This design comes from an exercise in tuning for small area and a short achievable clock period on the open sky130 flow, not from production work.
No functional check of the RTL was part of this run.

**design/flow/config.mk**
```make
export PLATFORM = sky130hd
export DESIGN_NAME = DCT
export DESIGN_NICKNAME = DCT
export VERILOG_FILES = /design/flow/design.v
export SDC_FILE = /design/flow/constraint.sdc
export NUM_CORES = 4
export LEC_CHECK = 0
export CAP_MARGIN = 20
export CORE_MARGIN = 2
export CORE_UTILIZATION = 40
export PLACE_DENSITY = 0.6
export SLEW_MARGIN = 20
```
**design/flow/constraint.sdc**
```tcl
create_clock -name core_clock -period 7.5 [get_ports {Clock}]
set_input_delay 1.5000 -clock core_clock [delete_from_list [all_inputs] [get_ports {Clock}]]
set_output_delay 1.5000 -clock core_clock [all_outputs]
set_load 0.01 [all_outputs]
```
**design/flow/design.v**
```verilog
module RAM_Mem (
	address,
	clock,
	data,
	rden,
	wren,
	q);
	input	[5:0]  address;
	input	  clock;
	input	[9:0]  data;
	input	  rden;
	input	  wren;
	output	[9:0]  q;
	reg [9:0] mem [0:63];
	reg [9:0] q;
	always @(posedge clock)
	begin
		if (wren)
			mem[address] <= data;
		if (rden)
			q <= mem[address];
	end
endmodule
module Mem(
Clock,
Reset_n,
In_Data,
En_In,
Out_Data,
En_Out
);
input Clock;
input Reset_n;
input signed [9:0] In_Data;
input En_In;
output signed [9:0] Out_Data;
output En_Out;
reg signed [9:0] Cache;         
reg [5:0] W_Address;     
reg W_En;                
reg [5:0] R_Address;     
reg R_En;                
reg W_En_0 ;             
reg W_En_1 ;             
reg R_En_0 ;             
reg R_En_1 ;             
reg [5:0] Address_0 ;    
reg [5:0] Address_1 ;    
reg Chip_Sele ;          
reg Chip_Sele_DFF;       
reg En_Out;              
reg signed[9:0] Out_Data;
wire signed [9:0] RAM_Mem_0_Out; 
wire signed [9:0] RAM_Mem_1_Out; 
RAM_Mem	U0_RAM_Mem(
	.address ( Address_0 ),
	.clock ( Clock ),
	.data ( Cache ),
	.rden ( R_En_0 ),
	.wren ( W_En_0 ),
	.q ( RAM_Mem_0_Out )
	);
RAM_Mem	U1_RAM_Mem(
	.address ( Address_1 ),
	.clock ( Clock ),
	.data ( Cache ),
	.rden ( R_En_1 ),
	.wren ( W_En_1 ),
	.q ( RAM_Mem_1_Out )
	);
always @( posedge Clock or negedge Reset_n )
begin
    if( !Reset_n )
        Cache <= 10'd0;
    else 
        Cache <= In_Data;
end
always @( posedge Clock or negedge Reset_n )
begin
    if( !Reset_n )
        W_En <= 1'b0;
    else if(En_In)
        W_En <= 1'b1;
    else
        W_En <= 1'b0;
end
always @( posedge Clock or negedge Reset_n )
begin
    if(!Reset_n)
        W_Address <= 6'd63;
    else if(En_In)
        begin
            if(W_Address == 6'd63)  
                W_Address <= 6'd0;
            else
                W_Address <= W_Address + 6'd1;  
        end
    else
        W_Address <= W_Address;
end
always @(posedge Clock or negedge Reset_n)
begin
    if(!Reset_n)
	    R_En <= 1'b0;
    else if( R_Address == 6'd63 )  
        begin
	        if( (W_Address == 6'd63) && W_En)  
                R_En <= 1'b1;
	        else 
		        R_En <= 1'b0;
        end
    else 
	    R_En <= R_En ;
end
always @(posedge Clock or negedge Reset_n)
begin
    if(!Reset_n)
        R_Address <= 6'd63;
    else if(R_Address == 6'd63)  
        begin
            if( (W_Address == 6'd63) && W_En ) 
                R_Address <= 6'd0;
            else
                R_Address <= R_Address;
        end
    else if(R_En)
        R_Address <= R_Address + 1'b1;
    else
        R_Address <= R_Address;
end  
always @(posedge Clock or negedge Reset_n)
begin
    if(!Reset_n)
        Chip_Sele <= 1'b0;
    else if( (W_Address == 6'd63) && W_En) 
        Chip_Sele <= ~Chip_Sele; 
    else
        Chip_Sele <= Chip_Sele;
end
always@( posedge Clock or negedge Reset_n )
begin
    if(!Reset_n)
        En_Out <= 1'b0;
    else if(R_En)
        En_Out <= 1'b1;
    else
        En_Out <= 1'b0;
end
always@( * )
begin
    if(Chip_Sele)
        begin
            W_En_0 = 1'b0;
            W_En_1 = W_En;
            R_En_0 = R_En;
            R_En_1 = 1'b0;
            Address_0 = {R_Address[2:0],R_Address[5:3]};
            Address_1 = W_Address;
        end
    else
        begin
            W_En_0 = W_En;
            W_En_1 = 1'b0;
            R_En_0 = 1'b0;
            R_En_1 = R_En;
            Address_0 = W_Address;
            Address_1 = {R_Address[2:0],R_Address[5:3]};
        end
end
always@( posedge Clock or negedge Reset_n )
begin
    if(!Reset_n)
        Chip_Sele_DFF <= 1'b0;
    else
        Chip_Sele_DFF <= Chip_Sele;
end
always @( * )
begin
    if(Chip_Sele_DFF)
        Out_Data = RAM_Mem_0_Out;
    else
        Out_Data = RAM_Mem_1_Out;
end
endmodule 
module Receive_8_Pixel(
Clock,
Reset_n,
Data_In,
En_In,
Out_Pixel_0,
Out_Pixel_1,
Out_Pixel_2,
Out_Pixel_3,
Out_Pixel_4,
Out_Pixel_5,
Out_Pixel_6,
Out_Pixel_7,
En_Out
);
parameter WIDTH = 8;  
input Clock;
input Reset_n;
input signed [WIDTH-1:0] Data_In;
input En_In;
output signed [WIDTH-1:0] Out_Pixel_0;
output signed [WIDTH-1:0] Out_Pixel_1;
output signed [WIDTH-1:0] Out_Pixel_2;
output signed [WIDTH-1:0] Out_Pixel_3;
output signed [WIDTH-1:0] Out_Pixel_4;
output signed [WIDTH-1:0] Out_Pixel_5;
output signed [WIDTH-1:0] Out_Pixel_6;
output signed [WIDTH-1:0] Out_Pixel_7;
output En_Out;
reg signed [WIDTH-1:0] Out_Pixel_0;
reg signed [WIDTH-1:0] Out_Pixel_1;
reg signed [WIDTH-1:0] Out_Pixel_2;
reg signed [WIDTH-1:0] Out_Pixel_3;
reg signed [WIDTH-1:0] Out_Pixel_4;
reg signed [WIDTH-1:0] Out_Pixel_5;
reg signed [WIDTH-1:0] Out_Pixel_6;
reg signed [WIDTH-1:0] Out_Pixel_7;
reg En_Out;
reg signed [WIDTH-1:0] Reg_Pixel_0;
reg signed [WIDTH-1:0] Reg_Pixel_1;
reg signed [WIDTH-1:0] Reg_Pixel_2;
reg signed [WIDTH-1:0] Reg_Pixel_3;
reg signed [WIDTH-1:0] Reg_Pixel_4;
reg signed [WIDTH-1:0] Reg_Pixel_5;
reg signed [WIDTH-1:0] Reg_Pixel_6;
reg [2:0] Counter;   
always @(posedge Clock or negedge Reset_n)
begin
    if(!Reset_n)
        Counter <= 3'b0;
    else if(Counter == 3'b111)
        Counter <= 3'b0;
    else if(En_In)
        Counter <= Counter + 3'b1;
    else
        Counter <= Counter;
end
always @(posedge Clock)
begin
    case (Counter)
        3'b000:begin Reg_Pixel_0 <= Data_In; end
        3'b001:begin Reg_Pixel_1 <= Data_In; end
        3'b010:begin Reg_Pixel_2 <= Data_In; end
        3'b011:begin Reg_Pixel_3 <= Data_In; end
        3'b100:begin Reg_Pixel_4 <= Data_In; end
        3'b101:begin Reg_Pixel_5 <= Data_In; end
        3'b110:begin Reg_Pixel_6 <= Data_In; end
        default:begin end
    endcase
end
always @(posedge Clock or negedge Reset_n)
begin
    if(!Reset_n)
        En_Out <= 1'b0;
    else if(Counter == 3'b111)
        En_Out <= 1'b1;
    else
        En_Out <= 1'b0;
end
always @(posedge Clock or negedge Reset_n)
begin
    if(!Reset_n)
        begin
            Out_Pixel_0 <= 8'b0;
            Out_Pixel_1 <= 8'b0;
            Out_Pixel_2 <= 8'b0;
            Out_Pixel_3 <= 8'b0;
            Out_Pixel_4 <= 8'b0;
            Out_Pixel_5 <= 8'b0;
            Out_Pixel_6 <= 8'b0;
            Out_Pixel_7 <= 8'b0;
        end
    else if(Counter == 3'b111)
        begin
            Out_Pixel_0 <= Reg_Pixel_0;
            Out_Pixel_1 <= Reg_Pixel_1;
            Out_Pixel_2 <= Reg_Pixel_2;
            Out_Pixel_3 <= Reg_Pixel_3;
            Out_Pixel_4 <= Reg_Pixel_4;
            Out_Pixel_5 <= Reg_Pixel_5;
            Out_Pixel_6 <= Reg_Pixel_6;
            Out_Pixel_7 <= Data_In;
        end
    else
        begin
            Out_Pixel_0 <= Out_Pixel_0;
            Out_Pixel_1 <= Out_Pixel_1;
            Out_Pixel_2 <= Out_Pixel_2;
            Out_Pixel_3 <= Out_Pixel_3;
            Out_Pixel_4 <= Out_Pixel_4;
            Out_Pixel_5 <= Out_Pixel_5;
            Out_Pixel_6 <= Out_Pixel_6;
            Out_Pixel_7 <= Out_Pixel_7;
        end
end
endmodule 
module Adder_1(
In_Pixel_0,
In_Pixel_1,
In_Pixel_2,
In_Pixel_3,
In_Pixel_4,
In_Pixel_5,
In_Pixel_6,
In_Pixel_7,
Data_0_Add_7,
Data_0_Sub_7,
Data_1_Add_6,
Data_1_Sub_6,
Data_2_Add_5,
Data_2_Sub_5,
Data_3_Add_4,
Data_3_Sub_4
);
parameter WIDTH = 8;
input signed [WIDTH-1:0] In_Pixel_0; 
input signed [WIDTH-1:0] In_Pixel_1; 
input signed [WIDTH-1:0] In_Pixel_2; 
input signed [WIDTH-1:0] In_Pixel_3; 
input signed [WIDTH-1:0] In_Pixel_4; 
input signed [WIDTH-1:0] In_Pixel_5; 
input signed [WIDTH-1:0] In_Pixel_6; 
input signed [WIDTH-1:0] In_Pixel_7; 
output signed [WIDTH:0] Data_0_Add_7; 
output signed [WIDTH:0] Data_0_Sub_7; 
output signed [WIDTH:0] Data_1_Add_6; 
output signed [WIDTH:0] Data_1_Sub_6; 
output signed [WIDTH:0] Data_2_Add_5; 
output signed [WIDTH:0] Data_2_Sub_5; 
output signed [WIDTH:0] Data_3_Add_4; 
output signed [WIDTH:0] Data_3_Sub_4; 
assign Data_0_Add_7 = In_Pixel_0 + In_Pixel_7;
assign Data_0_Sub_7 = In_Pixel_0 - In_Pixel_7;
assign Data_1_Add_6 = In_Pixel_1 + In_Pixel_6;
assign Data_1_Sub_6 = In_Pixel_1 - In_Pixel_6;
assign Data_2_Add_5 = In_Pixel_2 + In_Pixel_5;
assign Data_2_Sub_5 = In_Pixel_2 - In_Pixel_5;
assign Data_3_Add_4 = In_Pixel_3 + In_Pixel_4;
assign Data_3_Sub_4 = In_Pixel_3 - In_Pixel_4;
endmodule 
module DCT_1D_D_Flip_Flop_1(
Clock,
Reset_n,
In_Data_0,
In_Data_1,
In_Data_2,
In_Data_3,
In_Data_4,
In_Data_5,
In_Data_6,
In_Data_7,
Data_0_Add_7,
Data_0_Sub_7,
Data_1_Add_6,
Data_1_Sub_6,
Data_2_Add_5,
Data_2_Sub_5,
Data_3_Add_4,
Data_3_Sub_4
);
parameter WIDTH = 8;
input Clock;
input Reset_n;
input signed [WIDTH:0] In_Data_0;
input signed [WIDTH:0] In_Data_1;
input signed [WIDTH:0] In_Data_2;
input signed [WIDTH:0] In_Data_3;
input signed [WIDTH:0] In_Data_4;
input signed [WIDTH:0] In_Data_5;
input signed [WIDTH:0] In_Data_6;
input signed [WIDTH:0] In_Data_7;
output signed [WIDTH:0] Data_0_Add_7;
output signed [WIDTH:0] Data_0_Sub_7;
output signed [WIDTH:0] Data_1_Add_6;
output signed [WIDTH:0] Data_1_Sub_6;
output signed [WIDTH:0] Data_2_Add_5;
output signed [WIDTH:0] Data_2_Sub_5;
output signed [WIDTH:0] Data_3_Add_4;
output signed [WIDTH:0] Data_3_Sub_4;
reg signed [WIDTH:0] Data_0_Add_7;
reg signed [WIDTH:0] Data_0_Sub_7;
reg signed [WIDTH:0] Data_1_Add_6;
reg signed [WIDTH:0] Data_1_Sub_6;
reg signed [WIDTH:0] Data_2_Add_5;
reg signed [WIDTH:0] Data_2_Sub_5;
reg signed [WIDTH:0] Data_3_Add_4;
reg signed [WIDTH:0] Data_3_Sub_4;
always @(posedge Clock or negedge Reset_n)
begin
    if(!Reset_n)
        begin
            Data_0_Add_7 <= 9'b0;
            Data_0_Sub_7 <= 9'b0;
            Data_1_Add_6 <= 9'b0;
            Data_1_Sub_6 <= 9'b0;
            Data_2_Add_5 <= 9'b0;
            Data_2_Sub_5 <= 9'b0;
            Data_3_Add_4 <= 9'b0;
            Data_3_Sub_4 <= 9'b0;
        end
    else
        begin
            Data_0_Add_7 <= In_Data_0;
            Data_0_Sub_7 <= In_Data_1;
            Data_1_Add_6 <= In_Data_2;
            Data_1_Sub_6 <= In_Data_3;
            Data_2_Add_5 <= In_Data_4;
            Data_2_Sub_5 <= In_Data_5;
            Data_3_Add_4 <= In_Data_6;
            Data_3_Sub_4 <= In_Data_7;
        end
end
endmodule 
module Selector_4_to_1(
Data_0_Add_7,
Data_0_Sub_7,
Data_1_Add_6,
Data_1_Sub_6,
Data_2_Add_5,
Data_2_Sub_5,
Data_3_Add_4,
Data_3_Sub_4,
Sele,
Out_Add_Data,
Out_Sub_Data
);
parameter WIDTH = 8;
input signed [WIDTH:0] Data_0_Add_7;
input signed [WIDTH:0] Data_0_Sub_7;
input signed [WIDTH:0] Data_1_Add_6;
input signed [WIDTH:0] Data_1_Sub_6;
input signed [WIDTH:0] Data_2_Add_5;
input signed [WIDTH:0] Data_2_Sub_5;
input signed [WIDTH:0] Data_3_Add_4;
input signed [WIDTH:0] Data_3_Sub_4;
input [1:0] Sele;
output signed [WIDTH:0] Out_Add_Data;
output signed [WIDTH:0] Out_Sub_Data;
reg signed [WIDTH:0] Out_Add_Data;
reg signed [WIDTH:0] Out_Sub_Data;
always @( * ) 
begin
    case (Sele) 
        2'b00: 
            begin
                Out_Add_Data = Data_0_Add_7;
                Out_Sub_Data = Data_0_Sub_7;
            end
        2'b01:
            begin
                Out_Add_Data = Data_1_Add_6;
                Out_Sub_Data = Data_1_Sub_6;
            end
        2'b10: 
            begin
                Out_Add_Data = Data_2_Add_5;
                Out_Sub_Data = Data_2_Sub_5;
            end
        2'b11: 
            begin
                Out_Add_Data = Data_3_Add_4;
                Out_Sub_Data = Data_3_Sub_4;
            end
        default: 
            begin
                Out_Add_Data = 9'b0;
                Out_Sub_Data = 9'b0;
            end
    endcase
end
endmodule 
module Multiplier(
Data_Add,
Data_Sub,
Out_Data_Add_A,
Out_Data_Add_C,
Out_Data_Add_F,
Out_Data_Sub_B,
Out_Data_Sub_D,
Out_Data_Sub_E,
Out_Data_Sub_G
);
parameter WIDTH = 8;
parameter A = 362;	 
parameter B = 502;	 
parameter C = 473;	 
parameter D = 426;	 
parameter E = 284;	 
parameter F = 196;	 
parameter G = 100;	 
input signed [WIDTH:0] Data_Add;
input signed [WIDTH:0] Data_Sub;
output signed [WIDTH-1:0] Out_Data_Add_A;
output signed [WIDTH-1:0] Out_Data_Add_C;
output signed [WIDTH-1:0] Out_Data_Add_F;
output signed [WIDTH-1:0] Out_Data_Sub_B;
output signed [WIDTH-1:0] Out_Data_Sub_D;
output signed [WIDTH-1:0] Out_Data_Sub_E;
output signed [WIDTH-1:0] Out_Data_Sub_G;
reg signed [WIDTH+9:0] Mult_Add_A;
reg signed [WIDTH+9:0] Mult_Add_C;
reg signed [WIDTH+9:0] Mult_Add_F;
reg signed [WIDTH+9:0] Mult_Sub_B;
reg signed [WIDTH+9:0] Mult_Sub_D;
reg signed [WIDTH+9:0] Mult_Sub_E;
reg signed [WIDTH+9:0] Mult_Sub_G;
reg signed [WIDTH-1:0] Out_Data_Add_A;
reg signed [WIDTH-1:0] Out_Data_Add_C;
reg signed [WIDTH-1:0] Out_Data_Add_F;
reg signed [WIDTH-1:0] Out_Data_Sub_B;
reg signed [WIDTH-1:0] Out_Data_Sub_D;
reg signed [WIDTH-1:0] Out_Data_Sub_E;
reg signed [WIDTH-1:0] Out_Data_Sub_G;
always@( * )
begin
	Mult_Add_A = Data_Add * A;
	Mult_Add_C = Data_Add * C;
	Mult_Add_F = Data_Add * F;
	Mult_Sub_B = Data_Sub * B;
	Mult_Sub_D = Data_Sub * D;
	Mult_Sub_E = Data_Sub * E;
	Mult_Sub_G = Data_Sub * G;
end
always@( * )
begin
	Out_Data_Add_A = Mult_Add_A[WIDTH+9:10];
	Out_Data_Add_C = Mult_Add_C[WIDTH+9:10];
	Out_Data_Add_F = Mult_Add_F[WIDTH+9:10];
	Out_Data_Sub_B = Mult_Sub_B[WIDTH+9:10];
	Out_Data_Sub_D = Mult_Sub_D[WIDTH+9:10];
	Out_Data_Sub_E = Mult_Sub_E[WIDTH+9:10];
	Out_Data_Sub_G = Mult_Sub_G[WIDTH+9:10];
end
endmodule 
module Selector_1_to_4(
Data_Add_A,
Data_Add_C,
Data_Add_F,
Data_Sub_B,
Data_Sub_D,
Data_Sub_E,
Data_Sub_G,
Data_0_Add_7_A,
Data_0_Add_7_C,
Data_0_Add_7_F,
Data_0_Sub_7_B,
Data_0_Sub_7_D,
Data_0_Sub_7_E,
Data_0_Sub_7_G,
Data_1_Add_6_A,
Data_1_Add_6_C,
Data_1_Add_6_F,
Data_1_Sub_6_B,
Data_1_Sub_6_D,
Data_1_Sub_6_E,
Data_1_Sub_6_G,
Data_2_Add_5_A,
Data_2_Add_5_C,
Data_2_Add_5_F,
Data_2_Sub_5_B,
Data_2_Sub_5_D,
Data_2_Sub_5_E,
Data_2_Sub_5_G,
Data_3_Add_4_A,
Data_3_Add_4_C,
Data_3_Add_4_F,
Data_3_Sub_4_B,
Data_3_Sub_4_D,
Data_3_Sub_4_E,
Data_3_Sub_4_G,
Sele,
Clock
);
parameter WIDTH = 8;
input Clock;
input [1:0] Sele;
input signed [WIDTH-1:0] Data_Add_A;
input signed [WIDTH-1:0] Data_Add_C;
input signed [WIDTH-1:0] Data_Add_F;
input signed [WIDTH-1:0] Data_Sub_B;
input signed [WIDTH-1:0] Data_Sub_D;
input signed [WIDTH-1:0] Data_Sub_E;
input signed [WIDTH-1:0] Data_Sub_G;
output signed [WIDTH-1:0] Data_0_Add_7_A;
output signed [WIDTH-1:0] Data_0_Add_7_C;
output signed [WIDTH-1:0] Data_0_Add_7_F;
output signed [WIDTH-1:0] Data_0_Sub_7_B;
output signed [WIDTH-1:0] Data_0_Sub_7_D;
output signed [WIDTH-1:0] Data_0_Sub_7_E;
output signed [WIDTH-1:0] Data_0_Sub_7_G;
output signed [WIDTH-1:0] Data_1_Add_6_A;
output signed [WIDTH-1:0] Data_1_Add_6_C;
output signed [WIDTH-1:0] Data_1_Add_6_F;
output signed [WIDTH-1:0] Data_1_Sub_6_B;
output signed [WIDTH-1:0] Data_1_Sub_6_D;
output signed [WIDTH-1:0] Data_1_Sub_6_E;
output signed [WIDTH-1:0] Data_1_Sub_6_G;
output signed [WIDTH-1:0] Data_2_Add_5_A;
output signed [WIDTH-1:0] Data_2_Add_5_C;
output signed [WIDTH-1:0] Data_2_Add_5_F;
output signed [WIDTH-1:0] Data_2_Sub_5_B;
output signed [WIDTH-1:0] Data_2_Sub_5_D;
output signed [WIDTH-1:0] Data_2_Sub_5_E;
output signed [WIDTH-1:0] Data_2_Sub_5_G;
output signed [WIDTH-1:0] Data_3_Add_4_A;
output signed [WIDTH-1:0] Data_3_Add_4_C;
output signed [WIDTH-1:0] Data_3_Add_4_F;
output signed [WIDTH-1:0] Data_3_Sub_4_B;
output signed [WIDTH-1:0] Data_3_Sub_4_D;
output signed [WIDTH-1:0] Data_3_Sub_4_E;
output signed [WIDTH-1:0] Data_3_Sub_4_G;
reg signed [WIDTH-1:0] Data_0_Add_7_A;
reg signed [WIDTH-1:0] Data_0_Add_7_C;
reg signed [WIDTH-1:0] Data_0_Add_7_F;
reg signed [WIDTH-1:0] Data_0_Sub_7_B;
reg signed [WIDTH-1:0] Data_0_Sub_7_D;
reg signed [WIDTH-1:0] Data_0_Sub_7_E;
reg signed [WIDTH-1:0] Data_0_Sub_7_G;
reg signed [WIDTH-1:0] Data_1_Add_6_A;
reg signed [WIDTH-1:0] Data_1_Add_6_C;
reg signed [WIDTH-1:0] Data_1_Add_6_F;
reg signed [WIDTH-1:0] Data_1_Sub_6_B;
reg signed [WIDTH-1:0] Data_1_Sub_6_D;
reg signed [WIDTH-1:0] Data_1_Sub_6_E;
reg signed [WIDTH-1:0] Data_1_Sub_6_G;
reg signed [WIDTH-1:0] Data_2_Add_5_A;
reg signed [WIDTH-1:0] Data_2_Add_5_C;
reg signed [WIDTH-1:0] Data_2_Add_5_F;
reg signed [WIDTH-1:0] Data_2_Sub_5_B;
reg signed [WIDTH-1:0] Data_2_Sub_5_D;
reg signed [WIDTH-1:0] Data_2_Sub_5_E;
reg signed [WIDTH-1:0] Data_2_Sub_5_G;
reg signed [WIDTH-1:0] Data_3_Add_4_A;
reg signed [WIDTH-1:0] Data_3_Add_4_C;
reg signed [WIDTH-1:0] Data_3_Add_4_F;
reg signed [WIDTH-1:0] Data_3_Sub_4_B;
reg signed [WIDTH-1:0] Data_3_Sub_4_D;
reg signed [WIDTH-1:0] Data_3_Sub_4_E;
reg signed [WIDTH-1:0] Data_3_Sub_4_G;
always@( posedge Clock )
begin
    case(Sele)
        2'b00:
        begin
            Data_0_Add_7_A <= Data_Add_A;
            Data_0_Add_7_C <= Data_Add_C;
            Data_0_Add_7_F <= Data_Add_F;
            Data_0_Sub_7_B <= Data_Sub_B;
            Data_0_Sub_7_D <= Data_Sub_D;
            Data_0_Sub_7_E <= Data_Sub_E;
            Data_0_Sub_7_G <= Data_Sub_G;
        end
        2'b01:
        begin
            Data_1_Add_6_A <= Data_Add_A;
            Data_1_Add_6_C <= Data_Add_C;
            Data_1_Add_6_F <= Data_Add_F;
            Data_1_Sub_6_B <= Data_Sub_B;
            Data_1_Sub_6_D <= Data_Sub_D;
            Data_1_Sub_6_E <= Data_Sub_E;
            Data_1_Sub_6_G <= Data_Sub_G;
        end
        2'b10:
        begin
            Data_2_Add_5_A <= Data_Add_A;
            Data_2_Add_5_C <= Data_Add_C;
            Data_2_Add_5_F <= Data_Add_F;
            Data_2_Sub_5_B <= Data_Sub_B;
            Data_2_Sub_5_D <= Data_Sub_D;
            Data_2_Sub_5_E <= Data_Sub_E;
            Data_2_Sub_5_G <= Data_Sub_G;
        end
        2'b11:
        begin
            Data_3_Add_4_A <= Data_Add_A;
            Data_3_Add_4_C <= Data_Add_C;
            Data_3_Add_4_F <= Data_Add_F;
            Data_3_Sub_4_B <= Data_Sub_B;
            Data_3_Sub_4_D <= Data_Sub_D;
            Data_3_Sub_4_E <= Data_Sub_E;
            Data_3_Sub_4_G <= Data_Sub_G;
        end
    endcase
end
endmodule 
module Adder_2(
Data_0_Add_7_A,
Data_0_Add_7_C,
Data_0_Add_7_F,
Data_0_Sub_7_B,
Data_0_Sub_7_D,
Data_0_Sub_7_E,
Data_0_Sub_7_G,
Data_1_Add_6_A,
Data_1_Add_6_C,
Data_1_Add_6_F,
Data_1_Sub_6_B,
Data_1_Sub_6_D,
Data_1_Sub_6_E,
Data_1_Sub_6_G,
Data_2_Add_5_A,
Data_2_Add_5_C,
Data_2_Add_5_F,
Data_2_Sub_5_B,
Data_2_Sub_5_D,
Data_2_Sub_5_E,
Data_2_Sub_5_G,
Data_3_Add_4_A,
Data_3_Add_4_C,
Data_3_Add_4_F,
Data_3_Sub_4_B,
Data_3_Sub_4_D,
Data_3_Sub_4_E,
Data_3_Sub_4_G,
Out_Data_0,
Out_Data_1,
Out_Data_2,
Out_Data_3,
Out_Data_4,
Out_Data_5,
Out_Data_6,
Out_Data_7
);
parameter WIDTH = 8;
input signed [WIDTH-1:0] Data_0_Add_7_A; 
input signed [WIDTH-1:0] Data_0_Add_7_C; 
input signed [WIDTH-1:0] Data_0_Add_7_F; 
input signed [WIDTH-1:0] Data_0_Sub_7_B; 
input signed [WIDTH-1:0] Data_0_Sub_7_D; 
input signed [WIDTH-1:0] Data_0_Sub_7_E; 
input signed [WIDTH-1:0] Data_0_Sub_7_G; 
input signed [WIDTH-1:0] Data_1_Add_6_A; 
input signed [WIDTH-1:0] Data_1_Add_6_C; 
input signed [WIDTH-1:0] Data_1_Add_6_F; 
input signed [WIDTH-1:0] Data_1_Sub_6_B; 
input signed [WIDTH-1:0] Data_1_Sub_6_D; 
input signed [WIDTH-1:0] Data_1_Sub_6_E; 
input signed [WIDTH-1:0] Data_1_Sub_6_G; 
input signed [WIDTH-1:0] Data_2_Add_5_A; 
input signed [WIDTH-1:0] Data_2_Add_5_C; 
input signed [WIDTH-1:0] Data_2_Add_5_F; 
input signed [WIDTH-1:0] Data_2_Sub_5_B; 
input signed [WIDTH-1:0] Data_2_Sub_5_D; 
input signed [WIDTH-1:0] Data_2_Sub_5_E; 
input signed [WIDTH-1:0] Data_2_Sub_5_G; 
input signed [WIDTH-1:0] Data_3_Add_4_A; 
input signed [WIDTH-1:0] Data_3_Add_4_C; 
input signed [WIDTH-1:0] Data_3_Add_4_F; 
input signed [WIDTH-1:0] Data_3_Sub_4_B; 
input signed [WIDTH-1:0] Data_3_Sub_4_D; 
input signed [WIDTH-1:0] Data_3_Sub_4_E; 
input signed [WIDTH-1:0] Data_3_Sub_4_G; 
output signed [WIDTH+1:0] Out_Data_0;
output signed [WIDTH+1:0] Out_Data_1;
output signed [WIDTH+1:0] Out_Data_2;
output signed [WIDTH+1:0] Out_Data_3;
output signed [WIDTH+1:0] Out_Data_4;
output signed [WIDTH+1:0] Out_Data_5;
output signed [WIDTH+1:0] Out_Data_6;
output signed [WIDTH+1:0] Out_Data_7;
assign Out_Data_0 = Data_0_Add_7_A + Data_1_Add_6_A + Data_2_Add_5_A + Data_3_Add_4_A ;
assign Out_Data_1 = Data_0_Sub_7_B + Data_1_Sub_6_D + Data_2_Sub_5_E + Data_3_Sub_4_G ;
assign Out_Data_2 = Data_0_Add_7_C + Data_1_Add_6_F - Data_2_Add_5_F - Data_3_Add_4_C ; 
assign Out_Data_3 = Data_0_Sub_7_D - Data_1_Sub_6_G - Data_2_Sub_5_B - Data_3_Sub_4_E ;
assign Out_Data_4 = Data_0_Add_7_A - Data_1_Add_6_A - Data_2_Add_5_A + Data_3_Add_4_A ;
assign Out_Data_5 = Data_0_Sub_7_E - Data_1_Sub_6_B + Data_2_Sub_5_G + Data_3_Sub_4_D ;
assign Out_Data_6 = Data_0_Add_7_F - Data_1_Add_6_C + Data_2_Add_5_C - Data_3_Add_4_F ;
assign Out_Data_7 = Data_0_Sub_7_G - Data_1_Sub_6_E + Data_2_Sub_5_D - Data_3_Sub_4_B ;
endmodule 
module DCT_1D_D_Flip_Flop_2(
Clock,
Reset_n,
In_Data_0,
In_Data_1,
In_Data_2,
In_Data_3,
In_Data_4,
In_Data_5,
In_Data_6,
In_Data_7,
Out_Data_0,
Out_Data_1,
Out_Data_2,
Out_Data_3,
Out_Data_4,
Out_Data_5,
Out_Data_6,
Out_Data_7
);
parameter WIDTH = 8;
input Clock;
input Reset_n;
input signed [WIDTH+1:0] In_Data_0;
input signed [WIDTH+1:0] In_Data_1;
input signed [WIDTH+1:0] In_Data_2;
input signed [WIDTH+1:0] In_Data_3;
input signed [WIDTH+1:0] In_Data_4;
input signed [WIDTH+1:0] In_Data_5;
input signed [WIDTH+1:0] In_Data_6;
input signed [WIDTH+1:0] In_Data_7;
output  signed [WIDTH+1:0] Out_Data_0;
output  signed [WIDTH+1:0] Out_Data_1;
output  signed [WIDTH+1:0] Out_Data_2;
output  signed [WIDTH+1:0] Out_Data_3;
output  signed [WIDTH+1:0] Out_Data_4;
output  signed [WIDTH+1:0] Out_Data_5;
output  signed [WIDTH+1:0] Out_Data_6;
output  signed [WIDTH+1:0] Out_Data_7;
reg signed [WIDTH+1:0] Out_Data_0;
reg signed [WIDTH+1:0] Out_Data_1;
reg signed [WIDTH+1:0] Out_Data_2;
reg signed [WIDTH+1:0] Out_Data_3;
reg signed [WIDTH+1:0] Out_Data_4;
reg signed [WIDTH+1:0] Out_Data_5;
reg signed [WIDTH+1:0] Out_Data_6;
reg signed [WIDTH+1:0] Out_Data_7;
always @(posedge Clock or negedge Reset_n)
begin
    if(!Reset_n)
        begin
            Out_Data_0 <= 10'b0;
            Out_Data_1 <= 10'b0;
            Out_Data_2 <= 10'b0;
            Out_Data_3 <= 10'b0;
            Out_Data_4 <= 10'b0;
            Out_Data_5 <= 10'b0;
            Out_Data_6 <= 10'b0;
            Out_Data_7 <= 10'b0;
        end
    else
        begin
            Out_Data_0 <= In_Data_0;
            Out_Data_1 <= In_Data_1;
            Out_Data_2 <= In_Data_2;
            Out_Data_3 <= In_Data_3;
            Out_Data_4 <= In_Data_4;
            Out_Data_5 <= In_Data_5;
            Out_Data_6 <= In_Data_6;
            Out_Data_7 <= In_Data_7;
        end
end
endmodule 
module Send_8_Pixel(
Clock,
Reset_n,
Start,
In_Data_0,
In_Data_1,
In_Data_2,
In_Data_3,
In_Data_4,
In_Data_5,
In_Data_6,
In_Data_7,
Out_Data,
En_Out
);
parameter WIDTH = 8;
input Clock;
input Reset_n;
input Start;
input signed [WIDTH +1:0] In_Data_0;
input signed [WIDTH +1:0] In_Data_1;
input signed [WIDTH +1:0] In_Data_2;
input signed [WIDTH +1:0] In_Data_3;
input signed [WIDTH +1:0] In_Data_4;
input signed [WIDTH +1:0] In_Data_5;
input signed [WIDTH +1:0] In_Data_6;
input signed [WIDTH +1:0] In_Data_7;
output signed [WIDTH+1:0] Out_Data;
output En_Out;
reg signed [WIDTH+1:0] Out_Data;
reg En_Out;
reg [2:0]Counter;
reg signed [WIDTH+1:0]Out_Data_reg_0;
reg signed [WIDTH+1:0]Out_Data_reg_1;
reg signed [WIDTH+1:0]Out_Data_reg_2;
reg signed [WIDTH+1:0]Out_Data_reg_3;
reg signed [WIDTH+1:0]Out_Data_reg_4;
reg signed [WIDTH+1:0]Out_Data_reg_5;
reg signed [WIDTH+1:0]Out_Data_reg_6;
reg signed [WIDTH+1:0]Out_Data_reg_7;
always @(posedge Clock or negedge Reset_n)
begin
	if(!Reset_n)
		En_Out <= 1'b0;
	else if(Start)
		En_Out <= 1'b1;
	else if( (Counter == 3'b111) && (!Start) )
        En_Out <= 1'b0;
		else if(Counter == 3'b111)
			En_Out <= 1'b0;
    else
        En_Out <= En_Out;
end
always @(posedge Clock or negedge Reset_n)
begin
    if(!Reset_n)
        Counter <= 3'b0;
    else if( En_Out )
        Counter <= Counter + 1'b1;
    else if(Counter == 3'b111)
        Counter <= 3'b0;
    else
        Counter <= Counter;
end
always @(posedge Clock or negedge Reset_n)	
begin
	if(!Reset_n)
		begin
			Out_Data_reg_0 <= 10'b0;
			Out_Data_reg_1 <= 10'b0;
			Out_Data_reg_2 <= 10'b0;
			Out_Data_reg_3 <= 10'b0;
			Out_Data_reg_4 <= 10'b0;
			Out_Data_reg_5 <= 10'b0;
			Out_Data_reg_6 <= 10'b0;
			Out_Data_reg_7 <= 10'b0;
		end
	else if(Start)
		begin
			Out_Data_reg_0 <= In_Data_0;
			Out_Data_reg_1 <= In_Data_1;
			Out_Data_reg_2 <= In_Data_2;
			Out_Data_reg_3 <= In_Data_3;
			Out_Data_reg_4 <= In_Data_4;
			Out_Data_reg_5 <= In_Data_5;
			Out_Data_reg_6 <= In_Data_6;
			Out_Data_reg_7 <= In_Data_7;
		end
	else
		begin
			Out_Data_reg_0 <= Out_Data_reg_0;
			Out_Data_reg_1 <= Out_Data_reg_1;
			Out_Data_reg_2 <= Out_Data_reg_2;
			Out_Data_reg_3 <= Out_Data_reg_3;
			Out_Data_reg_4 <= Out_Data_reg_4;
			Out_Data_reg_5 <= Out_Data_reg_5;
			Out_Data_reg_6 <= Out_Data_reg_6;
			Out_Data_reg_7 <= Out_Data_reg_7;
		end
end
always @( * )
begin
	if(En_Out)
		begin
			case (Counter)
				3'b000: begin Out_Data = Out_Data_reg_0 ; end 
				3'b001: begin Out_Data = Out_Data_reg_1 ; end
				3'b010: begin Out_Data = Out_Data_reg_2 ; end
				3'b011: begin Out_Data = Out_Data_reg_3 ; end
				3'b100: begin Out_Data = Out_Data_reg_4 ; end
				3'b101: begin Out_Data = Out_Data_reg_5 ; end
				3'b110: begin Out_Data = Out_Data_reg_6 ; end
				3'b111: begin Out_Data = Out_Data_reg_7 ; end
				default: Out_Data =  10'b0;
			endcase
		end
	else
		Out_Data =  10'b0;
end
endmodule 
module DCT_1D_Data_Path(
Clock,
Reset_n,
Sele,
In_Data,
En_In,
End_Calc,
Start_Calc,
Out_Data,
En_Out
);
parameter WIDTH = 8;
input Clock;
input Reset_n;
input [1:0] Sele;
input signed [WIDTH-1:0] In_Data;
input En_In;
input End_Calc;
output Start_Calc;
output signed [WIDTH+1:0] Out_Data;
output En_Out;
wire [1:0] Sele;
wire signed [WIDTH-1:0] Receive_8_Pixel_to_Adder_1_In_Pixel_0;
wire signed [WIDTH-1:0] Receive_8_Pixel_to_Adder_1_In_Pixel_1;
wire signed [WIDTH-1:0] Receive_8_Pixel_to_Adder_1_In_Pixel_2;
wire signed [WIDTH-1:0] Receive_8_Pixel_to_Adder_1_In_Pixel_3;
wire signed [WIDTH-1:0] Receive_8_Pixel_to_Adder_1_In_Pixel_4;
wire signed [WIDTH-1:0] Receive_8_Pixel_to_Adder_1_In_Pixel_5;
wire signed [WIDTH-1:0] Receive_8_Pixel_to_Adder_1_In_Pixel_6;
wire signed [WIDTH-1:0] Receive_8_Pixel_to_Adder_1_In_Pixel_7;
wire signed [WIDTH:0] Data_0_Add_7_to_D_Flip_Flop_1_0;
wire signed [WIDTH:0] Data_0_Sub_7_to_D_Flip_Flop_1_1;
wire signed [WIDTH:0] Data_1_Add_6_to_D_Flip_Flop_1_2;
wire signed [WIDTH:0] Data_1_Sub_6_to_D_Flip_Flop_1_3;
wire signed [WIDTH:0] Data_2_Add_5_to_D_Flip_Flop_1_4;
wire signed [WIDTH:0] Data_2_Sub_5_to_D_Flip_Flop_1_5;
wire signed [WIDTH:0] Data_3_Add_4_to_D_Flip_Flop_1_6;
wire signed [WIDTH:0] Data_3_Sub_4_to_D_Flip_Flop_1_7;
wire signed [WIDTH:0] D_Flip_Flop_1_Seler_4_to_1_0;
wire signed [WIDTH:0] D_Flip_Flop_1_Seler_4_to_1_1;
wire signed [WIDTH:0] D_Flip_Flop_1_Seler_4_to_1_2;
wire signed [WIDTH:0] D_Flip_Flop_1_Seler_4_to_1_3;
wire signed [WIDTH:0] D_Flip_Flop_1_Seler_4_to_1_4;
wire signed [WIDTH:0] D_Flip_Flop_1_Seler_4_to_1_5;
wire signed [WIDTH:0] D_Flip_Flop_1_Seler_4_to_1_6;
wire signed [WIDTH:0] D_Flip_Flop_1_Seler_4_to_1_7;
wire signed [WIDTH:0] Selector_4_to_1_to_Mult_Add;
wire signed [WIDTH:0] Selector_4_to_1_to_Mult_Sub;
wire signed [WIDTH-1:0] Mult_to_Selector_1_to_4_Add_A;
wire signed [WIDTH-1:0] Mult_to_Selector_1_to_4_Add_C;
wire signed [WIDTH-1:0] Mult_to_Selector_1_to_4_Add_F;
wire signed [WIDTH-1:0] Mult_to_Selector_1_to_4_Sub_B;
wire signed [WIDTH-1:0] Mult_to_Selector_1_to_4_Sub_D;
wire signed [WIDTH-1:0] Mult_to_Selector_1_to_4_Sub_E;
wire signed [WIDTH-1:0] Mult_to_Selector_1_to_4_Sub_G;
wire signed [WIDTH-1:0] Data_0_Add_7_A;
wire signed [WIDTH-1:0] Data_0_Add_7_C;
wire signed [WIDTH-1:0] Data_0_Add_7_F;
wire signed [WIDTH-1:0] Data_0_Sub_7_B;
wire signed [WIDTH-1:0] Data_0_Sub_7_D;
wire signed [WIDTH-1:0] Data_0_Sub_7_E;
wire signed [WIDTH-1:0] Data_0_Sub_7_G;
wire signed [WIDTH-1:0] Data_1_Add_6_A;
wire signed [WIDTH-1:0] Data_1_Add_6_C;
wire signed [WIDTH-1:0] Data_1_Add_6_F;
wire signed [WIDTH-1:0] Data_1_Sub_6_B;
wire signed [WIDTH-1:0] Data_1_Sub_6_D;
wire signed [WIDTH-1:0] Data_1_Sub_6_E;
wire signed [WIDTH-1:0] Data_1_Sub_6_G;
wire signed [WIDTH-1:0] Data_2_Add_5_A;
wire signed [WIDTH-1:0] Data_2_Add_5_C;
wire signed [WIDTH-1:0] Data_2_Add_5_F;
wire signed [WIDTH-1:0] Data_2_Sub_5_B;
wire signed [WIDTH-1:0] Data_2_Sub_5_D;
wire signed [WIDTH-1:0] Data_2_Sub_5_E;
wire signed [WIDTH-1:0] Data_2_Sub_5_G;
wire signed [WIDTH-1:0] Data_3_Add_4_A;
wire signed [WIDTH-1:0] Data_3_Add_4_C;
wire signed [WIDTH-1:0] Data_3_Add_4_F;
wire signed [WIDTH-1:0] Data_3_Sub_4_B;
wire signed [WIDTH-1:0] Data_3_Sub_4_D;
wire signed [WIDTH-1:0] Data_3_Sub_4_E;
wire signed [WIDTH-1:0] Data_3_Sub_4_G;
wire signed [WIDTH+1:0] Adder_2_to_D_Flip_Flop_2_0;
wire signed [WIDTH+1:0] Adder_2_to_D_Flip_Flop_2_1;
wire signed [WIDTH+1:0] Adder_2_to_D_Flip_Flop_2_2;
wire signed [WIDTH+1:0] Adder_2_to_D_Flip_Flop_2_3;
wire signed [WIDTH+1:0] Adder_2_to_D_Flip_Flop_2_4;
wire signed [WIDTH+1:0] Adder_2_to_D_Flip_Flop_2_5;
wire signed [WIDTH+1:0] Adder_2_to_D_Flip_Flop_2_6;
wire signed [WIDTH+1:0] Adder_2_to_D_Flip_Flop_2_7;
wire signed [WIDTH+1:0] D_Flip_Flop_2_to_Send_8_Pixel_0;
wire signed [WIDTH+1:0] D_Flip_Flop_2_to_Send_8_Pixel_1;
wire signed [WIDTH+1:0] D_Flip_Flop_2_to_Send_8_Pixel_2;
wire signed [WIDTH+1:0] D_Flip_Flop_2_to_Send_8_Pixel_3;
wire signed [WIDTH+1:0] D_Flip_Flop_2_to_Send_8_Pixel_4;
wire signed [WIDTH+1:0] D_Flip_Flop_2_to_Send_8_Pixel_5;
wire signed [WIDTH+1:0] D_Flip_Flop_2_to_Send_8_Pixel_6;
wire signed [WIDTH+1:0] D_Flip_Flop_2_to_Send_8_Pixel_7;
Receive_8_Pixel #(WIDTH) Receive_8_Pixel(
.Clock( Clock ),
.Reset_n( Reset_n ),
.Data_In( In_Data ),
.En_In( En_In ),
.Out_Pixel_0( Receive_8_Pixel_to_Adder_1_In_Pixel_0 ),
.Out_Pixel_1( Receive_8_Pixel_to_Adder_1_In_Pixel_1 ),
.Out_Pixel_2( Receive_8_Pixel_to_Adder_1_In_Pixel_2 ),
.Out_Pixel_3( Receive_8_Pixel_to_Adder_1_In_Pixel_3 ),
.Out_Pixel_4( Receive_8_Pixel_to_Adder_1_In_Pixel_4 ),
.Out_Pixel_5( Receive_8_Pixel_to_Adder_1_In_Pixel_5 ),
.Out_Pixel_6( Receive_8_Pixel_to_Adder_1_In_Pixel_6 ),
.Out_Pixel_7( Receive_8_Pixel_to_Adder_1_In_Pixel_7 ),
.En_Out(Start_Calc)
);
Adder_1 #(WIDTH) Adder_1(
.In_Pixel_0( Receive_8_Pixel_to_Adder_1_In_Pixel_0 ),
.In_Pixel_1( Receive_8_Pixel_to_Adder_1_In_Pixel_1 ),
.In_Pixel_2( Receive_8_Pixel_to_Adder_1_In_Pixel_2 ),
.In_Pixel_3( Receive_8_Pixel_to_Adder_1_In_Pixel_3 ),
.In_Pixel_4( Receive_8_Pixel_to_Adder_1_In_Pixel_4 ),
.In_Pixel_5( Receive_8_Pixel_to_Adder_1_In_Pixel_5 ),
.In_Pixel_6( Receive_8_Pixel_to_Adder_1_In_Pixel_6 ),
.In_Pixel_7( Receive_8_Pixel_to_Adder_1_In_Pixel_7 ),
.Data_0_Add_7( Data_0_Add_7_to_D_Flip_Flop_1_0 ),
.Data_0_Sub_7( Data_0_Sub_7_to_D_Flip_Flop_1_1 ),
.Data_1_Add_6( Data_1_Add_6_to_D_Flip_Flop_1_2 ),
.Data_1_Sub_6( Data_1_Sub_6_to_D_Flip_Flop_1_3 ),
.Data_2_Add_5( Data_2_Add_5_to_D_Flip_Flop_1_4 ),
.Data_2_Sub_5( Data_2_Sub_5_to_D_Flip_Flop_1_5 ),
.Data_3_Add_4( Data_3_Add_4_to_D_Flip_Flop_1_6 ),
.Data_3_Sub_4( Data_3_Sub_4_to_D_Flip_Flop_1_7 )
);
DCT_1D_D_Flip_Flop_1 #(WIDTH) D_Flip_Flop_1(
.Clock( Clock ),
.Reset_n( Reset_n ),
.In_Data_0( Data_0_Add_7_to_D_Flip_Flop_1_0 ),
.In_Data_1( Data_0_Sub_7_to_D_Flip_Flop_1_1 ),
.In_Data_2( Data_1_Add_6_to_D_Flip_Flop_1_2 ),
.In_Data_3( Data_1_Sub_6_to_D_Flip_Flop_1_3 ),
.In_Data_4( Data_2_Add_5_to_D_Flip_Flop_1_4 ),
.In_Data_5( Data_2_Sub_5_to_D_Flip_Flop_1_5 ),
.In_Data_6( Data_3_Add_4_to_D_Flip_Flop_1_6 ),
.In_Data_7( Data_3_Sub_4_to_D_Flip_Flop_1_7 ),
.Data_0_Add_7(D_Flip_Flop_1_Seler_4_to_1_0),
.Data_0_Sub_7(D_Flip_Flop_1_Seler_4_to_1_1),
.Data_1_Add_6(D_Flip_Flop_1_Seler_4_to_1_2),
.Data_1_Sub_6(D_Flip_Flop_1_Seler_4_to_1_3),
.Data_3_Add_4(D_Flip_Flop_1_Seler_4_to_1_4),
.Data_3_Sub_4(D_Flip_Flop_1_Seler_4_to_1_5),
.Data_2_Add_5(D_Flip_Flop_1_Seler_4_to_1_6),
.Data_2_Sub_5(D_Flip_Flop_1_Seler_4_to_1_7)
);
Selector_4_to_1 #(WIDTH) Selector_4_to_1(
.Sele(Sele),
.Data_0_Add_7(D_Flip_Flop_1_Seler_4_to_1_0),
.Data_0_Sub_7(D_Flip_Flop_1_Seler_4_to_1_1),
.Data_1_Add_6(D_Flip_Flop_1_Seler_4_to_1_2),
.Data_1_Sub_6(D_Flip_Flop_1_Seler_4_to_1_3),
.Data_3_Add_4(D_Flip_Flop_1_Seler_4_to_1_4),
.Data_3_Sub_4(D_Flip_Flop_1_Seler_4_to_1_5),
.Data_2_Add_5(D_Flip_Flop_1_Seler_4_to_1_6),
.Data_2_Sub_5(D_Flip_Flop_1_Seler_4_to_1_7),
.Out_Add_Data(Selector_4_to_1_to_Mult_Add),
.Out_Sub_Data(Selector_4_to_1_to_Mult_Sub)
);
Multiplier #(WIDTH) Multiplier(
.Data_Add(Selector_4_to_1_to_Mult_Add),
.Data_Sub(Selector_4_to_1_to_Mult_Sub),
.Out_Data_Add_A(Mult_to_Selector_1_to_4_Add_A),
.Out_Data_Add_C(Mult_to_Selector_1_to_4_Add_C),
.Out_Data_Add_F(Mult_to_Selector_1_to_4_Add_F),
.Out_Data_Sub_B(Mult_to_Selector_1_to_4_Sub_B),
.Out_Data_Sub_D(Mult_to_Selector_1_to_4_Sub_D),
.Out_Data_Sub_E(Mult_to_Selector_1_to_4_Sub_E),
.Out_Data_Sub_G(Mult_to_Selector_1_to_4_Sub_G)
);
Selector_1_to_4 #(WIDTH) Selector_1_to_4(
.Clock(Clock),
.Sele(Sele),
.Data_Add_A(Mult_to_Selector_1_to_4_Add_A),
.Data_Add_C(Mult_to_Selector_1_to_4_Add_C),
.Data_Add_F(Mult_to_Selector_1_to_4_Add_F),
.Data_Sub_B(Mult_to_Selector_1_to_4_Sub_B),
.Data_Sub_D(Mult_to_Selector_1_to_4_Sub_D),
.Data_Sub_E(Mult_to_Selector_1_to_4_Sub_E),
.Data_Sub_G(Mult_to_Selector_1_to_4_Sub_G),
.Data_0_Add_7_A(Data_0_Add_7_A),
.Data_0_Add_7_C(Data_0_Add_7_C),
.Data_0_Add_7_F(Data_0_Add_7_F),
.Data_0_Sub_7_B(Data_0_Sub_7_B),
.Data_0_Sub_7_D(Data_0_Sub_7_D),
.Data_0_Sub_7_E(Data_0_Sub_7_E),
.Data_0_Sub_7_G(Data_0_Sub_7_G),
.Data_1_Add_6_A(Data_1_Add_6_A),
.Data_1_Add_6_C(Data_1_Add_6_C),
.Data_1_Add_6_F(Data_1_Add_6_F),
.Data_1_Sub_6_B(Data_1_Sub_6_B),
.Data_1_Sub_6_D(Data_1_Sub_6_D),
.Data_1_Sub_6_E(Data_1_Sub_6_E),
.Data_1_Sub_6_G(Data_1_Sub_6_G),
.Data_2_Add_5_A(Data_2_Add_5_A),
.Data_2_Add_5_C(Data_2_Add_5_C),
.Data_2_Add_5_F(Data_2_Add_5_F),
.Data_2_Sub_5_B(Data_2_Sub_5_B),
.Data_2_Sub_5_D(Data_2_Sub_5_D),
.Data_2_Sub_5_E(Data_2_Sub_5_E),
.Data_2_Sub_5_G(Data_2_Sub_5_G),
.Data_3_Add_4_A(Data_3_Add_4_A),
.Data_3_Add_4_C(Data_3_Add_4_C),
.Data_3_Add_4_F(Data_3_Add_4_F),
.Data_3_Sub_4_B(Data_3_Sub_4_B),
.Data_3_Sub_4_D(Data_3_Sub_4_D),
.Data_3_Sub_4_E(Data_3_Sub_4_E),
.Data_3_Sub_4_G(Data_3_Sub_4_G)
);
Adder_2 #(WIDTH) Adder_2(
.Data_0_Add_7_A(Data_0_Add_7_A),
.Data_0_Add_7_C(Data_0_Add_7_C),
.Data_0_Add_7_F(Data_0_Add_7_F),
.Data_0_Sub_7_B(Data_0_Sub_7_B),
.Data_0_Sub_7_D(Data_0_Sub_7_D),
.Data_0_Sub_7_E(Data_0_Sub_7_E),
.Data_0_Sub_7_G(Data_0_Sub_7_G),
.Data_1_Add_6_A(Data_1_Add_6_A),
.Data_1_Add_6_C(Data_1_Add_6_C),
.Data_1_Add_6_F(Data_1_Add_6_F),
.Data_1_Sub_6_B(Data_1_Sub_6_B),
.Data_1_Sub_6_D(Data_1_Sub_6_D),
.Data_1_Sub_6_E(Data_1_Sub_6_E),
.Data_1_Sub_6_G(Data_1_Sub_6_G),
.Data_2_Add_5_A(Data_2_Add_5_A),
.Data_2_Add_5_C(Data_2_Add_5_C),
.Data_2_Add_5_F(Data_2_Add_5_F),
.Data_2_Sub_5_B(Data_2_Sub_5_B),
.Data_2_Sub_5_D(Data_2_Sub_5_D),
.Data_2_Sub_5_E(Data_2_Sub_5_E),
.Data_2_Sub_5_G(Data_2_Sub_5_G),
.Data_3_Add_4_A(Data_3_Add_4_A),
.Data_3_Add_4_C(Data_3_Add_4_C),
.Data_3_Add_4_F(Data_3_Add_4_F),
.Data_3_Sub_4_B(Data_3_Sub_4_B),
.Data_3_Sub_4_D(Data_3_Sub_4_D),
.Data_3_Sub_4_E(Data_3_Sub_4_E),
.Data_3_Sub_4_G(Data_3_Sub_4_G),
.Out_Data_0(Adder_2_to_D_Flip_Flop_2_0),
.Out_Data_1(Adder_2_to_D_Flip_Flop_2_1),
.Out_Data_2(Adder_2_to_D_Flip_Flop_2_2),
.Out_Data_3(Adder_2_to_D_Flip_Flop_2_3),
.Out_Data_4(Adder_2_to_D_Flip_Flop_2_4),
.Out_Data_5(Adder_2_to_D_Flip_Flop_2_5),
.Out_Data_6(Adder_2_to_D_Flip_Flop_2_6),
.Out_Data_7(Adder_2_to_D_Flip_Flop_2_7)
);
DCT_1D_D_Flip_Flop_2 #(WIDTH) D_Flip_Flop_2(
.Clock(Clock),
.Reset_n(Reset_n),
.In_Data_0(Adder_2_to_D_Flip_Flop_2_0),
.In_Data_1(Adder_2_to_D_Flip_Flop_2_1),
.In_Data_2(Adder_2_to_D_Flip_Flop_2_2),
.In_Data_3(Adder_2_to_D_Flip_Flop_2_3),
.In_Data_4(Adder_2_to_D_Flip_Flop_2_4),
.In_Data_5(Adder_2_to_D_Flip_Flop_2_5),
.In_Data_6(Adder_2_to_D_Flip_Flop_2_6),
.In_Data_7(Adder_2_to_D_Flip_Flop_2_7),
.Out_Data_0(D_Flip_Flop_2_to_Send_8_Pixel_0),
.Out_Data_1(D_Flip_Flop_2_to_Send_8_Pixel_1),
.Out_Data_2(D_Flip_Flop_2_to_Send_8_Pixel_2),
.Out_Data_3(D_Flip_Flop_2_to_Send_8_Pixel_3),
.Out_Data_4(D_Flip_Flop_2_to_Send_8_Pixel_4),
.Out_Data_5(D_Flip_Flop_2_to_Send_8_Pixel_5),
.Out_Data_6(D_Flip_Flop_2_to_Send_8_Pixel_6),
.Out_Data_7(D_Flip_Flop_2_to_Send_8_Pixel_7)
);
Send_8_Pixel #(WIDTH) Send_8_Pixel(
.Clock(Clock),
.Reset_n(Reset_n),
.In_Data_0(D_Flip_Flop_2_to_Send_8_Pixel_0),
.In_Data_1(D_Flip_Flop_2_to_Send_8_Pixel_1),
.In_Data_2(D_Flip_Flop_2_to_Send_8_Pixel_2),
.In_Data_3(D_Flip_Flop_2_to_Send_8_Pixel_3),
.In_Data_4(D_Flip_Flop_2_to_Send_8_Pixel_4),
.In_Data_5(D_Flip_Flop_2_to_Send_8_Pixel_5),
.In_Data_6(D_Flip_Flop_2_to_Send_8_Pixel_6),
.In_Data_7(D_Flip_Flop_2_to_Send_8_Pixel_7),
.Out_Data(Out_Data),
.Start(End_Calc),
.En_Out(En_Out)
);
endmodule
module DCT_1D_Control_Unit(
Clock,
Reset_n,
Start_Calc,
Sele,
End_Calc
);
input Clock;
input Reset_n;
input Start_Calc;        
output [1:0]Sele;        
output End_Calc;         
parameter ST_IDLE    =  3'b000;  
parameter ST_ADDER_1 =  3'b001;  
parameter ST_MULT_1  =  3'b011;  
parameter ST_MULT_2  =  3'b010;  
parameter ST_MULT_3  =  3'b110;  
parameter ST_MULT_4  =  3'b111;  
parameter ST_Empty   =  3'b101;  
parameter ST_ADDER_2 =  3'b100;  
reg [1:0]Sele;               
reg End_Calc;                
reg [2:0] Present_State;     
reg [2:0] Next_State;
always @(posedge Clock or negedge Reset_n)
begin
    if(!Reset_n)
        Present_State <= ST_IDLE;
    else
        Present_State <= Next_State;
end
always @(*)
begin
	case(Present_State)
		ST_IDLE:
			begin
				if(Start_Calc)
					Next_State = ST_ADDER_1;
            else
					Next_State = ST_IDLE;
			end
        ST_ADDER_1: Next_State = ST_MULT_1;
        ST_MULT_1: Next_State = ST_MULT_2;
        ST_MULT_2: Next_State = ST_MULT_3;
        ST_MULT_3: Next_State = ST_MULT_4;
        ST_MULT_4: Next_State = ST_Empty;
		  ST_Empty  : Next_State = ST_ADDER_2;
		  ST_ADDER_2: Next_State = ST_IDLE;
        default: Next_State = ST_IDLE;
    endcase
end
always @(posedge Clock or negedge Reset_n)
begin
	if(!Reset_n)
	begin
		Sele <= 2'b00; End_Calc <= 1'b0;
	end
	else
	begin
        case(Present_State)
            ST_IDLE:    begin Sele <= 2'b00; End_Calc <= 1'b0; end
            ST_ADDER_1: begin Sele <= 2'b00; End_Calc <= 1'b0; end
            ST_MULT_1:  begin Sele <= 2'b01; End_Calc <= 1'b0; end
            ST_MULT_2:  begin Sele <= 2'b10; End_Calc <= 1'b0; end
            ST_MULT_3:  begin Sele <= 2'b11; End_Calc <= 1'b0; end
            ST_MULT_4:  begin Sele <= 2'b00; End_Calc <= 1'b0; end
				ST_Empty  : begin Sele <= 2'b00; End_Calc <= 1'b0; end
            ST_ADDER_2: begin Sele <= 2'b00; End_Calc <= 1'b1; end
            default:    begin Sele <= 2'b00; End_Calc <= 1'b0; end
        endcase
	end
end
endmodule 
module DCT_1D(
Clock,
Reset_n,
En_In,
Data_In,
En_Out,
Data_Out
);
parameter WIDTH = 8;
input Clock;
input Reset_n;
input En_In;     
input signed [WIDTH-1:0]Data_In;
output En_Out;   
output signed [WIDTH+1:0]Data_Out;
wire [1:0]Sele;
wire End_Calc;       
wire Start_Calc;     
DCT_1D_Data_Path #(WIDTH) DCT_1D_1_Data_Path(
.Clock(Clock),
.Reset_n(Reset_n),
.Sele(Sele),
.In_Data(Data_In),
.En_In(En_In),
.End_Calc(End_Calc),
.Start_Calc(Start_Calc),
.Out_Data(Data_Out),
.En_Out(En_Out)
);
DCT_1D_Control_Unit Control_Unit(
.Clock(Clock),
.Reset_n(Reset_n),
.Sele(Sele),
.End_Calc(End_Calc),
.Start_Calc(Start_Calc)
);
endmodule 
module DCT(
Clock,
Reset_n,
En_In,
In_Data,
En_Out,
Out_Data
);
input Clock;
input Reset_n;
input En_In;             
input signed [7:0] In_Data;
output En_Out;           
output signed [11:0] Out_Data;
wire En_U0_to_U1;        
wire En_U1_to_U2;        
wire signed [9:0] Data_U0_to_U1;  
wire signed [9:0] Data_U1_to_U0;  
DCT_1D #(8) DCT_1D_1(
.Clock(Clock),
.Reset_n(Reset_n),
.En_In(En_In),
.Data_In(In_Data),
.En_Out(En_U0_to_U1),
.Data_Out(Data_U0_to_U1)
);
Mem Mem(
.Clock(Clock),
.Reset_n(Reset_n),
.In_Data(Data_U0_to_U1),
.En_In(En_U0_to_U1),
.Out_Data(Data_U1_to_U0),
.En_Out(En_U1_to_U2)
);
DCT_1D #(10) DCT_1D_2(
.Clock(Clock),
.Reset_n(Reset_n),
.En_In(En_U1_to_U2),
.Data_In(Data_U1_to_U0),
.En_Out(En_Out),
.Data_Out(Out_Data)
);
endmodule 
```
**design/flow/run.sh**
```bash
#!/bin/bash
# synth_recipe.tcl (not shown) runs the flow's synth.tcl, then flattens the netlist and writes it again
# the make line also repeats each setting of config.mk as NAME=value (left out here)
make -C /OpenROAD-flow-scripts/flow DESIGN_CONFIG=/design/flow/config.mk WORK_HOME=/design/flow/orfs CLKGATE_MAP_FILE= SYNTH_SCRIPT=/design/flow/synth_recipe.tcl finish
```
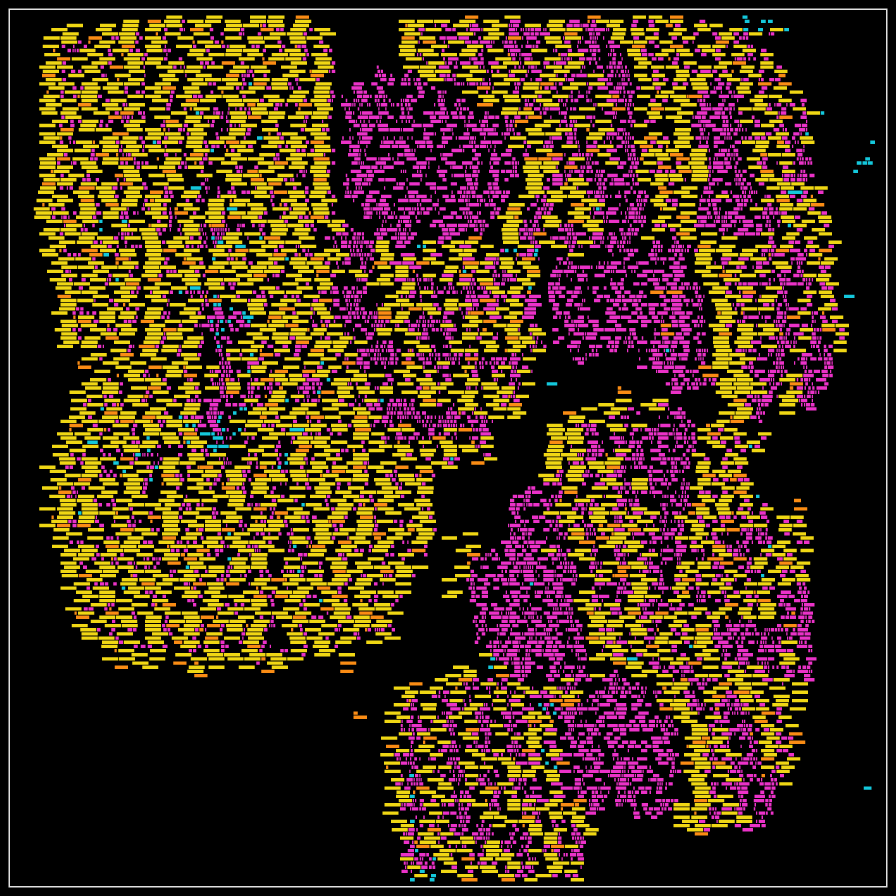
**Above:** placement by cell class.
Cyan is remaining buffers and delay cells, cells 136, share of their area 0.94%. Orange is clock drivers and dummy loads, cells 520, share of their area 6.7%. Yellow is sequential cells, cells 2625, share of their area 54%. Magenta is combinational and other logic, cells 6535, share of their area 38%.

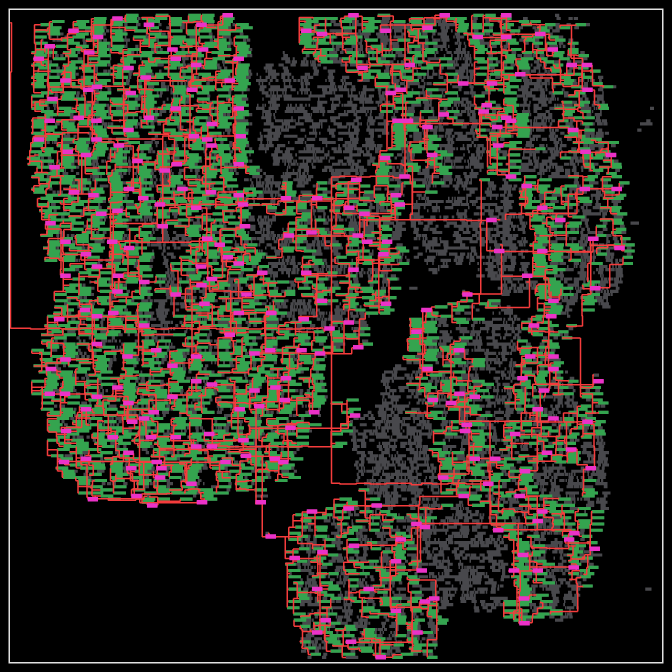
**Above:** clock distribution.
Magenta is clock drivers, count 284. Red is clock wires, length 31.8 mm. Green is flip-flops, count 2625.
There are 285 routed clock nets. Position of the flops: widely spread.

==> results.yml <==
status:
  status: "complete, no violations"
synthesis:
  syn_area_sq_mm: 0.1290
  synthAdderAreaFrac: 0.1656
  muxShareOfSynthArea: 0.03368
  synth_top_family_by_area: "adder cells"
  syn-mean-instance-area_sq_um: 13.69
  ys.flop_type: "edfxtp_1"
  yosysWarnings: 17
  yosysSeqAreaShare: 0.5841
cells_and_area:
  utilization: 0.4498
  areaGrowthSynthToFinish_pct: 11.93
  fillers: 28240
  layout_common_cells: "edfxtp_1 (1922), inv_1 (1188), ha_1 (913), dfrtp_1 (678), a22oi_1 (508)"
  drive_above_1_share: 0.1026
  instances_no_fill: 14130
grt:
  grt_max_degree: 184
  grt_usage: 0.1926
critical_path:
  crit_family: "adder cells"
  critPathLaunch: "DCT_1D_1.Control_Unit.Sele[1]"
  critPathRequiredTime_ns: 8.12
  r2r_setup_slack_ns: 0.93
  cpMaxStageDelayCell: "dfrtp_1"
  path_buf_inv: 5
  rr_worst_depth: 19
  cp_data_arrival_time_ns: 7.18
  crit_path_start_kind: "flop"
sta:
  max_freq_mhz: 152.3
  worst_slack_ns: 0.9343
  rsz0062_at_grt: "no"
  setup_viol_count_final: 0
  relSlewSlack: 0.2002
  period_share: 0.8754
  worstMarginPinSlew_ns: 1.189
  slew_viol_final: 0
place:
  gp_congestion: 0.8641
  numPortBuffers: 23
  dp_slack_ns: 0.9018
floorplan:
  pin_count: 24
  start_util: 0.4019
  core_area_sq_mm: 0.3209
clocking:
  clockBufferDepth: 4
  clk_transition_reported_paths_ns: 0.06
  cts_tree: "yes"
  h-tree-depth: 5
route:
  drt_iter0_drc: 6228
  avgViaCountPerCell: 5.345
  vias: 75520
  wl_per_cell_microns: 22.33
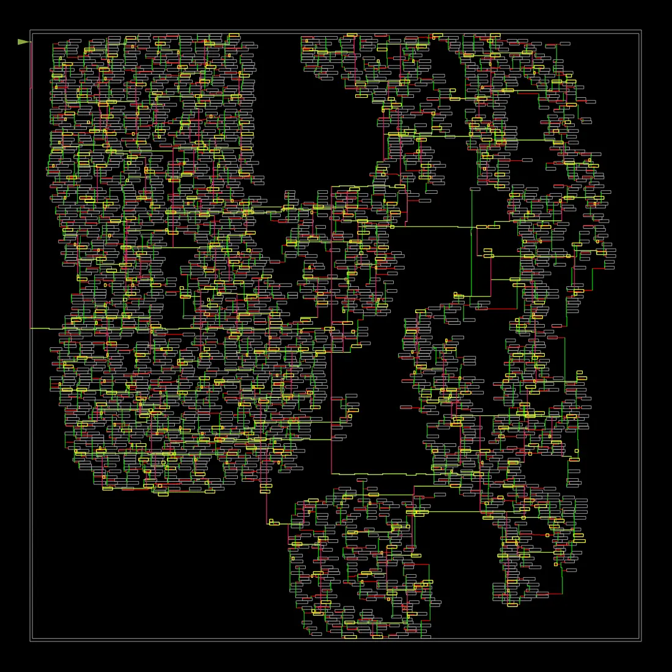
**Above:** the clock network.
Final Skew: 0.1070 ns
Sink Count: 2625
FFs & Latches: 2625
worst-skew pair later-pin latency: 0.93 ns
total CTS buffers: 284

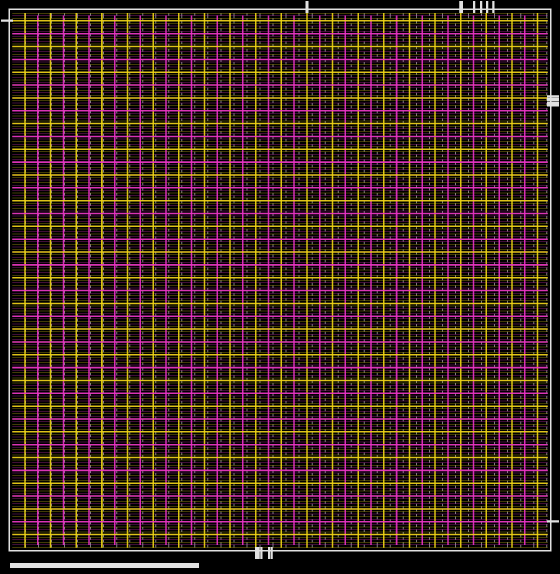
**Above:** power grid.
Scale bar: 200 microns. Pins as bars on the die edge. Tap cells in grey.
Yellow is VSS. Magenta is VDD.
41 straps on met4. 41 straps on met5. 24 signal pins sit on the boundary.

## synthesized netlist by cell type (45+ instances only)
cell | number | area, sq um
a22oi_1 | 508 | 3814
mux2_2 | 291 | 3277
xor2_1 | 130 | 1139
a31oi_1 | 68 | 425.4
fa_1 | 495 | 9910
nand2b_1 | 48 | 300.3
nand2_1 | 387 | 1453
a22o_1 | 53 | 464.2
nor3_1 | 112 | 560.5
and3_1 | 53 | 331.6
nor2_1 | 448 | 1682
nand3_1 | 58 | 290.3
edfxtp_1 | 1922 | 57720
a41oi_1 | 56 | 490.5
clkbuf_1 | 164 | 615.6
xnor2_1 | 278 | 2435
o21ai_0 | 323 | 1617
nor2b_1 | 94 | 588.1
o21bai_1 | 63 | 473.0
a21oi_1 | 289 | 1446
buf_2 | 48 | 240.2
ha_1 | 915 | 11450
a21o_1 | 67 | 503.0
a21boi_0 | 45 | 337.8
inv_1 | 1188 | 4459
dfrtp_1 | 691 | 17290
a221oi_1 | 52 | 455.4
a222oi_1 | 54 | 540.5
## sequential cells by signal, indices dropped and copies added (netlist names), 12 cells and up, named ones only
| signal | flops |
|---|---|
| DCT_1D_2.DCT_1D_1_Data_Path.D_Flip_Flop_2.Out_Data_5 | 12 |
| DCT_1D_2.DCT_1D_1_Data_Path.Send_8_Pixel.Out_Data_reg_6 | 12 |
| Mem.U0_RAM_Mem.mem | 640 |
| DCT_1D_2.DCT_1D_1_Data_Path.Send_8_Pixel.Out_Data_reg_5 | 12 |
| DCT_1D_2.DCT_1D_1_Data_Path.D_Flip_Flop_2.Out_Data_7 | 12 |
| DCT_1D_2.DCT_1D_1_Data_Path.Send_8_Pixel.Out_Data_reg_2 | 12 |
| DCT_1D_2.DCT_1D_1_Data_Path.Send_8_Pixel.Out_Data_reg_1 | 12 |
| DCT_1D_2.DCT_1D_1_Data_Path.Send_8_Pixel.Out_Data_reg_3 | 12 |
| DCT_1D_2.DCT_1D_1_Data_Path.Send_8_Pixel.Out_Data_reg_0 | 12 |
| DCT_1D_2.DCT_1D_1_Data_Path.D_Flip_Flop_2.Out_Data_1 | 12 |
| DCT_1D_2.DCT_1D_1_Data_Path.D_Flip_Flop_2.Out_Data_2 | 12 |
| DCT_1D_2.DCT_1D_1_Data_Path.Send_8_Pixel.Out_Data_reg_4 | 12 |
| DCT_1D_2.DCT_1D_1_Data_Path.Send_8_Pixel.Out_Data_reg_7 | 12 |
| Mem.U1_RAM_Mem.mem | 640 |
| DCT_1D_2.DCT_1D_1_Data_Path.D_Flip_Flop_2.Out_Data_3 | 12 |
| DCT_1D_2.DCT_1D_1_Data_Path.D_Flip_Flop_2.Out_Data_6 | 12 |
| DCT_1D_2.DCT_1D_1_Data_Path.D_Flip_Flop_2.Out_Data_4 | 12 |
| DCT_1D_2.DCT_1D_1_Data_Path.D_Flip_Flop_2.Out_Data_0 | 12 |
## final cells by class
class                   instances  area (sq um)  share of cell area
diodes                          8         20.02           0.0001387
clock buffers                 369          7756             0.05373
clock inverters               151          1508             0.01044
inverters                    1190          4467             0.03094
multi-input cells            5345         48540              0.3362
flip-flops and latches       2625         75370              0.5221
well taps                    4305          5386             0.03731
repair buffers                136          1309            0.009067
## per-layer routing
layer / wire length, microns / vias up / part of all wire / GRT usage
li1: - / 34310 / - / -
met1: 137400 / 38380 / 0.44 / 0.2643
met2: 150400 / 2283 / 0.48 / 0.3188
met3: 18350 / 538 / 0.058 / 0.02620
met4: 9280 / 2 / 0.029 / 0.05664
met5: 13 / - / 0.000041 / 0
## cells by family (layout without fill, tap and decap cells)
logic type	after synthesis	after routing
other cells	0	8
buf+inv	1448	1846
fa+ha+maj	1410	1410
flops	2625	2625
simple gates	1405	1405
xor+xnor	408	408
mux	346	346
compound gates	1776	1776
## worst min path at each step
stage | startpoint | to | slack [ns]
6_report | flop | flop | 0.42
5_1_grt | flop | flop | 0.46
4_1_cts | flop | flop | 0.43
3_5_place_dp | flop | flop | 0.44
3_3_place_gp | flop | flop | 0.44
2_1_floorplan | DCT_1D_1.DCT_1D_1_Data_Path.Send_8_Pixel.En_Out | Mem.W_En | 0.35

## separate check: timing with driven ports
How much do the figures lean on ideal ports? The routed layout below was timed once more, with nothing changed but the port constraints.
Step 1: set_driving_cell puts a clkbuf_16 on Clock and a buf_2 on each other input, an assumption about the parent block.
Step 2 also shifts input and output timing later by t, the mid clock arrival at the registers, as if the neighbouring blocks saw the same clock.
Slacks: ideal / step 1 / step 2; pairs: ideal / step 1.
t, ns: 0.970
setup slack, ns: 0.934 / 0.934 / 0.934
latest minus earliest clock arrival (ns): 0.117 / 0.117
After both steps this run still meets setup and hold. The setup slack of this run moves by 0.000 ns with the drivers and by 0.000 ns with both steps.
